This design comes from an exercise in tuning for small area and a short achievable clock period on the open sky130 flow, not from production work.
Only simulation tests tie the RTL to the original design; equivalence was not proved.
Not every run is shown, and edits may drop behaviour that the tests do not exercise.
Power figures rest on the tool's default switching activity, not on a simulated workload.

File: flow/design.v
`timescale 1ns/1ps
module write_back #(
    parameter DATA_WIDTH = 32
) (
    input [DATA_WIDTH-1:0] alu_result,
    output reg [DATA_WIDTH-1:0] wr_data_reg
);
always @(*) wr_data_reg = alu_result;
endmodule
`timescale 1ns/1ps
module alu #(
    parameter DATA_WIDTH = 32,
    parameter SHIFT = 2  
) (
    input [DATA_WIDTH-1:0] x,
    input [DATA_WIDTH-1:0] y,
    input [3:0] ALUctrl,
    output reg [DATA_WIDTH-1:0] out_result,
    output reg n_flag,
    output reg z_flag,
    output reg c_flag,
    output reg v_flag
);
    reg [DATA_WIDTH-1:0] logic_out;      
    reg [DATA_WIDTH-1:0] shift_out;      
    reg [DATA_WIDTH-1:0] slt_out;        
    reg [DATA_WIDTH-1:0] mux3_out;       
    wire [DATA_WIDTH-1:0] y_mod;         
    wire adder_cin;
    wire [DATA_WIDTH-1:0] adder_result;
    wire carry_out;
    assign y_mod = y ^ {DATA_WIDTH{ALUctrl[2]}};   
    assign adder_cin = ALUctrl[2];
    assign {carry_out, adder_result} = x + y_mod + adder_cin;
always@(*)
begin
        c_flag = 0;
        v_flag = 0;
        logic_out = (ALUctrl[1:0] == 2'b00) ? (x & y) :
                    (ALUctrl[1:0] == 2'b01) ? (x | y) :
                    (ALUctrl[1:0] == 2'b10) ? adder_result :
                    (ALUctrl[1:0] == 2'b11) ? (x ^ y) : {DATA_WIDTH{1'b0}};
        shift_out = (ALUctrl[3:2] == 2'b01) ? (x << SHIFT) :
                    (ALUctrl[3:2] == 2'b10) ? (x >> SHIFT) :
                    (ALUctrl[3:2] == 2'b11) ? ($signed(x) >>> SHIFT) :
                    {DATA_WIDTH{1'b0}};
        slt_out = (ALUctrl == 4'b1110) ? ((x < y) ? 4'b0001 : 4'b0000) : {DATA_WIDTH{1'b0}};
        mux3_out = (ALUctrl[3]) ? slt_out : logic_out;
        out_result = (ALUctrl == 4'b1110) ? slt_out :
                     ((ALUctrl[3:2] == 2'b01) || (ALUctrl[3:2] == 2'b10) || (ALUctrl[3:2] == 2'b11)) ? shift_out :
                     mux3_out;
        z_flag = (out_result == 0);
        n_flag = out_result[DATA_WIDTH-1];
        c_flag = (ALUctrl[1:0] == 2'b10) ? carry_out : 1'b0;
        v_flag = (ALUctrl[1:0] == 2'b10) ? ((~(x[DATA_WIDTH-1] ^ y_mod[DATA_WIDTH-1])) & (x[DATA_WIDTH-1] ^ adder_result[DATA_WIDTH-1])) : 1'b0;
    end
endmodule
`timescale 1ns/1ps
module execute #(
    parameter DATA_WIDTH = 32
)(
    input  [DATA_WIDTH-1:0] reg_data1,
    input  [DATA_WIDTH-1:0] reg_data2,
    input  [DATA_WIDTH-1:0] imm_ext,
    input  [3:0]  ALUctrl,
    input         ALUsrc,
    output [DATA_WIDTH-1:0] alu_result,
    output        z_flag, n_flag, c_flag, v_flag
);
wire [DATA_WIDTH-1:0] alu_b;
assign alu_b = (ALUsrc) ? imm_ext : reg_data2;
alu #(.DATA_WIDTH(DATA_WIDTH)) alu_inst(
    .x(reg_data1),
    .y(alu_b),
    .ALUctrl(ALUctrl),
    .out_result(alu_result),
    .z_flag(z_flag),
    .n_flag(n_flag),
    .c_flag(c_flag),
    .v_flag(v_flag)
);
endmodule
`timescale 1ns/1ps
module register_file #(
    parameter DATA_WIDTH = 32,
    parameter REG_WIDTH = 5
)(
    input clk,
    input reset,
    input reg_write,
    input [REG_WIDTH-1:0] rd_reg_1,
    input [REG_WIDTH-1:0] rd_reg_2,
    input [REG_WIDTH-1:0] wr_reg,
    input [DATA_WIDTH-1:0] wr_data,
    output reg [DATA_WIDTH-1:0] rd_data_1,
    output reg [DATA_WIDTH-1:0] rd_data_2
);
reg [DATA_WIDTH-1:0] registers [0:(1<<REG_WIDTH)-1];
integer i;
always @(posedge clk or posedge reset) begin
    if (reset)
        for (i = 0; i < (1<<REG_WIDTH); i = i + 1)
            registers[i] <= 0;
    else if (reg_write && wr_reg != 0)
        registers[wr_reg] <= wr_data;
end
always @(*) rd_data_1 = registers[rd_reg_1];
always @(*) rd_data_2 = registers[rd_reg_2];
endmodule
`timescale 1ns/1ps
module control(
    input  [6:0] opcode,
    input  [2:0] funct3,
    input  [6:0] funct7,
    output reg       reg_write,
    output reg [3:0] ALUctrl,
    output reg       ALUsrc
);
always @(*) begin
    reg_write = 0;
    ALUctrl   = 4'b0000;
    ALUsrc    = 0;
    case (opcode)
        7'b0110011: begin  
            reg_write = 1;
            ALUsrc    = 0;
            case ({funct7, funct3})
                {7'b0000000, 3'b000}: ALUctrl = 4'b0010;  
                {7'b0100000, 3'b000}: ALUctrl = 4'b0110;  
                {7'b0000000, 3'b111}: ALUctrl = 4'b0000;  
                {7'b0000000, 3'b110}: ALUctrl = 4'b0001;  
                {7'b0000000, 3'b100}: ALUctrl = 4'b0011;  
                {7'b0000000, 3'b001}: ALUctrl = 4'b0111;  
                {7'b0000000, 3'b101}: ALUctrl = 4'b1011;  
                {7'b0100000, 3'b101}: ALUctrl = 4'b1111;  
                {7'b0000000, 3'b010}: ALUctrl = 4'b1110;  
                default: ALUctrl = 4'b0000;
            endcase
        end
        7'b0010011: begin  
            reg_write = 1;
            ALUsrc    = 1;
            case (funct3)
                3'b000: ALUctrl = 4'b0010;  
                3'b111: ALUctrl = 4'b0000;  
                3'b110: ALUctrl = 4'b0001;  
                3'b100: ALUctrl = 4'b0011;  
                3'b001: ALUctrl = 4'b0111;  
                3'b101: begin
                    if (funct7 == 7'b0000000) ALUctrl = 4'b1011;  
                    else if (funct7 == 7'b0100000) ALUctrl = 4'b1111;  
                end
                3'b010: ALUctrl = 4'b1110;  
                default: ALUctrl = 4'b0000;
            endcase
        end
        default: begin
            reg_write = 0;
            ALUctrl   = 4'b0000;
            ALUsrc    = 0;
        end
    endcase
end
endmodule
`timescale 1ns/1ps
module decode(
    input  [31:0] instruction,
    output [6:0]  opcode,
    output [4:0]  rd,
    output [2:0]  funct3,
    output [4:0]  rs1,
    output [4:0]  rs2,
    output [6:0]  funct7,
    output [31:0] imm_ext
);
assign opcode = instruction[6:0];
assign rd     = instruction[11:7];
assign funct3 = instruction[14:12];
assign rs1    = instruction[19:15];
assign rs2    = instruction[24:20];
assign funct7 = instruction[31:25];
assign imm_ext = {{20{instruction[31]}}, instruction[31:20]};
endmodule
`timescale 1ns/1ps
module inst_mem #(
    parameter INST_WIDTH = 32,
    parameter MEM_SIZE = 16
)(
    input clk,
    input reset,
    input rd_en,
    input [$clog2(MEM_SIZE)-1:0] rd_addr,
    input [INST_WIDTH-1:0] rd_data,
    output reg [INST_WIDTH-1:0] instruction
);
always @(posedge clk or posedge reset) begin
    if (reset)
        instruction <= {INST_WIDTH{1'b0}};
    else if (rd_en)
        instruction <= rd_data;
end
endmodule
`timescale 1ns/1ps
module fetch #(
    parameter INST_WIDTH = 32,
    parameter MEM_SIZE = 16
)(
    input clk,
    input reset,
    input rd_en,
    input [INST_WIDTH-1:0] imem_data,
    output reg [$clog2(MEM_SIZE)-1:0] pc,
    output [INST_WIDTH-1:0] instruction
);
always @(posedge clk or posedge reset) begin
    if (reset)
        pc <= 0;
    else if (rd_en)
        pc <= pc + 1;
end
inst_mem #(
    .INST_WIDTH(INST_WIDTH),
    .MEM_SIZE(MEM_SIZE)
) imem (
    .clk(clk),
    .reset(reset),
    .rd_en(rd_en),
    .rd_addr(pc),
    .rd_data(imem_data),
    .instruction(instruction)
);
endmodule
`timescale 1ns/1ps
module data_path #(
    parameter INST_WIDTH = 32,
    parameter DATA_WIDTH = 32,
    parameter REG_WIDTH = 5,
    parameter SHIFT = 2,
    parameter MEM_SIZE = 16
)(
    input clk,
    input reset,
    input rd_en,
    input [INST_WIDTH-1:0] imem_data,
    output [$clog2(MEM_SIZE)-1:0] imem_addr,
    output [DATA_WIDTH-1:0] alu_result
);
wire [INST_WIDTH-1:0] instruction;
wire [$clog2(MEM_SIZE)-1:0] pc;
wire [REG_WIDTH-1:0] rd, rs1, rs2;
wire [2:0] funct3;
wire [6:0] funct7;
wire [DATA_WIDTH-1:0] imm_ext;
wire [DATA_WIDTH-1:0] reg_data1, reg_data2, write_data;
wire [3:0] ALUctrl;
wire reg_write, ALUsrc;
wire z_flag, n_flag, c_flag, v_flag;
wire [6:0] opcode;
fetch #(
    .INST_WIDTH(INST_WIDTH),
    .MEM_SIZE(MEM_SIZE)
) fetch_stage (
    .clk(clk),
    .reset(reset),
    .rd_en(rd_en),
    .imem_data(imem_data),
    .pc(pc),
    .instruction(instruction)
);
assign imem_addr = pc;
decode decode_stage(
    .instruction(instruction),
    .opcode(opcode),
    .rd(rd),
    .funct3(funct3),
    .rs1(rs1),
    .rs2(rs2),
    .funct7(funct7),
    .imm_ext(imm_ext)
);
control ctrl(
    .opcode(opcode),
    .funct3(funct3),
    .funct7(funct7),
    .reg_write(reg_write),
    .ALUctrl(ALUctrl),
    .ALUsrc(ALUsrc)
);
register_file #(
    .DATA_WIDTH(DATA_WIDTH),
    .REG_WIDTH(REG_WIDTH)
) rf(
    .clk(clk),
    .reset(reset),
    .reg_write(reg_write),
    .rd_reg_1(rs1),
    .rd_reg_2(rs2),
    .wr_reg(rd),
    .wr_data(write_data),
    .rd_data_1(reg_data1),
    .rd_data_2(reg_data2)
);
execute #(
    .DATA_WIDTH(DATA_WIDTH)
) ex(
    .reg_data1(reg_data1),
    .reg_data2(reg_data2),
    .imm_ext(imm_ext),
    .ALUctrl(ALUctrl),
    .ALUsrc(ALUsrc),
    .alu_result(alu_result),
    .z_flag(z_flag),
    .n_flag(n_flag),
    .c_flag(c_flag),
    .v_flag(v_flag)
);
write_back #(
    .DATA_WIDTH(DATA_WIDTH)
) wb(
    .alu_result(alu_result),
    .wr_data_reg(write_data)
);
endmodule
File: flow/run.sh
#!/bin/bash
# synth_recipe.tcl (not shown) runs the flow's synth.tcl, then flattens the netlist and writes it again
# the make line also repeats each setting of config.mk as NAME=value (left out here)
make -C /OpenROAD-flow-scripts/flow DESIGN_CONFIG=/design/flow/config.mk WORK_HOME=/design/flow/orfs CLKGATE_MAP_FILE= SYNTH_SCRIPT=/design/flow/synth_recipe.tcl finish
File: flow/config.mk
export PLATFORM = sky130hd
export DESIGN_NAME = data_path
export DESIGN_NICKNAME = data_path
export VERILOG_FILES = /design/flow/design.v
export SDC_FILE = /design/flow/constraint.sdc
export NUM_CORES = 4
export LEC_CHECK = 0
export CAP_MARGIN = 20
export CORE_MARGIN = 2
export CORE_UTILIZATION = 35
export SETUP_SLACK_MARGIN = 0.5
export SLEW_MARGIN = 20
File: flow/constraint.sdc
create_clock -name core_clock -period 8.5 [get_ports {clk}]
set_input_delay 1.7000 -clock core_clock [delete_from_list [all_inputs] [get_ports {clk}]]
set_output_delay 1.7000 -clock core_clock [all_outputs]
set_load 0.01 [all_outputs]
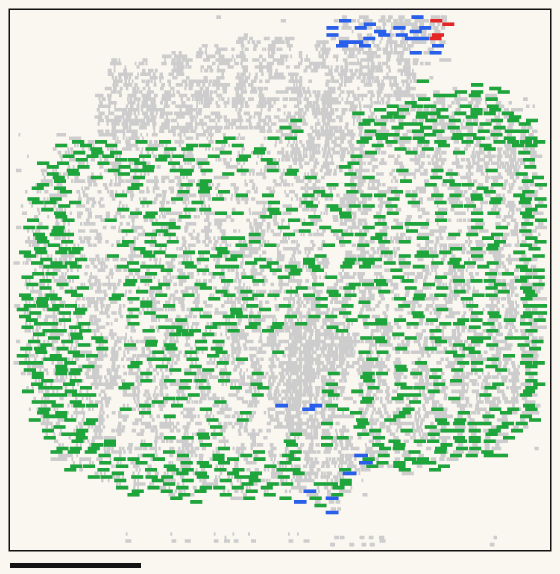
Fig. 1. Sequential cells grouped by signal name (run 1).
Bar = 100 µm.
Key: `fetch_stage.imem.instruction` = blue [placed flops 32]; `rf.registers` = green [placed flops 1024]; `fetch_stage.pc` = red [placed flops 4, where top right]

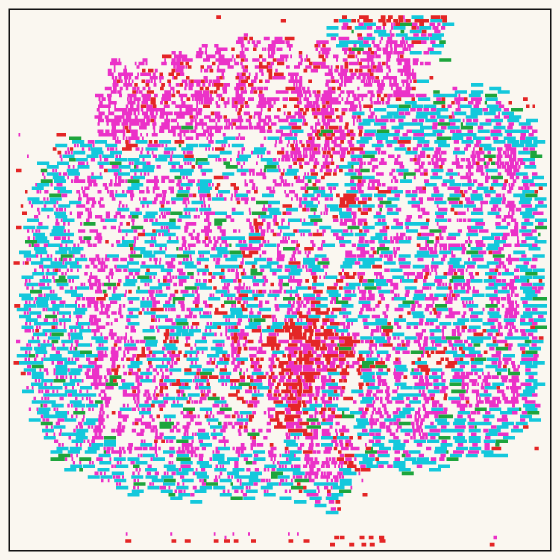
Fig. 2. Cell classes on the final placement (run 1).
Key: all other logic = magenta [cells 4548, share of their area 45%]; other buffers and delay cells = red [cells 790, share of their area 11%]; flip-flops = cyan [cells 1060, share of their area 38%]; clock drivers and dummy loads = green [cells 209, share of their area 5.7%]

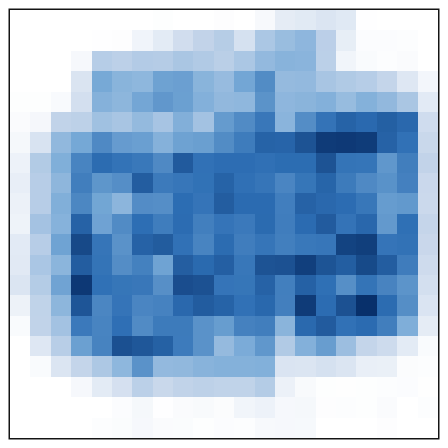
Fig. 3. Routed metal per tile (run 1).
The die is cut into 21 by 21 equal tiles; white is low, dark blue is high, scaled to the fullest tile. Values are wire area over tile area, all layers added.
The densest ninth of the die: middle. The mean over all tiles is 0.38. 44% of the tiles are over half the peak.

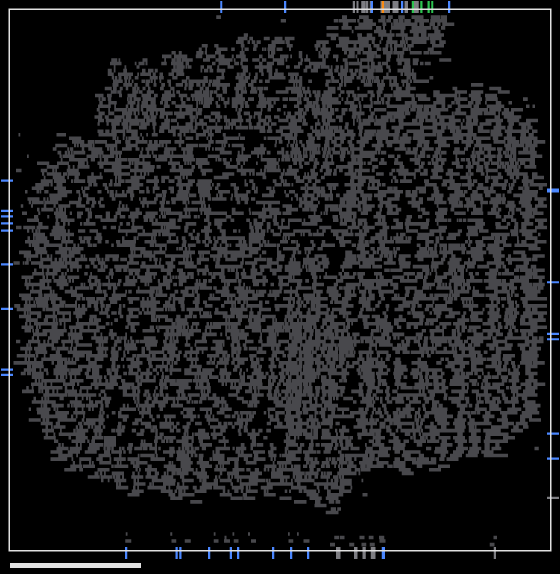
Fig. 4. Pin map (run 1).
Bar = 100 µm. Pins as bars across the die edge, other pins in gray.
Key: `alu_result` = blue [pins 32, direction output, edge 11 bottom, 9 left, 7 right, 5 top]; `rd_en` = orange [pins 1, direction input, edge top]; `imem_addr` = green [pins 4, direction output, edge top]
All pins by edge: 32 top, 22 bottom, 9 left, 8 right.

==> summary.md, run 1 <==
| Metric | Value |
|---|---|
| Status | finished clean |
| Tot GR Track Use | 39.2% |
| Most frequent cells in the layout | dfrtp_1, nand2_1, buf_4 |
| Final core occ | between 40% and 50% |
| Mapped Area | 0.0583 mm² |
| Routed wire length | 342000 µm |
| Multi-input gate count | 4429 |
| Hold Path Class | register to register |
| Worst Path Arrival | 6.45 ns |
| Clock network power share | between 40% and 50% |
| Most common cell after layout, fill and taps aside | dfrtp_1 |
| Setup crit end kind | primary output |
| Drc violations | 0 |
| Post-route clock skew | 0.0423 ns |
| CTS tree | done |
| Peak supply drop | ~0.16 mV |
| Clock sinks | between 1000 and 1500 |
| Worst EP required | between 6 and 7 ns |
| Largest register FFs | 1024 |
| Worst Hold Path EP | rf.registers[0][20] |
| Hpwl dp | between 200000 and 250000 µm |
| Reg clk slew, reported paths | around 0.06 ns |
| Slew HR | 12.1% |
| Max Fclk | about 120 MHz |
| Tap Cells | 2189 |
| I/O Pins | 71 |
| Critical path destination | alu_result[22] |
| Routed WL per cell | approximately 39 µm |
| Synthesized area per cell | 9.38 µm² |
| # rows | 149 |
| Power density cells | 166 mW/mm² |
| GR peak layer | met2 |
| Clock latency at the later pin of the worst-skew pair | 0.82 ns |
| Synth Area in Compound Gates | 23.3% |
| Yosys top cell area share | 45.5% |
| Top layer in use | met5 |
| Power in combinational cells | 1.44 mW |
| Die area | between 0.15 and 0.2 mm² |
| Combinational Power Share | 12.0% |
| Area leader, netlist | dfrtp_1 |
| MaxCap Viol Count | 0 |
| Layout clock area frac | 5.44% |
| Finish-stage setup viols | 0 |
| Top power group | clock |
| Multi-input combinational area share | 42.5% |
| CTS Buffer Depth | 3 |
| Largest family of logic cells by synthesized area | compound AO/OA/AOI/OAI gates |
| Largest Register | rf.registers |
| Vias | roughly 60000 |
| DR pass1 iterations | 8 |
| CP max stage cell | dfrtp_2 |
| Total congestion overflow | 0 |
| Crit path buf inv count | 9 |
| Inverters | 119 |
| Adder and majority gate portion of the synthesized area | approximately 2.8% |
| Critical path's largest stage delay | 0.46 ns |
| Non-clock buffer count | 790 |
| XOR/XNOR Fraction of Synth Area | 0.721% |
| Worst-margin pin slew | between 1 and 1.5 ns |
| Total CTS buffers | 117 |
| Worst-case reg-to-reg path depth | 27 |
| EDFF count, synth | 0 |
| Critical Path Start | fetch_stage.imem.instruction[20] |
| DRT met1 WL | between 100000 and 150000 µm |
| Ant diodes | 21 |
| Total area of sequential cells | 0.0265 mm² |
| Post-synthesis simple-gate area fraction | 15.0% |
| Via/cell ratio | between 6 and 7 |
| RSZ-0062 raised after global routing | yes |
| Sequential share of cell area | between 30% and 40% |
| Post-synth ARST share | 100% |
| Setup bufs post-CTS | about 170 |
| Synth cell count leaders | dfrtp_1, nand2_1, a22oi_1, o21ai_0, clkbuf_1 |
| Fin crit share | 95.9% |
| Met3 wire length | 49400 µm |
| Worst hold path depth | 0 |
| Placed cell count | between 8000 and 9000 |
| Int Pwr | 8.61 mW |
| Post-synthesis cell type count | 94 |
| Vias in the first global route | 56100 |
| Worst Path Max Fanout | 16 |
| FF-to-FF setup slack | ~2.3 ns |
| Largest registers | rf.registers: 1024 flops, fetch_stage.imem.instruction: 32 flops, fetch_stage.pc: 4 flops |
| IO buf count | 70 |
| WP depth | 26 |
| Post-CTS Hold Buffers | 0 |
| Worst setup margin | 0.348 ns |
| Setup Crit Path Kind | register to primary output |
| Post-synthesis mux area share | 7.43% |
| FF+latch count, synth | 1060 |
| Met2 layer usage reported by global route | 52.5% |
| GR Util met3 | 15.9% |
| Hold slack | around 0.41 ns |
| Post-cts resize count | 229 |
| Antenna Nets Post-Route | 0 |
| Setup WS pre-CTS | -0.102 ns |
| Cell repeated most along the worst path | buf_6 |
| Fillers | around 16000 |
| Die height | 412 µm |
| Leading cell kind | multi-input combinational cells |
| Core Region | approximately 0.17 mm² |
| WL met2 | 133000 µm |
| Reg power frac | 43.1% |
| Yosys warning total | 7 |
| Area of the multi-input gates | approximately 0.031 mm² |
| Reg2reg end | rf.registers[9][22] |
| Tmin final | 8.15 ns |
| Synthesized instance count | a little over 6000 |
| Ys flop type | dfrtp_1 |
| Layout area overhead | 24.3% |
| Number of DRC markers in iteration 0 | 11200 |
| Total power | 12.0 mW |
| Leak Pwr | around 32 nW |
| Sequential area share after synthesis | 45.5% |
| Area contributors post-synth | dfrtp_1, mux2_2, a22oi_1 |
| Chip width | 412 µm |
| Slew Limit Fails | 0 |
| RR Startpoint | fetch_stage.imem.instruction[20] |
| Initial antenna violation count | 24 |
| Met1 GRT Util | 49.9% |
| Final non-clock buffer share | 10.9% |
| Setup_tns | 0 ns |
| P_sw | 3.41 mW |
| DP Area | 0.0645 mm² |
| First-pass GRT wire length | 465000 µm |
| Finished Layout Cells | 8817 |
| Share of cells above drive strength 1 | 25.8% |
| Clock root buffer | clkbuf_16 |
| H-Tree Level Count | 3 |
| Most frequent cell after synthesis | dfrtp_1 |
| Final net count | 6680 |
| Clock buffer cells | 164 |
| Final Hold Viols | 0 |
| Clk pwr | 5.41 mW |
| Final Wtd Congestion | just over 1 |
| Worst path top cell family by delay | simple AND/OR/NAND/NOR gates |
| Switching part of the total power | 28.3% |
| Seq cells | 1060 |
| Initial Utilization | 35.3% |
| Startpoint Class | register |
| Critical hold path startpoint | rf.registers[0][20] |
| Sequential power | 5.18 mW |
| Final instance area | 0.0724 mm² |
| Pin count of the biggest net entering global routing | 178 |
==> inputs of run 2 (changes only) <==
==> flow/design.v (replaced) <==
`timescale 1ns/1ps
module data_path (
    input         clk,
    input         reset,
    input         rd_en,
    input  [31:0] imem_data,
    output [3:0]  imem_addr,
    output [31:0] alu_result
);
reg  [3:0]  pc;
reg  [4:0]  rd_q, rs1_q, rs2_q;    
reg         wr_q;                  
reg         isi_q;                 
reg         op_add, op_and, op_or, op_xor, op_sll, op_srl, op_slt;
reg  [31:0] a_q, b_q;              
reg  [31:1] valid;
reg  [31:0] rf [1:31];
assign imem_addr = pc;
wire [31:0] a = a_q;
wire [31:0] b = b_q;
wire [31:0] sum = a + b;
wire        lt  = a < b;
assign alu_result = ({32{op_add}} & sum)
                  | ({32{op_and}} & (a & b))
                  | ({32{op_or }} & (a | b))
                  | ({32{op_xor}} & (a ^ b))
                  | ({32{op_sll}} & {a[29:0], 2'b00})
                  | ({32{op_srl}} & {2'b00, a[31:2]})
                  | {31'b0, op_slt & lt};
wire [6:0] f_opc = imem_data[6:0];
wire [2:0] f_f3  = imem_data[14:12];
wire [6:0] f_f7  = imem_data[31:25];
wire       f_r   = (f_opc == 7'b0110011);
wire       f_i   = (f_opc == 7'b0010011);
wire       f7_0  = (f_f7 == 7'b0000000);
wire       f7_20 = (f_f7 == 7'b0100000);
reg d_add, d_or, d_xor, d_sll, d_srl, d_slt;
always @(*) begin
    d_add = 1'b0; d_or = 1'b0; d_xor = 1'b0;
    d_sll = 1'b0; d_srl = 1'b0; d_slt = 1'b0;
    if (f_r) begin
        case (f_f3)
            3'b000: begin d_add = f7_0; d_sll = f7_20; end
            3'b110: d_or  = f7_0;
            3'b100: d_xor = f7_0;
            3'b001: d_sll = f7_0;
            3'b101: d_srl = f7_0 | f7_20;
            3'b010: d_slt = f7_0;
            default: ;
        endcase
    end else if (f_i) begin
        case (f_f3)
            3'b000: d_add = 1'b1;
            3'b110: d_or  = 1'b1;
            3'b100: d_xor = 1'b1;
            3'b001: d_sll = 1'b1;
            3'b101: d_srl = f7_0 | f7_20;
            3'b010: d_slt = 1'b1;
            default: ;
        endcase
    end
end
wire d_and = ~(d_add | d_or | d_xor | d_sll | d_srl | d_slt);
wire [4:0]  n_rs1 = rd_en ? imem_data[19:15] : rs1_q;
wire [4:0]  n_rs2 = rd_en ? imem_data[24:20] : rs2_q;
wire        n_isi = rd_en ? f_i : isi_q;
wire [31:0] n_imm = rd_en ? {{20{imem_data[31]}}, imem_data[31:20]} : b_q;
reg [31:0] rdv1, rdv2;
integer k;
always @(*) begin
    rdv1 = 32'b0;
    rdv2 = 32'b0;
    for (k = 1; k < 32; k = k + 1) begin
        rdv1 = rdv1 | ({32{valid[k] && n_rs1 == k}} & rf[k]);
        rdv2 = rdv2 | ({32{valid[k] && n_rs2 == k}} & rf[k]);
    end
end
wire byp1 = wr_q && (rd_q == n_rs1);
wire byp2 = wr_q && (rd_q == n_rs2);
wire [31:0] a_n = byp1 ? alu_result : rdv1;
wire [31:0] b_n = n_isi ? n_imm : (byp2 ? alu_result : rdv2);
always @(posedge clk or posedge reset) begin
    if (reset) begin
        pc     <= 4'd0;
        wr_q   <= 1'b0;
        isi_q  <= 1'b0;
        op_add <= 1'b0;
        op_and <= 1'b1;
        op_or  <= 1'b0;
        op_xor <= 1'b0;
        op_sll <= 1'b0;
        op_srl <= 1'b0;
        op_slt <= 1'b0;
        a_q    <= 32'b0;
    end else begin
        a_q <= a_n;
        if (rd_en) begin
            pc     <= pc + 4'd1;
            wr_q   <= (f_r | f_i) && (imem_data[11:7] != 5'd0);
            isi_q  <= f_i;
            op_add <= d_add;
            op_and <= d_and;
            op_or  <= d_or;
            op_xor <= d_xor;
            op_sll <= d_sll;
            op_srl <= d_srl;
            op_slt <= d_slt;
        end
    end
end
always @(posedge clk) begin
    b_q <= b_n;
    if (rd_en) begin
        rd_q  <= imem_data[11:7];
        rs1_q <= imem_data[19:15];
        rs2_q <= imem_data[24:20];
    end
end
genvar g;
generate
    for (g = 1; g < 32; g = g + 1) begin : regs
        always @(posedge clk or posedge reset) begin
            if (reset)
                valid[g] <= 1'b0;
            else if (wr_q && rd_q == g)
                valid[g] <= 1'b1;
        end
        always @(posedge clk) begin
            if (wr_q && rd_q == g)
                rf[g] <= alu_result;
        end
    end
endgenerate
endmodule
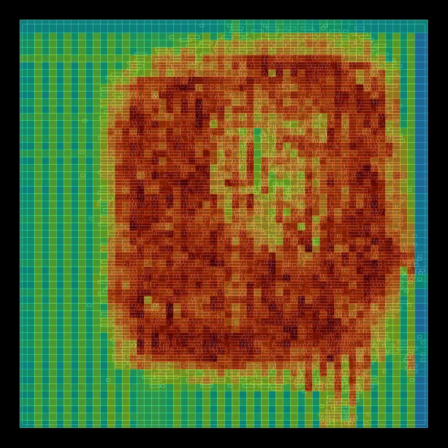
Fig. 5. Track usage over the die (run 2).
Routed WL per cell: 44.7 µm
GR Util met3: 16.1%
final core occ: 39.8%
met1 GRT Util: 39.6%

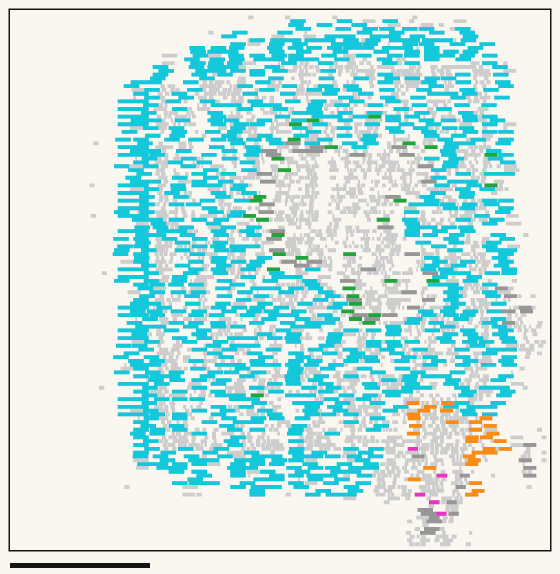
Fig. 6. Sequential cells grouped by signal name (run 2).
Bar = 100 µm.
Key: `valid` = orange [placed flops 31, where bottom right]; `a_q` = green [placed flops 32]; `rf` = cyan [placed flops 992]; `rs2_q` = magenta [placed flops 5, where bottom right]
Another 55 sequential cells are not colored.
sequential share of cell area: 57.7%
sequential power: 5.98 mW
total area of sequential cells: 0.0330 mm²

==> run 2 against run 1 <==
Clock skew about the same. Sequential share of layout area grew 21 points. Worst setup slack improved by 1.2 ns. Count of clock-buffer cells in the layout down 17. Global-route usage fell by 6.1 points. Sequential cell count is 55 higher.
==> summary.md, run 2 <==
| Metric | Value |
|---|---|
| Combinational Power Share | 2.4% (was 12.0%) |
| P_sw | 2.43 mW (was 3.41 mW) |
| IO buf count | 70 (unchanged) |
| Tap Cells | 1903 (was 2189) |
| Most frequent cells in the layout | edfxtp_1, a22oi_1, a22o_1 (was dfrtp_1, nand2_1, buf_4) |
| Layout clock area frac | 6.23% (was 5.44%) |
| Sequential area share after synthesis | 65.1% (was 45.5%) |
| Total CTS buffers | 112 (was 117) |
| DP Area | 0.0536 mm² (was 0.0645 mm²) |
| Mapped Area | 0.0507 mm² (was 0.0583 mm²) |
| Adder and majority gate portion of the synthesized area | 2.43% (was 2.76%) |
| Layout area overhead | 12.8% (was 24.3%) |
| Max Fclk | 143 MHz (was 123 MHz) |
| Setup bufs post-CTS | 0 (was 169) |
| I/O Pins | 71 (unchanged) |
| Largest family of logic cells by synthesized area | compound AO/OA/AOI/OAI gates (unchanged) |
| Share of cells above drive strength 1 | 13.6% (was 25.8%) |
| CTS tree | done (unchanged) |
| Via/cell ratio | 7.65 (was 6.87) |
| Inverters | 109 (was 119) |
| Worst setup margin | 1.52 ns (was 0.348 ns) |
| WL met2 | 99600 µm (was 133000 µm) |
| DR pass1 iterations | 13 (was 8) |
| Clock root buffer | clkbuf_16 (unchanged) |
| Tmin final | 6.98 ns (was 8.15 ns) |
| Leading cell kind | sequential cells (was multi-input combinational cells) |
| FF-to-FF setup slack | 4.00 ns (was 2.29 ns) |
| Setup_tns | 0 ns (unchanged) |
| Non-clock buffer count | 231 (was 790) |
| Post-synth ARST share | 6.82% (was 100%) |
| Area contributors post-synth | edfxtp_1, a22oi_1, a22o_1 (was dfrtp_1, mux2_2, a22oi_1) |
| Critical hold path startpoint | pc[3] (was rf.registers[0][20]) |
| Status | finished clean (unchanged) |
| Vias | 43200 (was 60600) |
| Worst hold path depth | 1 (was 0) |
| CTS Buffer Depth | 3 (unchanged) |
| Worst path top cell family by delay | compound AO/OA/AOI/OAI gates (was simple AND/OR/NAND/NOR gates) |
| Fin crit share | 82.1% (was 95.9%) |
| Worst-case reg-to-reg path depth | 9 (was 27) |
| Hpwl dp | 137000 µm (was 217000 µm) |
| Met3 wire length | 46100 µm (was 49400 µm) |
| Clock buffer cells | 147 (was 164) |
| Largest registers | rf: 992 flops, a_q: 32 flops, b_q: 32 flops (was rf.registers: 1024 flops, fetch_stage.imem.instruction: 32 flops, fetch_stage.pc: 4 flops) |
| Drc violations | 0 (unchanged) |
| Reg2reg end | b_q[3] (was rf.registers[9][22]) |
| Clock network power share | 44.3% (was 45.0%) |
| Reg power frac | 53.3% (was 43.1%) |
| Post-synthesis mux area share | 0.276% (was 7.43%) |
| Clock latency at the later pin of the worst-skew pair | 0.76 ns (was 0.82 ns) |
| Post-CTS Hold Buffers | 0 (unchanged) |
| Slew Limit Fails | 0 (unchanged) |
| Synth Area in Compound Gates | 20.7% (was 23.3%) |
| Top power group | sequential cells (was clock) |
| Placed cell count | 5425 (was 8359) |
| Initial Utilization | 35.3% (about the same) |
| Synth cell count leaders | edfxtp_1, a22oi_1, a22o_1, a221oi_1, buf_2 (was dfrtp_1, nand2_1, a22oi_1, o21ai_0, clkbuf_1) |
| Number of DRC markers in iteration 0 | 11500 (was 11200) |
| CP max stage cell | a221oi_1 (was dfrtp_2) |
| Final non-clock buffer share | 3.37% (was 10.9%) |
| Antenna Nets Post-Route | 0 (unchanged) |
| Most common cell after layout, fill and taps aside | edfxtp_1 (was dfrtp_1) |
| Worst Hold Path EP | pc[3] (was rf.registers[0][20]) |
| Critical path's largest stage delay | 1.00 ns (was 0.46 ns) |
| Initial antenna violation count | 9 (was 24) |
| Total power | 11.2 mW (was 12.0 mW) |
| Fillers | 13300 (was 16000) |
| Post-route clock skew | 0.0423 ns (about the same) |
| Worst-margin pin slew | 1.35 ns (was 1.32 ns) |
| RSZ-0062 raised after global routing | no (was yes) |
| Largest Register | rf (was rf.registers) |
| GR peak layer | met2 (unchanged) |
| Worst Path Arrival | 5.28 ns (was 6.45 ns) |
| Most frequent cell after synthesis | edfxtp_1 (was dfrtp_1) |
| Ys flop type | edfxtp_1 (was dfrtp_1) |
| Met2 layer usage reported by global route | 46.3% (was 52.5%) |
| Synthesized instance count | 3609 (was 6214) |
| Final Hold Viols | 0 (unchanged) |
| Final net count | 3770 (was 6680) |
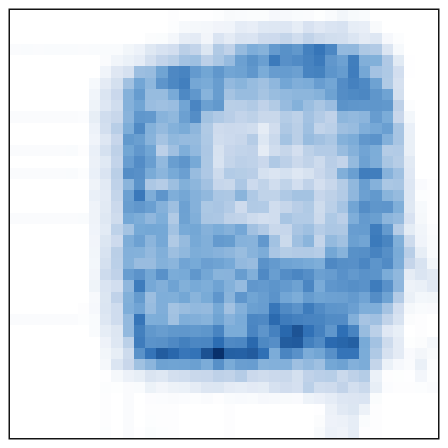
Fig. 7. Routed metal per tile (run 2).
The die is cut into 38 by 38 equal tiles; white is low, dark blue is high, scaled to the fullest tile. Values are wire area over tile area, all layers added.
The emptiest ninth of the die: bottom left. The mean over all tiles is 0.33. The densest ninth of the die: middle. The fullest tile reaches 1.3.

## Run 3: files that changed since run 2, shown whole
removed: flow/run.sh
==> flow/design.v <==
`timescale 1ns/1ps
module data_path (
    input         clk,
    input         reset,
    input         rd_en,
    input  [31:0] imem_data,
    output [3:0]  imem_addr,
    output [31:0] alu_result
);
reg  [3:0]  pc;
reg  [4:0]  rd_q;                  
reg         eq1_q, eq2_q;          
reg         wr_q;                  
reg         isi_q;                 
reg         op_add, op_and, op_or, op_xor, op_sll, op_srl, op_slt;
reg  [31:0] a_q, b_q;              
reg  [15:0] lo_q;                  
reg         c16_q;                 
reg         ltlo_q;                
reg  [31:1] valid;
reg  [31:0] rf [1:31];
wire [31*32-1:0] rf_flat;            
assign imem_addr = pc;
wire [31:0] a = a_q;
wire [31:0] b = b_q;
wire [15:0] sum_hi;
add16_ks add_hi (.a(a[31:16]), .b(b[31:16]), .ci(c16_q), .s(sum_hi));
wire [31:0] sum    = {sum_hi, lo_q};
wire        lt;
lt16_tree cmp_hi (.a(a[31:16]), .b(b[31:16]), .lt_lo(ltlo_q), .lt(lt));
assign alu_result = ({32{op_add}} & sum)
                  | ({32{op_and}} & (a & b))
                  | ({32{op_or }} & (a | b))
                  | ({32{op_xor}} & (a ^ b))
                  | ({32{op_sll}} & {a[29:0], 2'b00})
                  | ({32{op_srl}} & {2'b00, a[31:2]})
                  | {31'b0, op_slt & lt};
wire [6:0] f_opc = imem_data[6:0];
wire [2:0] f_f3  = imem_data[14:12];
wire [6:0] f_f7  = imem_data[31:25];
wire       f_r   = (f_opc == 7'b0110011);
wire       f_i   = (f_opc == 7'b0010011);
wire       f7_0  = (f_f7 == 7'b0000000);
wire       f7_20 = (f_f7 == 7'b0100000);
reg d_add, d_or, d_xor, d_sll, d_srl, d_slt;
always @(*) begin
    d_add = 1'b0; d_or = 1'b0; d_xor = 1'b0;
    d_sll = 1'b0; d_srl = 1'b0; d_slt = 1'b0;
    if (f_r) begin
        case (f_f3)
            3'b000: begin d_add = f7_0; d_sll = f7_20; end
            3'b110: d_or  = f7_0;
            3'b100: d_xor = f7_0;
            3'b001: d_sll = f7_0;
            3'b101: d_srl = f7_0 | f7_20;
            3'b010: d_slt = f7_0;
            default: ;
        endcase
    end else if (f_i) begin
        case (f_f3)
            3'b000: d_add = 1'b1;
            3'b110: d_or  = 1'b1;
            3'b100: d_xor = 1'b1;
            3'b001: d_sll = 1'b1;
            3'b101: d_srl = f7_0 | f7_20;
            3'b010: d_slt = 1'b1;
            default: ;
        endcase
    end
end
wire d_and = ~(d_add | d_or | d_xor | d_sll | d_srl | d_slt);
wire [31:1] sel1, sel2;
genvar r;
generate
    for (r = 1; r < 32; r = r + 1) begin : rsel
        assign sel1[r] = valid[r] && imem_data[19:15] == r;
        assign sel2[r] = valid[r] && imem_data[24:20] == r;
    end
endgenerate
wire [31:0] rdv1, rdv2;
rf_read rd1 (.sel(sel1), .q(rf_flat), .y(rdv1));
rf_read rd2 (.sel(sel2), .q(rf_flat), .y(rdv2));
wire f_byp1 = wr_q && (rd_q == imem_data[19:15]);
wire f_byp2 = wr_q && (rd_q == imem_data[24:20]);
wire h_byp1 = wr_q && eq1_q;
wire h_byp2 = wr_q && eq2_q && !isi_q;
wire [31:0] a_n = rd_en ? (f_byp1 ? alu_result : rdv1)
                        : (h_byp1 ? alu_result : a_q);
wire [31:0] b_n = rd_en ? (f_i ? {{20{imem_data[31]}}, imem_data[31:20]}
                               : (f_byp2 ? alu_result : rdv2))
                        : (h_byp2 ? alu_result : b_q);
always @(posedge clk or posedge reset) begin
    if (reset) begin
        pc     <= 4'd0;
        wr_q   <= 1'b0;
        isi_q  <= 1'b0;
        op_add <= 1'b0;
        op_and <= 1'b0;
        op_or  <= 1'b0;
        op_xor <= 1'b0;
        op_sll <= 1'b0;
        op_srl <= 1'b0;
        op_slt <= 1'b0;
    end else begin
        if (rd_en) begin
            pc     <= pc + 4'd1;
            wr_q   <= (f_r | f_i) && (imem_data[11:7] != 5'd0);
            isi_q  <= f_i;
            op_add <= d_add;
            op_and <= d_and;
            op_or  <= d_or;
            op_xor <= d_xor;
            op_sll <= d_sll;
            op_srl <= d_srl;
            op_slt <= d_slt;
        end
    end
end
always @(posedge clk) begin
    a_q <= a_n;
    b_q <= b_n;
    {c16_q, lo_q} <= {1'b0, a_n[15:0]} + {1'b0, b_n[15:0]};
    ltlo_q <= a_n[15:0] < b_n[15:0];
    if (rd_en) begin
        rd_q  <= imem_data[11:7];
        eq1_q <= (imem_data[19:15] == imem_data[11:7]);
        eq2_q <= (imem_data[24:20] == imem_data[11:7]);
    end
end
genvar g;
generate
    for (g = 1; g < 32; g = g + 1) begin : regs
        always @(posedge clk or posedge reset) begin
            if (reset)
                valid[g] <= 1'b0;
            else if (wr_q && rd_q == g)
                valid[g] <= 1'b1;
        end
        always @(posedge clk) begin
            if (wr_q && rd_q == g)
                rf[g] <= alu_result;
        end
        assign rf_flat[(g-1)*32 +: 32] = rf[g];
    end
endgenerate
endmodule
module rf_read (
    input  [31:1]        sel,
    input  [31*32-1:0]   q,
    output [31:0]        y
);
genvar b, j;
generate
    for (b = 0; b < 32; b = b + 1) begin : bits
        wire [10:0] t;
        for (j = 0; j < 10; j = j + 1) begin : grp
            aoi222 g (
                .a1(sel[3*j+1]), .a2(q[(3*j)*32+b]),
                .b1(sel[3*j+2]), .b2(q[(3*j+1)*32+b]),
                .c1(sel[3*j+3]), .c2(q[(3*j+2)*32+b]),
                .y(t[j]));
        end
        assign t[10] = ~(sel[31] & q[30*32+b]);
        assign y[b] = ~&t;
    end
endgenerate
endmodule
module aoi222 (
    input  a1, a2, b1, b2, c1, c2,
    output y
);
assign y = ~((a1 & a2) | (b1 & b2) | (c1 & c2));
endmodule
module add16_ks (
    input  [15:0] a,
    input  [15:0] b,
    input         ci,
    output [15:0] s
);
wire [16:0] g0, p0;
assign g0[0] = ci;
assign p0[0] = 1'b0;
genvar i, l;
generate
    for (i = 0; i < 16; i = i + 1) begin : pg
        gate_and2 ga (.a(a[i]), .b(b[i]), .y(g0[i+1]));
        gate_xor2 gx (.a(a[i]), .b(b[i]), .y(p0[i+1]));
    end
endgenerate
wire [16:0] gl [0:5];
wire [16:0] pl [0:5];
assign gl[0] = g0;
assign pl[0] = p0;
generate
    for (l = 1; l <= 5; l = l + 1) begin : lvl
        for (i = 0; i <= 16; i = i + 1) begin : node
            if (i >= (1 << (l-1))) begin : op
                gate_ao21 gg (.a(gl[l-1][i]), .b(pl[l-1][i]), .c(gl[l-1][i-(1<<(l-1))]), .y(gl[l][i]));
                if (i >= (1 << l)) begin : pp
                    gate_and2 gp (.a(pl[l-1][i]), .b(pl[l-1][i-(1<<(l-1))]), .y(pl[l][i]));
                end else begin : pz
                    assign pl[l][i] = 1'b0;
                end
            end else begin : pass
                assign gl[l][i] = gl[l-1][i];
                assign pl[l][i] = pl[l-1][i];
            end
        end
    end
    for (i = 0; i < 16; i = i + 1) begin : sum
        gate_xor2 gs (.a(p0[i+1]), .b(gl[5][i]), .y(s[i]));
    end
endgenerate
endmodule
module gate_and2 (input a, input b, output y);
assign y = a & b;
endmodule
module gate_xor2 (input a, input b, output y);
assign y = a ^ b;
endmodule
module gate_ao21 (input a, input b, input c, output y);
assign y = a | (b & c);
endmodule
module lt16_tree (
    input  [15:0] a,
    input  [15:0] b,
    input         lt_lo,
    output        lt
);
wire [16:0] l0, e0;
assign l0[0] = lt_lo;
assign e0[0] = 1'b0;
genvar i;
generate
    for (i = 0; i < 16; i = i + 1) begin : leaf
        gate_andn  gl (.a(a[i]), .b(b[i]), .y(l0[i+1]));
        gate_xnor2 ge (.a(a[i]), .b(b[i]), .y(e0[i+1]));
    end
endgenerate
wire [8:0] l1, e1;
generate
    for (i = 0; i < 8; i = i + 1) begin : c1
        gate_ao21 gl (.a(l0[2*i+1]), .b(e0[2*i+1]), .c(l0[2*i]), .y(l1[i]));
        gate_and2 ge (.a(e0[2*i+1]), .b(e0[2*i]), .y(e1[i]));
    end
endgenerate
assign l1[8] = l0[16];
assign e1[8] = e0[16];
wire [4:0] l2, e2;
generate
    for (i = 0; i < 4; i = i + 1) begin : c2
        gate_ao21 gl (.a(l1[2*i+1]), .b(e1[2*i+1]), .c(l1[2*i]), .y(l2[i]));
        gate_and2 ge (.a(e1[2*i+1]), .b(e1[2*i]), .y(e2[i]));
    end
endgenerate
assign l2[4] = l1[8];
assign e2[4] = e1[8];
wire [2:0] l3, e3;
generate
    for (i = 0; i < 2; i = i + 1) begin : c3
        gate_ao21 gl (.a(l2[2*i+1]), .b(e2[2*i+1]), .c(l2[2*i]), .y(l3[i]));
        gate_and2 ge (.a(e2[2*i+1]), .b(e2[2*i]), .y(e3[i]));
    end
endgenerate
assign l3[2] = l2[4];
assign e3[2] = e2[4];
wire l4;
gate_ao21 g4a (.a(l3[1]), .b(e3[1]), .c(l3[0]), .y(l4));
wire e4;
gate_and2 g4e (.a(e3[2]), .b(e3[1]), .y(e4));
gate_ao21 g5 (.a(l3[2]), .b(e3[2]), .c(l4), .y(lt));
endmodule
module gate_andn (input a, input b, output y);
assign y = ~a & b;
endmodule
module gate_xnor2 (input a, input b, output y);
assign y = ~(a ^ b);
endmodule
==> flow/flow/run.sh <==
#!/bin/bash
# Standard synthesis unchanged; the layout steps buffer the ports with
# buf_4 (instead of a delay cell) and let the resizer change a cell's
# footprint when it sizes it.
set -uo pipefail
bash standard.sh synth > synth.log 2>&1 || exit 1
bash standard.sh MATCH_CELL_FOOTPRINT=0 \
    "BUFFER_PORTS_ARGS=-buffer_cell sky130_fd_sc_hd__buf_4" \
    finish > layout.log 2>&1
==> flow/standard.sh <==
#!/bin/bash
# synth_recipe.tcl (not shown) runs the flow's synth.tcl, then flattens the netlist and writes it again
# the make line also repeats each setting of config.mk as NAME=value (left out here)
make -C /OpenROAD-flow-scripts/flow DESIGN_CONFIG=/design/flow/config.mk WORK_HOME=/design/flow/orfs CLKGATE_MAP_FILE= SYNTH_SCRIPT=/design/flow/synth_recipe.tcl "${@:-finish}"
==> flow/config.mk <==
export PLATFORM = sky130hd
export DESIGN_NAME = data_path
export DESIGN_NICKNAME = data_path
export VERILOG_FILES = /design/flow/design.v
export SDC_FILE = /design/flow/constraint.sdc
export NUM_CORES = 4
export LEC_CHECK = 0
export CAP_MARGIN = 10
export CORE_MARGIN = 2
export CORE_UTILIZATION = 35
export CTS_CLUSTER_DIAMETER = 80
export CTS_CLUSTER_SIZE = 30
export SETUP_SLACK_MARGIN = 4.0
export SLEW_MARGIN = 10
export SYNTH_HIERARCHICAL = 1
export SYNTH_MINIMUM_KEEP_SIZE = 0
export TNS_END_PERCENT = 10
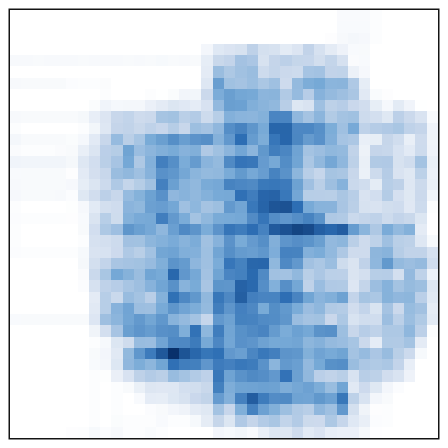
Fig. 8. Routed metal per tile (run 3).
The die is cut into 38 by 38 equal tiles; white is low, dark blue is high, scaled to the fullest tile. Values are wire area over tile area, all layers added.
The densest ninth of the die: middle. 29% of the tiles are nearly empty. The fullest tile reaches 0.94. The mean over all tiles is 0.24.

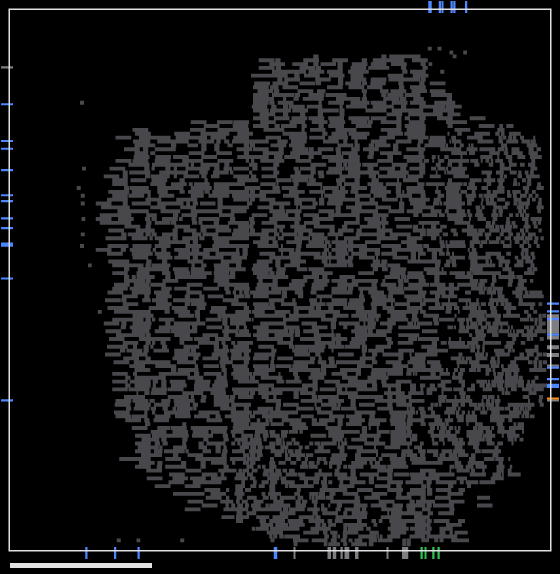
Fig. 9. Pin map (run 3).
Bar = 100 µm. Pins as bars across the die edge, other pins in gray.
Key: `alu_result` = blue [pins 32, direction output, edge 12 left, 8 right, 7 top, 5 bottom]; `rd_en` = orange [pins 1, direction input, edge right]; `imem_addr` = green [pins 4, direction output, edge bottom]
IO buf count: 70
die height: 379 µm
chip width: 379 µm

==> run 3 against run 2 <==
Still clean. Clock skew is 0.0094 ns higher. Clock power is 41% lower. Power is 15% lower. Via count is 15% lower. Global-route usage is 8.8 points lower. Maximum frequency is 24% higher. Hold slack better by 0.010 ns. Register-to-register slack worse by 0.32 ns. Wire length is 25% lower. Non-clock buffer count is 66 lower. Area after synthesis is 2.8% lower. Die area is 2.8% lower.
==> summary.md, run 3 <==
| Metric | Value |
|---|---|
| Met1 GRT Util | 31.6% (was 39.6%) |
| DP Area | 0.0530 mm² (was 0.0536 mm²) |
| Placed cell count | 5131 (was 5425) |
| Largest register FFs | 992 (unchanged) |
| Reg power frac | 64.2% (was 53.3%) |
| Total CTS buffers | 49 (was 112) |
| Most common cell after layout, fill and taps aside | edfxtp_1 (unchanged) |
| Largest family of logic cells by synthesized area | compound AO/OA/AOI/OAI gates (unchanged) |
| Via/cell ratio | 6.96 (was 7.65) |
| Post-synth ARST share | 3.91% (was 6.82%) |
| Worst hold path depth | 1 (unchanged) |
| XOR/XNOR Fraction of Synth Area | 1.47% (was 0.498%) |
| Top power group | sequential cells (unchanged) |
| Worst-case reg-to-reg path depth | 19 (was 9) |
| Clock buffer cells | 62 (was 147) |
| Area of the multi-input gates | 0.0164 mm² (was 0.0159 mm²) |
| Seq cells | 1125 (was 1115) |
| Synth cell count leaders | edfxtp_1, a222oi_1, nand2_1, nand4_1, ha_1 (was edfxtp_1, a22oi_1, a22o_1, a221oi_1, buf_2) |
| Worst-margin pin slew | 1.11 ns (was 1.35 ns) |
| Met2 layer usage reported by global route | 37.3% (was 46.3%) |
| Worst Path Max Fanout | 16 (was 32) |
| Max Fclk | 178 MHz (was 143 MHz) |
| Initial Utilization | 35.3% (about the same) |
| Area contributors post-synth | edfxtp_1, a222oi_1, ha_1 (was edfxtp_1, a22oi_1, a22o_1) |
| Final net count | 3470 (was 3770) |
| Status | finished clean (unchanged) |
| Multi-input combinational area share | 29.8% (was 27.8%) |
| Setup WS pre-CTS | 2.31 ns (was 2.42 ns) |
| Adder and majority gate portion of the synthesized area | 2.50% (was 2.43%) |
| Post-synthesis simple-gate area fraction | 7.28% (was 6.75%) |
| Vias in the first global route | 34400 (was 39300) |
| Clock sinks | 1125 (was 1115) |
| CP max stage cell | a222oi_1 (was a221oi_1) |
| Clock network power share | 31.1% (was 44.3%) |
| Antenna Nets Post-Route | 0 (unchanged) |
| Post-cts resize count | 4 (was 0) |
| Critical path's largest stage delay | 0.61 ns (was 1.00 ns) |
| Most frequent cells in the layout | edfxtp_1, a222oi_1, buf_4 (was edfxtp_1, a22oi_1, a22o_1) |
| Initial antenna violation count | 19 (was 9) |
| First-pass GRT wire length | 251000 µm (was 336000 µm) |
| Clock latency at the later pin of the worst-skew pair | 0.70 ns (was 0.76 ns) |
| Multi-input gate count | 1906 (was 2068) |
| Switching part of the total power | 22.8% (was 21.6%) |
| Synth Area in Compound Gates | 18.9% (was 20.7%) |
| Tot GR Track Use | 24.2% (was 33.1%) |
| P_sw | 2.16 mW (was 2.43 mW) |
| Reg2reg end | lo_q[14] (was b_q[3]) |
| RSZ-0062 raised after global routing | yes (was no) |
| Layout area overhead | 11.5% (was 12.8%) |
| Pin count of the biggest net entering global routing | 55 (unchanged) |
| Die area | 0.144 mm² (was 0.148 mm²) |
| Setup Crit Path Kind | input pin to register (was register to primary output) |
| Post-synthesis cell type count | 69 (was 90) |
| CTS tree | done (unchanged) |
| Hpwl dp | 104000 µm (was 137000 µm) |
| RR Startpoint | a_q[26] (was rs2_q[1]) |
| Final Hold Viols | 0 (unchanged) |
| Worst Hold Path EP | pc[3] (unchanged) |
| Routed WL per cell | 36.0 µm (was 44.7 µm) |
| DRT met1 WL | 66600 µm (was 81100 µm) |
| Drc violations | 0 (unchanged) |
| Startpoint Class | input pin (was register) |
| Critical hold path startpoint | pc[3] (unchanged) |
| Number of DRC markers in iteration 0 | 9535 (was 11500) |
| GR Util met3 | 8.30% (was 16.1%) |
| Post-route clock skew | 0.0517 ns (was 0.0423 ns) |
| Clock root buffer | clkbuf_16 (unchanged) |
| Worst path top cell family by delay | simple AND/OR/NAND/NOR gates (was compound AO/OA/AOI/OAI gates) |
| Tap Cells | 1876 (was 1903) |
| MaxCap Viol Count | 0 (unchanged) |
| Slew HR | 26.1% (was 10.3%) |
| Int Pwr | 7.33 mW (was 8.79 mW) |
| Routed wire length | 189000 µm (was 252000 µm) |
| WL met2 | 82300 µm (was 99600 µm) |
| FF+latch count, synth | 1125 (was 1115) |
| Yosys warning total | 9 (was 2) |
| Fin crit share | 66.0% (was 82.1%) |
| Finish-stage setup viols | 0 (unchanged) |
| Hold Path Class | register to register (unchanged) |
| Setup bufs post-CTS | 0 (unchanged) |
| Slew Limit Fails | 0 (unchanged) |
| Top layer in use | met5 (unchanged) |
| Ys flop type | edfxtp_1 (unchanged) |
| Sequential area share after synthesis | 67.1% (was 65.1%) |
| Tmin final | 5.61 ns (was 6.98 ns) |
| Final Wtd Congestion | 0.896 (was 1.01) |
| Non-clock buffer count | 165 (was 231) |
| Ant diodes | 17 (was 11) |
| CTS Buffer Depth | 3 (unchanged) |
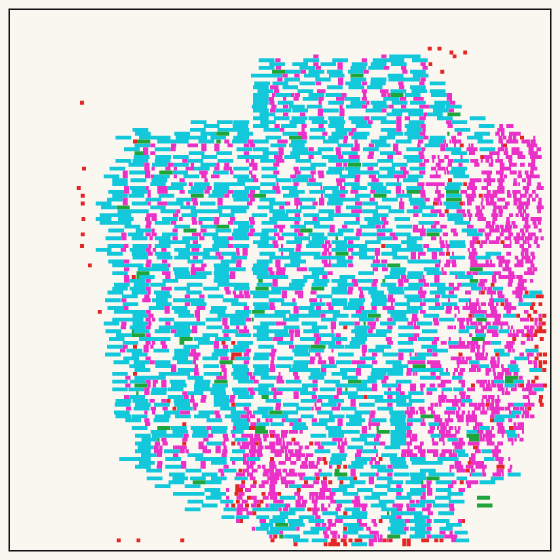
Fig. 10. Cell classes on the final placement (run 3).
Key: flip-flops = cyan [cells 1125, share of their area 63%]; other buffers and delay cells = red [cells 165, share of their area 2.4%]; all other logic = magenta [cells 1996, share of their area 32%]; clock drivers and dummy loads = green [cells 78, share of their area 2.9%]
final instance area: 0.0550 mm²
Core Region: 0.140 mm²
# rows: 137
sequential share of cell area: 60.2%
final core occ: 39.3%

==> inputs of run 4 (changes only) <==
--- a/flow/design.v
+++ b/flow/design.v
@@ -25,5 +25,5 @@
 wire [31:0] b = b_q;
 wire [15:0] sum_hi;
-add16_ks add_hi (.a(a[31:16]), .b(b[31:16]), .ci(c16_q), .s(sum_hi));
+add16_ks add_hi (.a(a[31:16]), .b(b[31:16]), .ci(c16_q), .s(sum_hi), .co());
 wire [31:0] sum    = {sum_hi, lo_q};
 wire        lt;
@@ -70,24 +70,32 @@
 end
 wire d_and = ~(d_add | d_or | d_xor | d_sll | d_srl | d_slt);
-wire [31:1] sel1, sel2;
-genvar r;
-generate
-    for (r = 1; r < 32; r = r + 1) begin : rsel
-        assign sel1[r] = valid[r] && imem_data[19:15] == r;
-        assign sel2[r] = valid[r] && imem_data[24:20] == r;
-    end
-endgenerate
-wire [31:0] rdv1, rdv2;
-rf_read rd1 (.sel(sel1), .q(rf_flat), .y(rdv1));
-rf_read rd2 (.sel(sel2), .q(rf_flat), .y(rdv2));
 wire f_byp1 = wr_q && (rd_q == imem_data[19:15]);
 wire f_byp2 = wr_q && (rd_q == imem_data[24:20]);
 wire h_byp1 = wr_q && eq1_q;
 wire h_byp2 = wr_q && eq2_q && !isi_q;
-wire [31:0] a_n = rd_en ? (f_byp1 ? alu_result : rdv1)
-                        : (h_byp1 ? alu_result : a_q);
-wire [31:0] b_n = rd_en ? (f_i ? {{20{imem_data[31]}}, imem_data[31:20]}
-                               : (f_byp2 ? alu_result : rdv2))
-                        : (h_byp2 ? alu_result : b_q);
+wire [31:1] we;                      
+wire [31:1] sel1, sel2;
+genvar r;
+generate
+    for (r = 1; r < 32; r = r + 1) begin : rsel
+        assign we[r]   = wr_q && rd_q == r;
+        assign sel1[r] = rd_en && valid[r] && !we[r] && imem_data[19:15] == r;
+        assign sel2[r] = rd_en && !f_i && valid[r] && !we[r] && imem_data[24:20] == r;
+    end
+endgenerate
+wire [31:0] imm_n = {{20{imem_data[31]}}, imem_data[31:20]};
+wire [31:0] a_n, b_n;
+sel_read #(.N(33)) rd1 (
+    .sel({rd_en ? f_byp1 : h_byp1, !rd_en && !h_byp1, sel1}),
+    .q({alu_result, a_q, rf_flat}),
+    .y(a_n));
+sel_read #(.N(34)) rd2 (
+    .sel({rd_en ? (f_byp2 && !f_i) : h_byp2, !rd_en && !h_byp2, rd_en && f_i, sel2}),
+    .q({alu_result, b_q, imm_n, rf_flat}),
+    .y(b_n));
+wire [15:0] lo_sum;
+wire        lo_co, lo_lt;
+add16_ks  add_lo (.a(a_n[15:0]), .b(b_n[15:0]), .ci(1'b0), .s(lo_sum), .co(lo_co));
+lt16_tree cmp_lo (.a(a_n[15:0]), .b(b_n[15:0]), .lt_lo(1'b0), .lt(lo_lt));
 always @(posedge clk or posedge reset) begin
     if (reset) begin
@@ -120,6 +128,6 @@
     a_q <= a_n;
     b_q <= b_n;
-    {c16_q, lo_q} <= {1'b0, a_n[15:0]} + {1'b0, b_n[15:0]};
-    ltlo_q <= a_n[15:0] < b_n[15:0];
+    {c16_q, lo_q} <= {lo_co, lo_sum};
+    ltlo_q <= lo_lt;
     if (rd_en) begin
         rd_q  <= imem_data[11:7];
@@ -134,9 +142,9 @@
             if (reset)
                 valid[g] <= 1'b0;
-            else if (wr_q && rd_q == g)
+            else if (we[g])
                 valid[g] <= 1'b1;
         end
         always @(posedge clk) begin
-            if (wr_q && rd_q == g)
+            if (we[g])
                 rf[g] <= alu_result;
         end
@@ -145,21 +153,30 @@
 endgenerate
 endmodule
-module rf_read (
-    input  [31:1]        sel,
-    input  [31*32-1:0]   q,
-    output [31:0]        y
-);
+module sel_read #(
+    parameter N = 33
+) (
+    input  [N-1:0]      sel,
+    input  [N*32-1:0]   q,
+    output [31:0]       y
+);
+localparam G = N / 3;
 genvar b, j;
 generate
     for (b = 0; b < 32; b = b + 1) begin : bits
-        wire [10:0] t;
-        for (j = 0; j < 10; j = j + 1) begin : grp
+        wire [G:0] t;
+        for (j = 0; j < G; j = j + 1) begin : grp
             aoi222 g (
-                .a1(sel[3*j+1]), .a2(q[(3*j)*32+b]),
-                .b1(sel[3*j+2]), .b2(q[(3*j+1)*32+b]),
-                .c1(sel[3*j+3]), .c2(q[(3*j+2)*32+b]),
+                .a1(sel[3*j]),   .a2(q[(3*j)*32+b]),
+                .b1(sel[3*j+1]), .b2(q[(3*j+1)*32+b]),
+                .c1(sel[3*j+2]), .c2(q[(3*j+2)*32+b]),
                 .y(t[j]));
         end
-        assign t[10] = ~(sel[31] & q[30*32+b]);
+        if (N % 3 == 1) begin : r1
+            assign t[G] = ~(sel[N-1] & q[(N-1)*32+b]);
+        end else if (N % 3 == 2) begin : r2
+            assign t[G] = ~((sel[N-2] & q[(N-2)*32+b]) | (sel[N-1] & q[(N-1)*32+b]));
+        end else begin : r0
+            assign t[G] = 1'b1;
+        end
         assign y[b] = ~&t;
     end
@@ -176,5 +193,6 @@
     input  [15:0] b,
     input         ci,
-    output [15:0] s
+    output [15:0] s,
+    output        co
 );
 wire [16:0] g0, p0;
@@ -208,4 +226,5 @@
         end
     end
+    assign co = gl[5][16];
     for (i = 0; i < 16; i = i + 1) begin : sum
         gate_xor2 gs (.a(p0[i+1]), .b(gl[5][i]), .y(s[i]));
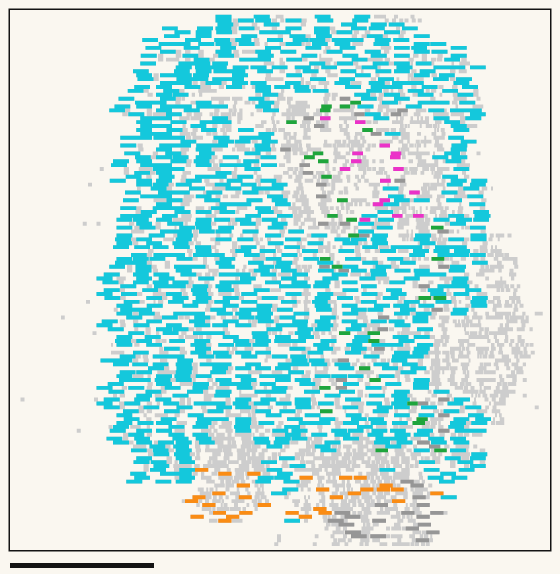
Fig. 11. Sequential cells grouped by signal name (run 4).
Bar = 100 µm.
Key: `lo_q` = magenta [placed flops 16]; `valid` = orange [placed flops 31, where bottom middle]; `a_q` = green [placed flops 32]; `rf` = cyan [placed flops 992]
Another 54 sequential cells are not colored.
final core occ: 41.1%
sequential share of cell area: 58.1%
total area of sequential cells: 0.0328 mm²
sequential power: 6.00 mW

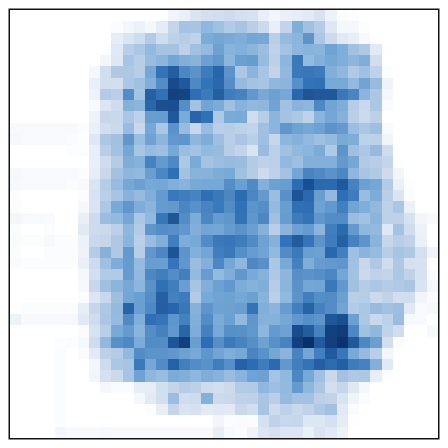
Fig. 12. Routed metal per tile (run 4).
The die is cut into 38 by 38 equal tiles; white is low, dark blue is high, scaled to the fullest tile. Values are wire area over tile area, all layers added.
The emptiest ninth of the die: top left. 27% of the tiles are nearly empty. The fullest tile reaches 0.79. 27% of the tiles are over half the peak. The mean over all tiles is 0.24. The densest ninth of the die: middle.
vias: 37000
Routed WL per cell: 36.0 µm
routed wire length: 190000 µm
Tot GR Track Use: 25.8%

==> run 4 against run 3 <==
Die area down 1.8%. Via count grew 1.2%. Power is 3.2% lower. Synthesized cell count is 2.7% lower. Clock power is 4% lower. Sequential share of layout area fell by 2.0 points. Critical path type unchanged. Largest power group unchanged. Highest routed layer unchanged.
==> summary.md, run 4 <==
| Metric | Value |
|---|---|
| Antenna Nets Post-Route | 0 (unchanged) |
| Most frequent cells in the layout | edfxtp_1, a222oi_1, buf_4 (unchanged) |
| WP depth | 13 (was 15) |
| Chip width | 376 µm (was 379 µm) |
| Synthesized instance count | 3089 (was 3176) |
| Total CTS buffers | 47 (was 49) |
| Synthesized area per cell | 15.7 µm² (was 15.5 µm²) |
| Clk pwr | 2.84 mW (was 2.95 mW) |
| Worst Path Arrival | 5.59 ns (was 6.25 ns) |
| First-pass GRT wire length | 263000 µm (was 251000 µm) |
| DP Area | 0.0532 mm² (was 0.0530 mm²) |
| Clock root buffer | clkbuf_16 (unchanged) |
| Met3 wire length | 29700 µm (was 29800 µm) |
| Most common cell after layout, fill and taps aside | edfxtp_1 (unchanged) |
| Startpoint Class | input pin (unchanged) |
| Yosys warning total | 9 (unchanged) |
| Hpwl dp | 126000 µm (was 104000 µm) |
| Die area | 0.141 mm² (was 0.144 mm²) |
| Placed cell count | 5072 (was 5131) |
| Worst path top cell family by delay | simple AND/OR/NAND/NOR gates (unchanged) |
| Initial Utilization | 35.2% (was 35.3%) |
| Final non-clock buffer share | 5.64% (was 2.31%) |
| CTS tree | done (unchanged) |
| Hold Path Class | register to register (unchanged) |
| Initial antenna violation count | 13 (was 19) |
| Number of DRC markers in iteration 0 | 9974 (was 9535) |
| Reg power frac | 65.3% (was 64.2%) |
| Leading cell kind | sequential cells (unchanged) |
| Power density cells | 163 mW/mm² (was 173 mW/mm²) |
| P_sw | 2.01 mW (was 2.16 mW) |
| Via/cell ratio | 7.02 (was 6.96) |
| Setup crit end kind | register (unchanged) |
| Worst-case reg-to-reg path depth | 14 (was 19) |
| Clock sinks | 1125 (unchanged) |
| Layout clock area frac | 2.50% (was 2.75%) |
| Clock latency at the later pin of the worst-skew pair | 0.68 ns (was 0.70 ns) |
| RR Startpoint | rd_q[2] (was a_q[26]) |
| DR pass1 iterations | 13 (was 14) |
| Pin count of the biggest net entering global routing | 45 (was 55) |
| Crit path buf inv count | 2 (was 1) |
| Setup bufs post-CTS | 103 (was 0) |
| Multi-input gate count | 1850 (was 1906) |
| Tap Cells | 1794 (was 1876) |
| Mapped Area | 0.0484 mm² (was 0.0493 mm²) |
| Worst EP required | 9.02 ns (was 9.14 ns) |
| Switching part of the total power | 21.9% (was 22.8%) |
| Fillers | 12300 (was 12800) |
| Finished Layout Cells | 5276 (was 5257) |
| Status | finished clean (unchanged) |
| Critical hold path startpoint | valid[27] (was pc[3]) |
| Combinational Power Share | 3.7% (was 4.7%) |
| Hold slack | 0.469 ns (was 0.491 ns) |
| Cell repeated most along the worst path | and2_1 |
| Total congestion overflow | 0 (unchanged) |
| CP max stage cell | a222oi_1 (unchanged) |
| Vias in the first global route | 34000 (was 34400) |
| Max Fclk | 197 MHz (was 178 MHz) |
| Largest register FFs | 992 (unchanged) |
| Met2 layer usage reported by global route | 38.7% (was 37.3%) |
| Critical path destination | lo_q[13] (was lo_q[15]) |
| Area of the multi-input gates | 0.0165 mm² (was 0.0164 mm²) |
| Tmin final | 5.07 ns (was 5.61 ns) |
| RSZ-0062 raised after global routing | yes (unchanged) |
| Die height | 376 µm (was 379 µm) |
| Slew HR | 15.7% (was 26.1%) |
| Final Wtd Congestion | 0.939 (was 0.896) |
| Clock buffer cells | 64 (was 62) |
| FF-to-FF setup slack | 3.60 ns (was 3.68 ns) |
| Post-cts resize count | 165 (was 4) |
| Worst-margin pin slew | 1.26 ns (was 1.11 ns) |
| Final net count | 3548 (was 3470) |
| IO buf count | 70 (unchanged) |
| Clock network power share | 30.9% (was 31.1%) |
| Seq cells | 1125 (unchanged) |
| Setup WS pre-CTS | 2.02 ns (was 2.31 ns) |
| Largest registers | rf: 992 flops, a_q: 32 flops, b_q: 32 flops (unchanged) |
| GR Util met3 | 8.81% (was 8.30%) |
| Post-CTS Hold Buffers | 0 (unchanged) |
| Power in combinational cells | 0.342 mW (was 0.447 mW) |
| Worst Path Max Fanout | 32 (was 16) |
| Reg2reg end | lo_q[14] (unchanged) |
| Post-route clock skew | 0.0348 ns (was 0.0517 ns) |
| Drc violations | 0 (unchanged) |
| Largest Register | rf (unchanged) |
| Total power | 9.18 mW (was 9.48 mW) |
| MaxCap Viol Count | 0 (unchanged) |
| Share of cells above drive strength 1 | 19.3% (was 13.8%) |
| Ant diodes | 3 (was 17) |
| Peak supply drop | 0.146 mV (was 0.162 mV) |
| Top power group | sequential cells (unchanged) |
| Setup Crit Path Kind | input pin to register (unchanged) |
| Critical Path Start | imem_data[16] (was imem_data[17]) |
| Worst Hold Path EP | valid[27] (was pc[3]) |
| WL met2 | 81500 µm (was 82300 µm) |
| Leak Pwr | 18.9 nW (was 18.6 nW) |
| Fin crit share | 59.6% (was 66.0%) |
| Finish-stage setup viols | 0 (unchanged) |
| Critical path's largest stage delay | 1.15 ns (was 0.61 ns) |
| Top layer in use | met5 (unchanged) |
| Worst hold path depth | 1 (unchanged) |
| I/O Pins | 71 (unchanged) |
| H-Tree Level Count | 2 (unchanged) |
| Int Pwr | 7.17 mW (was 7.33 mW) |
| GR peak layer | met2 (unchanged) |
| Layout area overhead | 16.5% (was 11.5%) |
| Final Hold Viols | 0 (unchanged) |
| Setup_tns | 0 ns (unchanged) |
| Inverters | 75 (was 90) |
| Slew Limit Fails | 0 (unchanged) |
| Worst setup margin | 3.43 ns (was 2.89 ns) |
| CTS Buffer Depth | 3 (unchanged) |
| DRT met1 WL | 71500 µm (was 66600 µm) |
| Non-clock buffer count | 349 (was 165) |
| Reg clk slew, reported paths | 0.11 ns (about the same) |
| Crit-path cells | buf_4, nand4_1, nor3_4, buf_4, a222oi_1, nand4_1, or3_4, xor2_2, and2_1, and2_1, and2_1, a21o_1, xor2_1 (was buf_6, and2_1, and4_4, a222oi_1, nand4_1, a2111o_1, mux2_2, nand2_1, o21ai_1, ha_4, or4_4, o21ai_4, o22ai_1, or4_1, nand3_1) |
| Met1 GRT Util | 35.5% (was 31.6%) |
| Multi-input combinational area share | 29.2% (was 29.8%) |
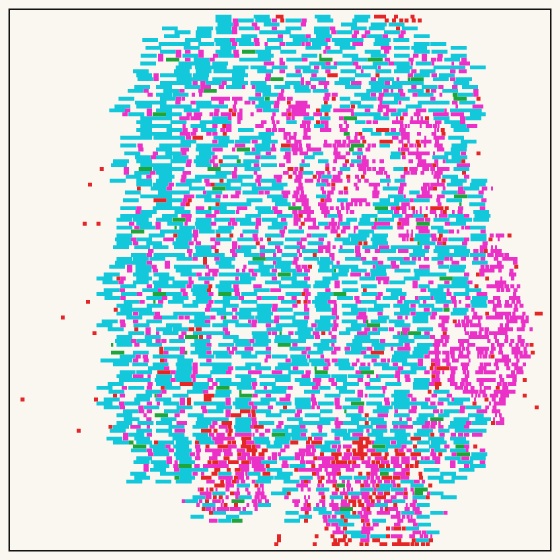
Fig. 13. Cell classes on the final placement (run 4).
Key: flip-flops = cyan [cells 1125, share of their area 61%]; other buffers and delay cells = red [cells 349, share of their area 5.9%]; all other logic = magenta [cells 1925, share of their area 31%]; clock drivers and dummy loads = green [cells 80, share of their area 2.6%]
Core Region: 0.137 mm²
final instance area: 0.0564 mm²
# rows: 136

## Run 5: files that changed since run 4, shown whole
==> flow/design.v <==
`timescale 1ns/1ps
module data_path #(
    parameter SPLIT = 16,            
    parameter LOFAST = 0             
) (
    input         clk,
    input         reset,
    input         rd_en,
    input  [31:0] imem_data,
    output [3:0]  imem_addr,
    output [31:0] alu_result
);
reg  [3:0]  pc;
reg  [4:0]  rd_q;                  
reg         eq1_q, eq2_q;          
reg         wr_q;                  
reg         isi_q;                 
reg         op_add, op_and, op_or, op_xor, op_sll, op_srl, op_slt;
reg  [31:0] a_q, b_q;              
reg  [SPLIT-1:0] lo_q;             
reg         c16_q;                 
reg         ltlo_q;                
reg  [31:1] valid;
reg  [31:0] rf [1:31];
wire [31*32-1:0] rf_flat;            
assign imem_addr = pc;
wire [31:0] a = a_q;
wire [31:0] b = b_q;
wire [31-SPLIT:0] sum_hi;
add_ks #(.W(32-SPLIT)) add_hi (.a(a[31:SPLIT]), .b(b[31:SPLIT]), .ci(c16_q), .s(sum_hi), .co());
wire [31:0] sum    = {sum_hi, lo_q};
wire        lt;
lt_tree #(.W(32-SPLIT)) cmp_hi (.a(a[31:SPLIT]), .b(b[31:SPLIT]), .lt_lo(ltlo_q), .lt(lt));
assign alu_result = ({32{op_add}} & sum)
                  | ({32{op_and}} & (a & b))
                  | ({32{op_or }} & (a | b))
                  | ({32{op_xor}} & (a ^ b))
                  | ({32{op_sll}} & {a[29:0], 2'b00})
                  | ({32{op_srl}} & {2'b00, a[31:2]})
                  | {31'b0, op_slt & lt};
wire [6:0] f_opc = imem_data[6:0];
wire [2:0] f_f3  = imem_data[14:12];
wire [6:0] f_f7  = imem_data[31:25];
wire       f_r   = (f_opc == 7'b0110011);
wire       f_i   = (f_opc == 7'b0010011);
wire       f7_0  = (f_f7 == 7'b0000000);
wire       f7_20 = (f_f7 == 7'b0100000);
reg d_add, d_or, d_xor, d_sll, d_srl, d_slt;
always @(*) begin
    d_add = 1'b0; d_or = 1'b0; d_xor = 1'b0;
    d_sll = 1'b0; d_srl = 1'b0; d_slt = 1'b0;
    if (f_r) begin
        case (f_f3)
            3'b000: begin d_add = f7_0; d_sll = f7_20; end
            3'b110: d_or  = f7_0;
            3'b100: d_xor = f7_0;
            3'b001: d_sll = f7_0;
            3'b101: d_srl = f7_0 | f7_20;
            3'b010: d_slt = f7_0;
            default: ;
        endcase
    end else if (f_i) begin
        case (f_f3)
            3'b000: d_add = 1'b1;
            3'b110: d_or  = 1'b1;
            3'b100: d_xor = 1'b1;
            3'b001: d_sll = 1'b1;
            3'b101: d_srl = f7_0 | f7_20;
            3'b010: d_slt = 1'b1;
            default: ;
        endcase
    end
end
wire d_and = ~(d_add | d_or | d_xor | d_sll | d_srl | d_slt);
wire f_byp1 = wr_q && (rd_q == imem_data[19:15]);
wire f_byp2 = wr_q && (rd_q == imem_data[24:20]);
wire h_byp1 = wr_q && eq1_q;
wire h_byp2 = wr_q && eq2_q && !isi_q;
wire [31:1] we;                      
wire [31:1] rok;                     
genvar r;
generate
    for (r = 1; r < 32; r = r + 1) begin : rsel
        assign we[r]  = wr_q && rd_q == r;
        assign rok[r] = valid[r] && !we[r];
    end
endgenerate
wire        en1 = rd_en;
wire        en2 = rd_en && !f_i;
wire [31:1] sel1l, sel1h, sel2l, sel2h;
rd_dec dec1l (.en(en1), .addr(imem_data[19:15]), .ok(rok), .sel(sel1l));
rd_dec dec1h (.en(en1), .addr(imem_data[19:15]), .ok(rok), .sel(sel1h));
rd_dec dec2l (.en(en2), .addr(imem_data[24:20]), .ok(rok), .sel(sel2l));
rd_dec dec2h (.en(en2), .addr(imem_data[24:20]), .ok(rok), .sel(sel2h));
wire [2:0] xs1 = {rd_en ? f_byp1 : h_byp1, !rd_en && !h_byp1, 1'b0};
wire [2:0] xs2 = {rd_en ? (f_byp2 && !f_i) : h_byp2, !rd_en && !h_byp2, rd_en && f_i};
wire [31:0] imm_n = {{20{imem_data[31]}}, imem_data[31:20]};
wire [31:0] a_n, b_n;
function [31*32-1:0] rf_part;        
    input [31*32-1:0] f;
    input integer lo, w;
    integer k, i;
    begin
        rf_part = 0;
        for (k = 0; k < 31; k = k + 1)
            for (i = 0; i < w; i = i + 1)
                rf_part[k*w + i] = f[k*32 + lo + i];
    end
endfunction
wire [31*SPLIT-1:0]      rf_lo = rf_part(rf_flat, 0, SPLIT);
wire [31*(32-SPLIT)-1:0] rf_hi = rf_part(rf_flat, SPLIT, 32-SPLIT);
sel_read #(.N(33), .WB(SPLIT), .FAST(LOFAST)) rd1l (
    .sel({xs1[2:1], sel1l}),
    .q({alu_result[SPLIT-1:0], a_q[SPLIT-1:0], rf_lo}),
    .y(a_n[SPLIT-1:0]));
sel_read #(.N(33), .WB(32-SPLIT), .FAST(0)) rd1h (
    .sel({xs1[2:1], sel1h}),
    .q({alu_result[31:SPLIT], a_q[31:SPLIT], rf_hi}),
    .y(a_n[31:SPLIT]));
sel_read #(.N(34), .WB(SPLIT), .FAST(LOFAST)) rd2l (
    .sel({xs2, sel2l}),
    .q({alu_result[SPLIT-1:0], b_q[SPLIT-1:0], imm_n[SPLIT-1:0], rf_lo}),
    .y(b_n[SPLIT-1:0]));
sel_read #(.N(34), .WB(32-SPLIT), .FAST(0)) rd2h (
    .sel({xs2, sel2h}),
    .q({alu_result[31:SPLIT], b_q[31:SPLIT], imm_n[31:SPLIT], rf_hi}),
    .y(b_n[31:SPLIT]));
wire [SPLIT-1:0] lo_sum;
wire        lo_co, lo_lt;
add_ks  #(.W(SPLIT)) add_lo (.a(a_n[SPLIT-1:0]), .b(b_n[SPLIT-1:0]), .ci(1'b0), .s(lo_sum), .co(lo_co));
lt_tree #(.W(SPLIT)) cmp_lo (.a(a_n[SPLIT-1:0]), .b(b_n[SPLIT-1:0]), .lt_lo(1'b0), .lt(lo_lt));
always @(posedge clk or posedge reset) begin
    if (reset) begin
        pc     <= 4'd0;
        wr_q   <= 1'b0;
        isi_q  <= 1'b0;
        op_add <= 1'b0;
        op_and <= 1'b0;
        op_or  <= 1'b0;
        op_xor <= 1'b0;
        op_sll <= 1'b0;
        op_srl <= 1'b0;
        op_slt <= 1'b0;
    end else begin
        if (rd_en) begin
            pc     <= pc + 4'd1;
            wr_q   <= (f_r | f_i) && (imem_data[11:7] != 5'd0);
            isi_q  <= f_i;
            op_add <= d_add;
            op_and <= d_and;
            op_or  <= d_or;
            op_xor <= d_xor;
            op_sll <= d_sll;
            op_srl <= d_srl;
            op_slt <= d_slt;
        end
    end
end
always @(posedge clk) begin
    a_q <= a_n;
    b_q <= b_n;
    {c16_q, lo_q} <= {lo_co, lo_sum};
    ltlo_q <= lo_lt;
    if (rd_en) begin
        rd_q  <= imem_data[11:7];
        eq1_q <= (imem_data[19:15] == imem_data[11:7]);
        eq2_q <= (imem_data[24:20] == imem_data[11:7]);
    end
end
genvar g;
generate
    for (g = 1; g < 32; g = g + 1) begin : regs
        always @(posedge clk or posedge reset) begin
            if (reset)
                valid[g] <= 1'b0;
            else if (we[g])
                valid[g] <= 1'b1;
        end
        always @(posedge clk) begin
            if (we[g])
                rf[g] <= alu_result;
        end
        assign rf_flat[(g-1)*32 +: 32] = rf[g];
    end
endgenerate
endmodule
module rd_dec (
    input         en,
    input  [4:0]  addr,
    input  [31:1] ok,
    output [31:1] sel
);
genvar k;
generate
    for (k = 1; k < 32; k = k + 1) begin : d
        assign sel[k] = en && ok[k] && addr == k;
    end
endgenerate
endmodule
module sel_read #(
    parameter N    = 33,
    parameter WB   = 32,
    parameter FAST = 0
) (
    input  [N-1:0]      sel,
    input  [N*WB-1:0]   q,
    output [WB-1:0]     y
);
localparam M = FAST ? 2 : 3;         
localparam G = N / M;                
localparam R = N % M;                
genvar b, j;
generate
    for (b = 0; b < WB; b = b + 1) begin : bits
        wire [G:0] t;
        for (j = 0; j < G; j = j + 1) begin : grp
            if (FAST) begin : f
                assign t[j] = ~((sel[2*j] & q[(2*j)*WB+b]) | (sel[2*j+1] & q[(2*j+1)*WB+b]));
            end else begin : s
                aoi222 g (
                    .a1(sel[3*j]),   .a2(q[(3*j)*WB+b]),
                    .b1(sel[3*j+1]), .b2(q[(3*j+1)*WB+b]),
                    .c1(sel[3*j+2]), .c2(q[(3*j+2)*WB+b]),
                    .y(t[j]));
            end
        end
        if (R == 1) begin : r1
            assign t[G] = ~(sel[N-1] & q[(N-1)*WB+b]);
        end else if (R == 2) begin : r2
            assign t[G] = ~((sel[N-2] & q[(N-2)*WB+b]) | (sel[N-1] & q[(N-1)*WB+b]));
        end else begin : r0
            assign t[G] = 1'b1;
        end
        assign y[b] = ~&t;
    end
endgenerate
endmodule
module aoi222 (
    input  a1, a2, b1, b2, c1, c2,
    output y
);
assign y = ~((a1 & a2) | (b1 & b2) | (c1 & c2));
endmodule
module gate_and2 (input a, input b, output y);
assign y = a & b;
endmodule
module gate_xor2 (input a, input b, output y);
assign y = a ^ b;
endmodule
module gate_ao21 (input a, input b, input c, output y);
assign y = a | (b & c);
endmodule
module gate_andn (input a, input b, output y);
assign y = ~a & b;
endmodule
module gate_xnor2 (input a, input b, output y);
assign y = ~(a ^ b);
endmodule
module add_ks #(
    parameter W = 16
) (
    input  [W-1:0] a,
    input  [W-1:0] b,
    input          ci,
    output [W-1:0] s,
    output         co
);
localparam LV = $clog2(W + 1);
wire [W:0] gl [0:LV];
wire [W:0] pl [0:LV];
assign gl[0][0] = ci;
assign pl[0][0] = 1'b0;
genvar i, l;
generate
    for (i = 0; i < W; i = i + 1) begin : pg
        gate_and2 ga (.a(a[i]), .b(b[i]), .y(gl[0][i+1]));
        gate_xor2 gx (.a(a[i]), .b(b[i]), .y(pl[0][i+1]));
    end
    for (l = 1; l <= LV; l = l + 1) begin : lvl
        for (i = 0; i <= W; i = i + 1) begin : node
            if (i >= (1 << (l-1))) begin : op
                gate_ao21 gg (.a(gl[l-1][i]), .b(pl[l-1][i]), .c(gl[l-1][i-(1<<(l-1))]), .y(gl[l][i]));
                if (i >= (1 << l)) begin : pp
                    gate_and2 gp (.a(pl[l-1][i]), .b(pl[l-1][i-(1<<(l-1))]), .y(pl[l][i]));
                end else begin : pz
                    assign pl[l][i] = 1'b0;
                end
            end else begin : pass
                assign gl[l][i] = gl[l-1][i];
                assign pl[l][i] = pl[l-1][i];
            end
        end
    end
    assign co = gl[LV][W];
    for (i = 0; i < W; i = i + 1) begin : sum
        gate_xor2 gs (.a(pl[0][i+1]), .b(gl[LV][i]), .y(s[i]));
    end
endgenerate
endmodule
module lt_tree #(
    parameter W = 16
) (
    input  [W-1:0] a,
    input  [W-1:0] b,
    input          lt_lo,
    output         lt
);
localparam LV = $clog2(W + 1);
wire [W:0] ll [0:LV];
wire [W:0] ee [0:LV];
assign ll[0][0] = lt_lo;
assign ee[0][0] = 1'b0;
genvar i, l;
generate
    for (i = 0; i < W; i = i + 1) begin : leaf
        gate_andn  gl (.a(a[i]), .b(b[i]), .y(ll[0][i+1]));
        gate_xnor2 ge (.a(a[i]), .b(b[i]), .y(ee[0][i+1]));
    end
    for (l = 1; l <= LV; l = l + 1) begin : lvl
        localparam integer NP = ((W + 1) + (1 << (l-1)) - 1) >> (l-1);
        for (i = 0; i < (NP + 1) / 2; i = i + 1) begin : node
            if (2*i + 1 < NP) begin : op
                gate_ao21 gl (.a(ll[l-1][2*i+1]), .b(ee[l-1][2*i+1]), .c(ll[l-1][2*i]), .y(ll[l][i]));
                if (2*i > 0) begin : pe
                    gate_and2 ge (.a(ee[l-1][2*i+1]), .b(ee[l-1][2*i]), .y(ee[l][i]));
                end else begin : pz
                    assign ee[l][i] = 1'b0;
                end
            end else begin : pass
                assign ll[l][i] = ll[l-1][2*i];
                assign ee[l][i] = ee[l-1][2*i];
            end
        end
    end
    assign lt = ll[LV][0];
endgenerate
endmodule
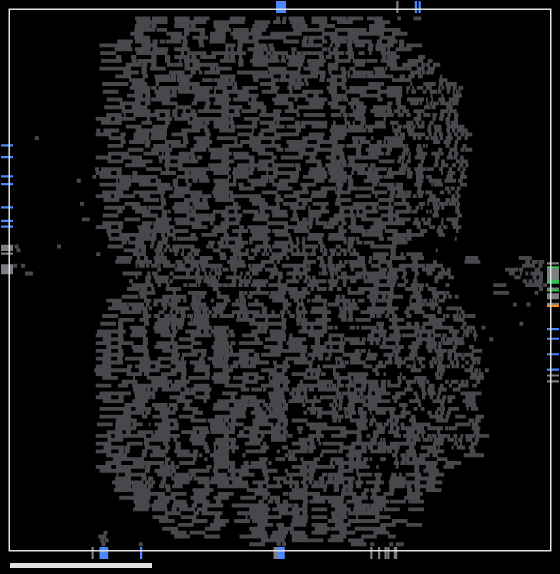
Fig. 14. Pin map (run 5).
Bar = 100 µm. Pins as bars across the die edge, other pins in gray.
Key: `alu_result` = blue [pins 32, direction output, edge 12 bottom, 9 top, 7 left, 4 right]; `rd_en` = orange [pins 1, direction input, edge right]; `imem_addr` = green [pins 4, direction output, edge right]
All pins by edge: 23 right, 22 bottom, 16 left, 10 top.

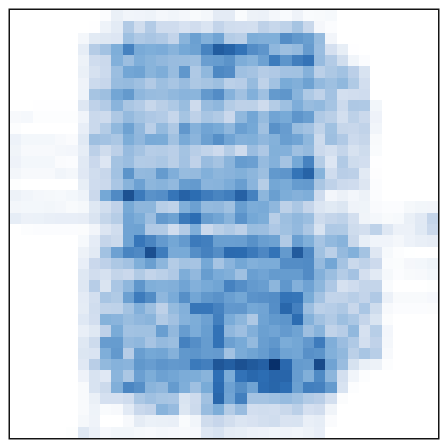
Fig. 15. Routed metal per tile (run 5).
The die is cut into 38 by 38 equal tiles; white is low, dark blue is high, scaled to the fullest tile. Values are wire area over tile area, all layers added.
18% of the tiles are over half the peak. 27% of the tiles are nearly empty. The fullest tile reaches 0.83. The mean over all tiles is 0.22.
vias: 37100
routed wire length: 180000 µm
Tot GR Track Use: 23.6%
Routed WL per cell: 33.7 µm

==> run 5 against run 4 <==
Still clean. Combinational power is essentially flat. Core utilization shrank 1.5 points. Area after synthesis grew 2.1%. Worst setup slack lost 0.44 ns. Non-clock buffer count shrank 142. Largest power group unchanged. Sequential share of layout area grew 1.0 points. Die area grew 2.1%.
==> summary.md, run 5 <==
| Metric | Value |
|---|---|
| Worst Path Arrival | 6.10 ns (was 5.59 ns) |
| Max Fclk | 182 MHz (was 197 MHz) |
| I/O Pins | 71 (unchanged) |
| Largest register FFs | 992 (unchanged) |
| Worst setup margin | 2.99 ns (was 3.43 ns) |
| Cell repeated most along the worst path | a21o_1 (was and2_1) |
| Seq cells | 1125 (unchanged) |
| Reg power frac | 64.8% (was 65.3%) |
| WL met2 | 77000 µm (was 81500 µm) |
| Setup WS pre-CTS | 2.12 ns (was 2.02 ns) |
| Area of the multi-input gates | 0.0168 mm² (was 0.0165 mm²) |
| IO buf count | 70 (unchanged) |
| Die height | 380 µm (was 376 µm) |
| Power density cells | 167 mW/mm² (was 163 mW/mm²) |
| CTS Buffer Depth | 3 (unchanged) |
| Core Region | 0.140 mm² (was 0.137 mm²) |
| DP Area | 0.0533 mm² (was 0.0532 mm²) |
| MaxCap Viol Count | 0 (unchanged) |
| Worst-case reg-to-reg path depth | 16 (was 14) |
| Largest Register | rf (unchanged) |
| Number of DRC markers in iteration 0 | 9330 (was 9974) |
| Met3 wire length | 26800 µm (was 29700 µm) |
| Met2 layer usage reported by global route | 34.9% (was 38.7%) |
| GR peak layer | met2 (unchanged) |
| Pin count of the biggest net entering global routing | 45 (unchanged) |
| Initial Utilization | 35.3% (was 35.2%) |
| Status | finished clean (unchanged) |
| Inverters | 83 (was 75) |
| Clock buffer cells | 73 (was 64) |
| RSZ-0062 raised after global routing | yes (unchanged) |
| Setup_tns | 0 ns (unchanged) |
| Top power group | sequential cells (unchanged) |
| Slew HR | 19.9% (was 15.7%) |
| Multi-input gate count | 1955 (was 1850) |
| Tmin final | 5.51 ns (was 5.07 ns) |
| Clock latency at the later pin of the worst-skew pair | 0.69 ns (was 0.68 ns) |
| Antenna Nets Post-Route | 0 (unchanged) |
| Crit-path cells | buf_6, nor4b_4, nand3_4, nor2_4, nor2_4, and4bb_2, and3_4, a222oi_1, nand4_1, a2111o_1, buf_4, xnor2_1, and2_1, a21o_1, a21o_1, a21o_1, a21o_1 (was buf_4, nand4_1, nor3_4, buf_4, a222oi_1, nand4_1, or3_4, xor2_2, and2_1, and2_1, and2_1, a21o_1, xor2_1) |
| Setup Crit Path Kind | input pin to register (unchanged) |
| P_sw | 2.02 mW (was 2.01 mW) |
| Post-cts resize count | 36 (was 165) |
| Critical path's largest stage delay | 0.89 ns (was 1.15 ns) |
| Worst EP required | 9.09 ns (was 9.02 ns) |
| Peak supply drop | 0.160 mV (was 0.146 mV) |
| Worst-margin pin slew | 1.20 ns (was 1.26 ns) |
| Worst path top cell family by delay | compound AO/OA/AOI/OAI gates (was simple AND/OR/NAND/NOR gates) |
| Hold slack | 0.463 ns (was 0.469 ns) |
| Switching part of the total power | 21.8% (was 21.9%) |
| # rows | 137 (was 136) |
| Yosys warning total | 10 (was 9) |
| Crit path buf inv count | 2 (unchanged) |
| Drc violations | 0 (unchanged) |
| Met1 GRT Util | 34.9% (was 35.5%) |
| Combinational Power Share | 3.7% (about the same) |
| H-Tree Level Count | 2 (unchanged) |
| First-pass GRT wire length | 253000 µm (was 263000 µm) |
| DRT met1 WL | 71900 µm (was 71500 µm) |
| Int Pwr | 7.24 mW (was 7.17 mW) |
| Fin crit share | 64.8% (was 59.6%) |
| Ant diodes | 3 (unchanged) |
| DR pass1 iterations | 13 (unchanged) |
| Finish-stage setup viols | 0 (unchanged) |
| Reg clk slew, reported paths | 0.11 ns (about the same) |
| Startpoint Class | input pin (unchanged) |
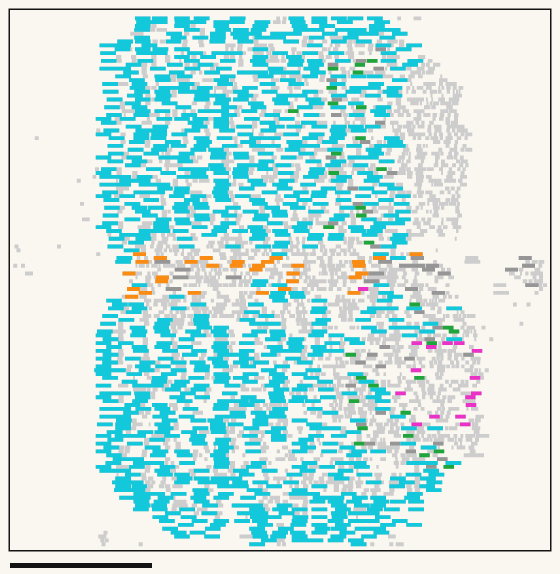
Fig. 16. Sequential cells grouped by signal name (run 5).
Bar = 100 µm.
Key: `lo_q` = magenta [placed flops 16]; `a_q` = green [placed flops 32]; `rf` = cyan [placed flops 992]; `valid` = orange [placed flops 31]
Another 54 sequential cells are not colored.
total area of sequential cells: 0.0327 mm²
final core occ: 39.6%
sequential share of cell area: 59.1%

==> inputs of run 6 (changes only) <==
--- a/flow/design.v
+++ b/flow/design.v
@@ -2,5 +2,5 @@
 module data_path #(
     parameter SPLIT = 16,            
-    parameter LOFAST = 0             
+    parameter LOFAST = 1             
 ) (
     input         clk,
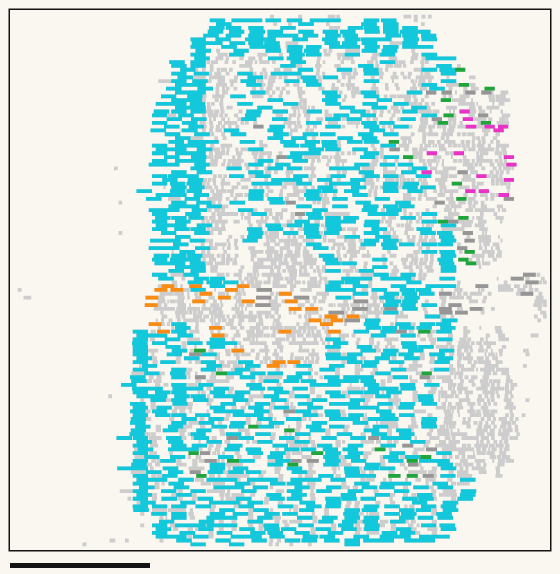
Fig. 17. Sequential cells grouped by signal name (run 6).
Bar = 100 µm.
Key: `a_q` = green [placed flops 32]; `rf` = cyan [placed flops 992]; `lo_q` = magenta [placed flops 16, where top right]; `valid` = orange [placed flops 31, where middle]
Another 54 sequential cells are not colored.
final core occ: 40.2%
sequential share of cell area: 56.1%
total area of sequential cells: 0.0328 mm²

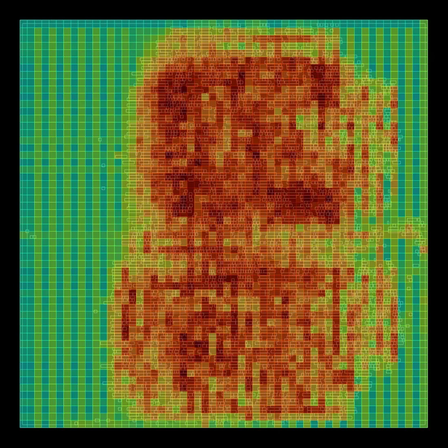
Fig. 18. Track usage over the die (run 6).
GR Util met3: 15.0%
Routed WL per cell: 41.1 µm
met2 layer usage reported by global route: 42.4%
GR peak layer: met2

==> run 6 against run 5 <==
Now fails the layout checks on capacitance limit, slew limit. Core utilization up 0.59 points. Register-to-register slack better by 0.61 ns. Sequential share of layout area down 3.1 points. Die area up 3.7%. Area after synthesis up 3.8%. Clock skew up 0.023 ns. First-iteration DRC count up 26%. Sequential power about the same. Hold slack better by 0.0026 ns. Sequential cell count unchanged. Highest routed layer unchanged.
==> summary.md, run 6 <==
| Metric | Value |
|---|---|
| Post-CTS Hold Buffers | 0 (unchanged) |
| FF-to-FF setup slack | 3.72 ns (was 3.11 ns) |
| Worst Path Arrival | 3.14 ns (was 6.10 ns) |
| Layout check faults | capacitance limit, slew limit |
| Share of cells above drive strength 1 | 18.4% (was 12.9%) |
| Slew HR | -1.35% (was 19.9%) |
| Die area | 0.150 mm² (was 0.144 mm²) |
| Yosys warning total | 10 (unchanged) |
| Via/cell ratio | 7.36 (was 6.95) |
| Clock sinks | 1125 (unchanged) |
| RSZ-0062 raised after global routing | yes (unchanged) |
| Worst hold path depth | 1 (unchanged) |
| Worst-case reg-to-reg path depth | 14 (was 16) |
| Sequential power | 6.00 mW (about the same) |
| Number of DRC markers in iteration 0 | 11800 (was 9330) |
| # rows | 140 (was 137) |
| Drc violations | 0 (unchanged) |
| Multi-input combinational area share | 30.5% (was 30.3%) |
| Synthesized area per cell | 14.4 µm² (was 15.5 µm²) |
| Crit path buf inv count | 4 (was 2) |
| Most frequent cells in the layout | edfxtp_1, a22oi_1, a222oi_1 (was edfxtp_1, a222oi_1, buf_4) |
| Met3 wire length | 44500 µm (was 26800 µm) |
| Tot GR Track Use | 30.3% (was 23.6%) |
| Final non-clock buffer share | 5.86% (was 2.92%) |
| Pin count of the biggest net entering global routing | 45 (unchanged) |
| CP max stage cell | dfxtp_2 (was a222oi_1) |
| Final Hold Viols | 0 (unchanged) |
| Switching part of the total power | 22.7% (was 21.8%) |
| Worst Path Max Fanout | 34 (was 6) |
| CTS Buffer Depth | 3 (unchanged) |
| DP Area | 0.0545 mm² (was 0.0533 mm²) |
| Setup WS pre-CTS | 1.85 ns (was 2.12 ns) |
| CTS tree | done (unchanged) |
| Hold slack | 0.466 ns (was 0.463 ns) |
| Power in combinational cells | 0.368 mW (was 0.343 mW) |
| Met1 GRT Util | 38.5% (was 34.9%) |
| Layout clock area frac | 2.84% (was 2.79%) |
| Hpwl dp | 138000 µm (was 123000 µm) |
| Clock root buffer | clkbuf_16 (unchanged) |
| Clock buffer cells | 71 (was 73) |
| IO buf count | 70 (unchanged) |
| DR pass1 iterations | 12 (was 13) |
| WP depth | 11 (was 17) |
| Total congestion overflow | 0 (unchanged) |
| Finished Layout Cells | 5799 (was 5337) |
| Critical hold path startpoint | valid[21] (was valid[2]) |
| Area of the multi-input gates | 0.0178 mm² (was 0.0168 mm²) |
| Post-route clock skew | 0.0719 ns (was 0.0486 ns) |
| Setup_tns | 0 ns (unchanged) |
| Ant diodes | 17 (was 3) |
| Finish-stage setup viols | 0 (unchanged) |
| Mapped Area | 0.0513 mm² (was 0.0494 mm²) |
| Reg2reg end | lo_q[15] (was lo_q[10]) |
| Max Fclk | 207 MHz (was 182 MHz) |
| Clock latency at the later pin of the worst-skew pair | 0.73 ns (was 0.69 ns) |
| Top power group | sequential cells (unchanged) |
| Power density cells | 162 mW/mm² (was 167 mW/mm²) |
| MaxCap Viol Count | 1 (was 0) |
| Non-clock buffer count | 370 (was 207) |
| P_sw | 2.15 mW (was 2.02 mW) |
| Worst-margin pin slew | 1.52 ns (was 1.20 ns) |
| Worst path top cell family by delay | compound AO/OA/AOI/OAI gates (unchanged) |
| Layout area overhead | 14.0% (was 12.0%) |
| Combinational Power Share | 3.9% (was 3.7%) |
| Critical Path Start | a_q[18] (was imem_data[3]) |
| Setup crit end kind | primary output (was register) |
| Vias | 42700 (was 37100) |
| Final instance area | 0.0585 mm² (was 0.0554 mm²) |
| Total power | 9.46 mW (was 9.26 mW) |
| RR Startpoint | rd_q[3] (was rd_q[4]) |
| DRT met1 WL | 82400 µm (was 71900 µm) |
| Crit-path cells | buf_12, xor2_4, a21o_1, buf_4, a21o_1, a21o_1, xor2_1, a221oi_1, nand2_1, buf_4, buf_4 (was buf_6, nor4b_4, nand3_4, nor2_4, nor2_4, and4bb_2, and3_4, a222oi_1, nand4_1, a2111o_1, buf_4, xnor2_1, and2_1, a21o_1, a21o_1, a21o_1, a21o_1) |
| Fillers | 13400 (was 13000) |
| Vias in the first global route | 39100 (was 33700) |
| Status | failed layout checks (was finished clean) |
| Setup bufs post-CTS | 96 (was 37) |
| Setup Crit Path Kind | register to primary output (was input pin to register) |
| Final net count | 3924 (was 3519) |
| Most common cell after layout, fill and taps aside | edfxtp_1 (unchanged) |
| Largest register FFs | 992 (unchanged) |
| Tmin final | 4.84 ns (was 5.51 ns) |
| Placed cell count | 5558 (was 5198) |
| First-pass GRT wire length | 318000 µm (was 253000 µm) |
| Post-cts resize count | 215 (was 36) |
| Slew Limit Fails | 17 (was 0) |
| Top layer in use | met5 (unchanged) |
| H-Tree Level Count | 2 (unchanged) |
| Int Pwr | 7.31 mW (was 7.24 mW) |
| Tap Cells | 1917 (was 1876) |
| Worst Hold Path EP | valid[21] (was valid[2]) |
| Startpoint Class | register (was input pin) |
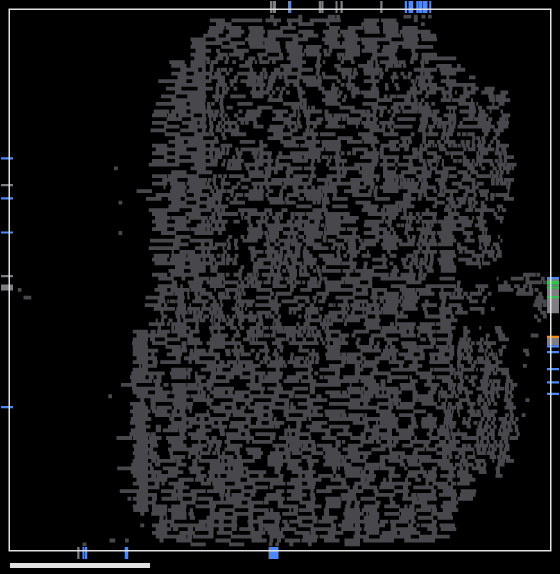
Fig. 19. Pin map (run 6).
Bar = 100 µm. Pins as bars across the die edge, other pins in gray.
Key: `alu_result` = blue [pins 32, direction output, edge 12 top, 10 bottom, 6 right, 4 left]; `rd_en` = orange [pins 1, direction input, edge right]; `imem_addr` = green [pins 4, direction output, edge right]
die height: 387 µm
chip width: 387 µm

==> inputs of run 7 (changes only) <==
--- a/flow/design.v
+++ b/flow/design.v
@@ -1,5 +1,5 @@
 `timescale 1ns/1ps
 module data_path #(
-    parameter SPLIT = 16,            
+    parameter SPLIT = 18,            
     parameter LOFAST = 1             
 ) (
@@ -32,11 +32,12 @@
 wire        lt;
 lt_tree #(.W(32-SPLIT)) cmp_hi (.a(a[31:SPLIT]), .b(b[31:SPLIT]), .lt_lo(ltlo_q), .lt(lt));
-assign alu_result = ({32{op_add}} & sum)
-                  | ({32{op_and}} & (a & b))
-                  | ({32{op_or }} & (a | b))
-                  | ({32{op_xor}} & (a ^ b))
-                  | ({32{op_sll}} & {a[29:0], 2'b00})
-                  | ({32{op_srl}} & {2'b00, a[31:2]})
-                  | {31'b0, op_slt & lt};
+wire [31:0] lres = ({32{op_and}} & (a & b))
+                 | ({32{op_or }} & (a | b))
+                 | ({32{op_xor}} & (a ^ b))
+                 | ({32{op_sll}} & {a[29:0], 2'b00})
+                 | ({32{op_srl}} & {2'b00, a[31:2]});
+wire [31:0] r_wb;
+res_final res_o (.add(op_add), .sum(sum), .slt(op_slt), .lt(lt), .l(lres), .y(alu_result));
+res_final res_w (.add(op_add), .sum(sum), .slt(op_slt), .lt(lt), .l(lres), .y(r_wb));
 wire [6:0] f_opc = imem_data[6:0];
 wire [2:0] f_f3  = imem_data[14:12];
@@ -79,9 +80,11 @@
 wire [31:1] we;                      
 wire [31:1] rok;                     
+wire [31:1] we_r;                    
+wr_dec wdr (.en(wr_q), .addr(rd_q), .y(we_r));
 genvar r;
 generate
     for (r = 1; r < 32; r = r + 1) begin : rsel
         assign we[r]  = wr_q && rd_q == r;
-        assign rok[r] = valid[r] && !we[r];
+        assign rok[r] = valid[r] && !we_r[r];
     end
 endgenerate
@@ -112,17 +115,17 @@
 sel_read #(.N(33), .WB(SPLIT), .FAST(LOFAST)) rd1l (
     .sel({xs1[2:1], sel1l}),
-    .q({alu_result[SPLIT-1:0], a_q[SPLIT-1:0], rf_lo}),
+    .q({r_wb[SPLIT-1:0], a_q[SPLIT-1:0], rf_lo}),
     .y(a_n[SPLIT-1:0]));
 sel_read #(.N(33), .WB(32-SPLIT), .FAST(0)) rd1h (
     .sel({xs1[2:1], sel1h}),
-    .q({alu_result[31:SPLIT], a_q[31:SPLIT], rf_hi}),
+    .q({r_wb[31:SPLIT], a_q[31:SPLIT], rf_hi}),
     .y(a_n[31:SPLIT]));
 sel_read #(.N(34), .WB(SPLIT), .FAST(LOFAST)) rd2l (
     .sel({xs2, sel2l}),
-    .q({alu_result[SPLIT-1:0], b_q[SPLIT-1:0], imm_n[SPLIT-1:0], rf_lo}),
+    .q({r_wb[SPLIT-1:0], b_q[SPLIT-1:0], imm_n[SPLIT-1:0], rf_lo}),
     .y(b_n[SPLIT-1:0]));
 sel_read #(.N(34), .WB(32-SPLIT), .FAST(0)) rd2h (
     .sel({xs2, sel2h}),
-    .q({alu_result[31:SPLIT], b_q[31:SPLIT], imm_n[31:SPLIT], rf_hi}),
+    .q({r_wb[31:SPLIT], b_q[31:SPLIT], imm_n[31:SPLIT], rf_hi}),
     .y(b_n[31:SPLIT]));
 wire [SPLIT-1:0] lo_sum;
@@ -179,5 +182,5 @@
         always @(posedge clk) begin
             if (we[g])
-                rf[g] <= alu_result;
+                rf[g] <= r_wb;
         end
         assign rf_flat[(g-1)*32 +: 32] = rf[g];
@@ -191,11 +194,31 @@
     output [31:1] sel
 );
+wire [3:0] ph;                       
+wire [7:0] pl;                       
+dec2en dh (.en(en), .a(addr[4:3]), .y(ph));
+dec3   dl (.a(addr[2:0]), .y(pl));
 genvar k;
 generate
     for (k = 1; k < 32; k = k + 1) begin : d
-        assign sel[k] = en && ok[k] && addr == k;
+        gate_and3 g (.a(ok[k]), .b(ph[k >> 3]), .c(pl[k & 7]), .y(sel[k]));
     end
 endgenerate
 endmodule
+module dec2en (
+    input        en,
+    input  [1:0] a,
+    output [3:0] y
+);
+assign y = {4{en}} & (4'b0001 << a);
+endmodule
+module dec3 (
+    input  [2:0] a,
+    output [7:0] y
+);
+assign y = 8'b00000001 << a;
+endmodule
+module gate_and3 (input a, input b, input c, output y);
+assign y = a & b & c;
+endmodule
 module sel_read #(
     parameter N    = 33,
@@ -336,2 +359,24 @@
 endgenerate
 endmodule
+module res_final (
+    input         add,
+    input  [31:0] sum,
+    input         slt,
+    input         lt,
+    input  [31:0] l,
+    output [31:0] y
+);
+assign y = ({32{add}} & sum) | l | {31'b0, slt & lt};
+endmodule
+module wr_dec (
+    input         en,
+    input  [4:0]  addr,
+    output [31:1] y
+);
+genvar k;
+generate
+    for (k = 1; k < 32; k = k + 1) begin : d
+        assign y[k] = en && addr == k;
+    end
+endgenerate
+endmodule
--- a/flow/config.mk
+++ b/flow/config.mk
@@ -6,11 +6,11 @@
 export NUM_CORES = 4
 export LEC_CHECK = 0
-export CAP_MARGIN = 10
+export CAP_MARGIN = 20
 export CORE_MARGIN = 2
 export CORE_UTILIZATION = 35
-export CTS_CLUSTER_DIAMETER = 80
-export CTS_CLUSTER_SIZE = 30
+export CTS_CLUSTER_DIAMETER = 60
+export CTS_CLUSTER_SIZE = 24
 export SETUP_SLACK_MARGIN = 4.0
-export SLEW_MARGIN = 10
+export SLEW_MARGIN = 20
 export SYNTH_HIERARCHICAL = 1
 export SYNTH_MINIMUM_KEEP_SIZE = 0
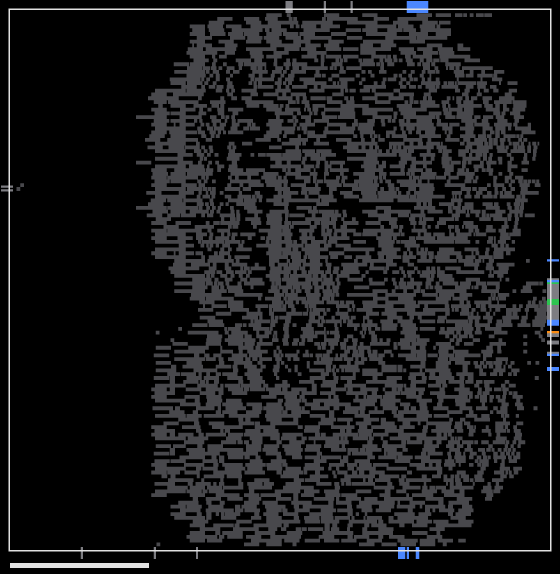
Fig. 20. Pin map (run 7).
Bar = 100 µm. Pins as bars across the die edge, other pins in gray.
Key: `imem_addr` = green [pins 4, direction output, edge right]; `alu_result` = blue [pins 32, direction output, edge 16 top, 8 right, 8 bottom]; `rd_en` = orange [pins 1, direction input, edge right]

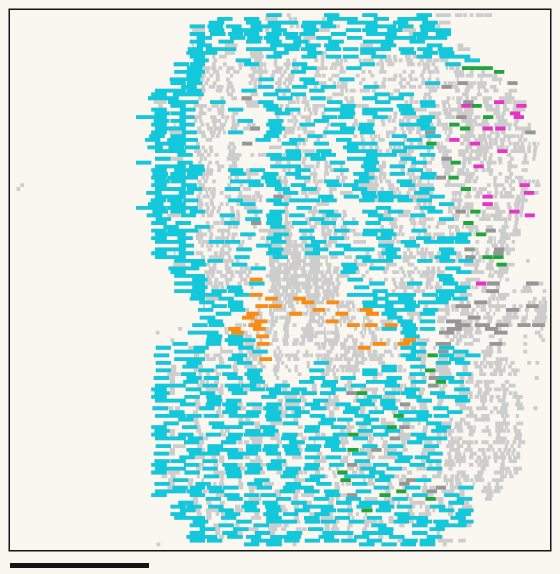
Fig. 21. Sequential cells grouped by signal name (run 7).
Bar = 100 µm.
Key: `rf` = cyan [placed flops 992]; `valid` = orange [placed flops 31, where middle]; `lo_q` = magenta [placed flops 18, where top right]; `a_q` = green [placed flops 32, where a column on the right]
Another 54 sequential cells are not colored.
final core occ: 39.9%
sequential share of cell area: 55.7%
total area of sequential cells: 0.0328 mm²
sequential power: 6.02 mW

==> run 7 against run 6 <==
The run now finishes clean. First-iteration DRC count fell by 8.4%. Core utilization fell by 0.24 points. Largest cell class unchanged. Global-route usage fell by 0.54 points. Register-to-register slack got worse by 0.21 ns. Via count fell by 1.5%. Sequential share of layout area fell by 0.36 points. Worst setup slack got worse by 0.15 ns. Non-clock buffer count fell by 114. Maximum frequency fell by 3.0%. Critical path depth rose by 4.
==> summary.md, run 7 <==
| Metric | Value |
|---|---|
| Final instance area | 0.0588 mm² (was 0.0585 mm²) |
| Antenna Nets Post-Route | 0 (unchanged) |
| Mapped Area | 0.0518 mm² (was 0.0513 mm²) |
| Synthesized instance count | 3614 (was 3568) |
| Critical hold path startpoint | valid[1] (was valid[21]) |
| Seq cells | 1127 (was 1125) |
| Tmin final | 4.99 ns (was 4.84 ns) |
| Reg2reg end | lo_q[16] (was lo_q[15]) |
| Worst hold path depth | 1 (unchanged) |
| Most frequent cells in the layout | edfxtp_1, a22oi_1, a222oi_1 (unchanged) |
| Crit path buf inv count | 0 (was 4) |
| Vias in the first global route | 39300 (was 39100) |
| GR peak layer | met2 (unchanged) |
| Clock sinks | 1127 (was 1125) |
| Ant diodes | 5 (was 17) |
| Total CTS buffers | 76 (was 50) |
| Routed wire length | 233000 µm (was 238000 µm) |
| Setup bufs post-CTS | 74 (was 96) |
| Setup_tns | 0 ns (unchanged) |
| Setup Crit Path Kind | register to register (was register to primary output) |
| First-pass GRT wire length | 316000 µm (was 318000 µm) |
| CTS Buffer Depth | 3 (unchanged) |
| Final non-clock buffer share | 3.98% (was 5.86%) |
| Total congestion overflow | 0 (unchanged) |
| FF-to-FF setup slack | 3.51 ns (was 3.72 ns) |
| Chip width | 389 µm (was 387 µm) |
| Initial antenna violation count | 9 (was 11) |
| RR Startpoint | rd_q[1] (was rd_q[3]) |
| Slew Limit Fails | 0 (was 17) |
| Met3 wire length | 40200 µm (was 44500 µm) |
| Status | finished clean (was failed layout checks) |
| Critical path destination | lo_q[16] (was alu_result[21]) |
| Setup crit end kind | register (was primary output) |
| DP Area | 0.0544 mm² (was 0.0545 mm²) |
| Pin count of the biggest net entering global routing | 45 (unchanged) |
| Most common cell after layout, fill and taps aside | edfxtp_1 (unchanged) |
| Hold Path Class | register to register (unchanged) |
| Clk pwr | 4.11 mW (was 3.09 mW) |
| Post-route clock skew | 0.0417 ns (was 0.0719 ns) |
| WP depth | 15 (was 11) |
| Final net count | 3884 (was 3924) |
| Yosys warning total | 12 (was 10) |
| Power density cells | 178 mW/mm² (was 162 mW/mm²) |
| Top layer in use | met5 (unchanged) |
| Layout area overhead | 13.7% (was 14.0%) |
| # rows | 141 (was 140) |
| Die area | 0.151 mm² (was 0.150 mm²) |
| CTS tree | done (unchanged) |
| Vias | 42000 (was 42700) |
| Switching part of the total power | 23.6% (was 22.7%) |
| Crit-path cells | nand2b_1, nor2_1, nor2b_1, and3_2, a22oi_1, nand4_1, nor4_1, nand2_1, xor2_2, a21o_1, a21o_1, a21o_1, a21o_1, a21o_1, xor2_1 (was buf_12, xor2_4, a21o_1, buf_4, a21o_1, a21o_1, xor2_1, a221oi_1, nand2_1, buf_4, buf_4) |
| Startpoint Class | register (unchanged) |
| Largest registers | rf: 992 flops, a_q: 32 flops, b_q: 32 flops (unchanged) |
| IO buf count | 70 (unchanged) |
| Via/cell ratio | 7.27 (was 7.36) |
| Power in combinational cells | 0.358 mW (was 0.368 mW) |
| P_sw | 2.47 mW (was 2.15 mW) |
| Multi-input combinational area share | 31.2% (was 30.5%) |
| Clock network power share | 39.2% (was 32.7%) |
| Worst setup margin | 3.51 ns (was 3.66 ns) |
| Finished Layout Cells | 5779 (was 5799) |
| Placed cell count | 5554 (was 5558) |
| Critical path's largest stage delay | 1.01 ns (was 0.35 ns) |
| Cell repeated most along the worst path | a21o_1 |
| Post-cts resize count | 197 (was 215) |
| Tap Cells | 1930 (was 1917) |
| Finish-stage setup viols | 0 (unchanged) |
| Worst Path Arrival | 5.57 ns (was 3.14 ns) |
| MaxCap Viol Count | 0 (was 1) |
| Total power | 10.5 mW (was 9.46 mW) |
| Fillers | 13500 (was 13400) |
| Worst Hold Path EP | valid[1] (was valid[21]) |
| Setup WS pre-CTS | 2.00 ns (was 1.85 ns) |
| Critical Path Start | rd_q[1] (was a_q[18]) |
| Worst Path Max Fanout | 18 (was 34) |
| Fin crit share | 58.7% (was 57.0%) |
| Initial Utilization | 35.1% (was 35.2%) |
| Max Fclk | 200 MHz (was 207 MHz) |
| Non-clock buffer count | 256 (was 370) |
| Hold slack | 0.460 ns (was 0.466 ns) |
| Multi-input gate count | 2254 (was 2194) |
| DRT met1 WL | 82300 µm (was 82400 µm) |
| Final Hold Viols | 0 (unchanged) |
| Layout clock area frac | 4.54% (was 2.84%) |
| Share of cells above drive strength 1 | 17.7% (was 18.4%) |
| Number of DRC markers in iteration 0 | 10800 (was 11800) |
| Worst-case reg-to-reg path depth | 15 (was 14) |
| DR pass1 iterations | 15 (was 12) |
| Inverters | 69 (was 83) |
| Post-CTS Hold Buffers | 0 (unchanged) |
| Worst-margin pin slew | 1.25 ns (was 1.52 ns) |
| Core Region | 0.147 mm² (was 0.146 mm²) |
| Hpwl dp | 142000 µm (was 138000 µm) |
| Clock root buffer | clkbuf_16 (unchanged) |
| CP max stage cell | and3_2 (was dfxtp_2) |
| RSZ-0062 raised after global routing | yes (unchanged) |
| Combinational Power Share | 3.4% (was 3.9%) |
| Reg clk slew, reported paths | 0.09 ns (was 0.12 ns) |
| Top power group | sequential cells (unchanged) |
| Die height | 389 µm (was 387 µm) |
| H-Tree Level Count | 3 (was 2) |
| Int Pwr | 8.01 mW (was 7.31 mW) |
| WL met2 | 94600 µm (was 95400 µm) |
| I/O Pins | 71 (unchanged) |
| Worst EP required | 9.08 ns (was 6.80 ns) |
| Leading cell kind | sequential cells (unchanged) |
| Area of the multi-input gates | 0.0183 mm² (was 0.0178 mm²) |
| Leak Pwr | 19.5 nW (was 19.3 nW) |
| Largest Register | rf (unchanged) |
| Drc violations | 0 (unchanged) |
| Synthesized area per cell | 14.3 µm² (was 14.4 µm²) |
| Slew HR | 16.3% (was -1.35%) |
| Worst path top cell family by delay | simple AND/OR/NAND/NOR gates (was compound AO/OA/AOI/OAI gates) |
| Clock buffer cells | 86 (was 71) |
| Clock latency at the later pin of the worst-skew pair | 0.72 ns (was 0.73 ns) |
| Final Wtd Congestion | 0.989 (was 0.994) |
| Reg power frac | 57.4% (was 63.4%) |
| Largest register FFs | 992 (unchanged) |
| Peak supply drop | 0.148 mV (was 0.163 mV) |
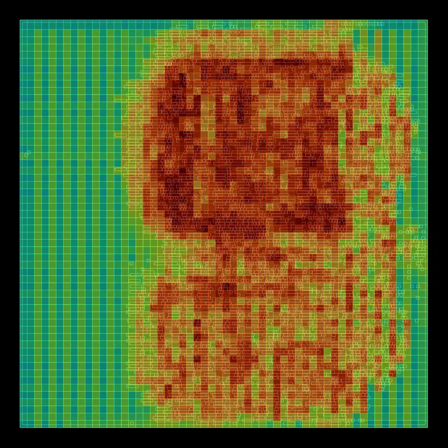
Fig. 22. Track usage over the die (run 7).
met2 layer usage reported by global route: 42.4%
Routed WL per cell: 40.4 µm
met1 GRT Util: 38.2%
Tot GR Track Use: 29.7%
GR Util met3: 13.1%

-- afterwards: timing with drivers on the ports --
No port has a modelled driver above. Below, the same layouts with a new extraction and two added sets of constraints. Step 1: set_driving_cell puts a clkbuf_16 on clk and a buf_2 on each other input, an assumption about the parent block. Step 2 adds t to the input delays and takes it off the output delays; t is the mean of the earliest and latest rising clock arrival at the registers after step 1. Input paths then give back, and output paths get back, about the clock's delay inside the block. Three values: ideal ports, drivers, drivers and shift; two values: the first two.
| run | t, ns | setup WS [ns] | latest minus earliest clock arrival (ns) | cell pins on the clock port's net |
|---|---|---|---|---|
| run 1 | 0.880 | 0.348 / 0.265 / 1.145 | 0.042 / 0.042 | 1 |
| run 2 | 0.826 | 1.524 / 1.437 / 1.962 | 0.042 / 0.043 | 1 |
| run 3 | 0.753 | 2.893 / 2.940 / 2.187 | 0.055 / 0.054 | 1 |
| run 4 | 0.729 | 3.434 / 3.456 / 2.727 | 0.036 / 0.036 | 1 |
| run 5 | 0.747 | 2.993 / 3.037 / 2.290 | 0.050 / 0.050 | 1 |
| run 6 | 0.767 | 3.659 / 3.583 / 2.824 | 0.072 / 0.072 | 1 |
| run 7 | 0.779 | 3.509 / 3.509 / 2.793 | 0.044 / 0.044 | 1 |
The setup slack of run 6, which loses most, moves by -0.076 ns with the drivers and by -0.835 ns with both steps.
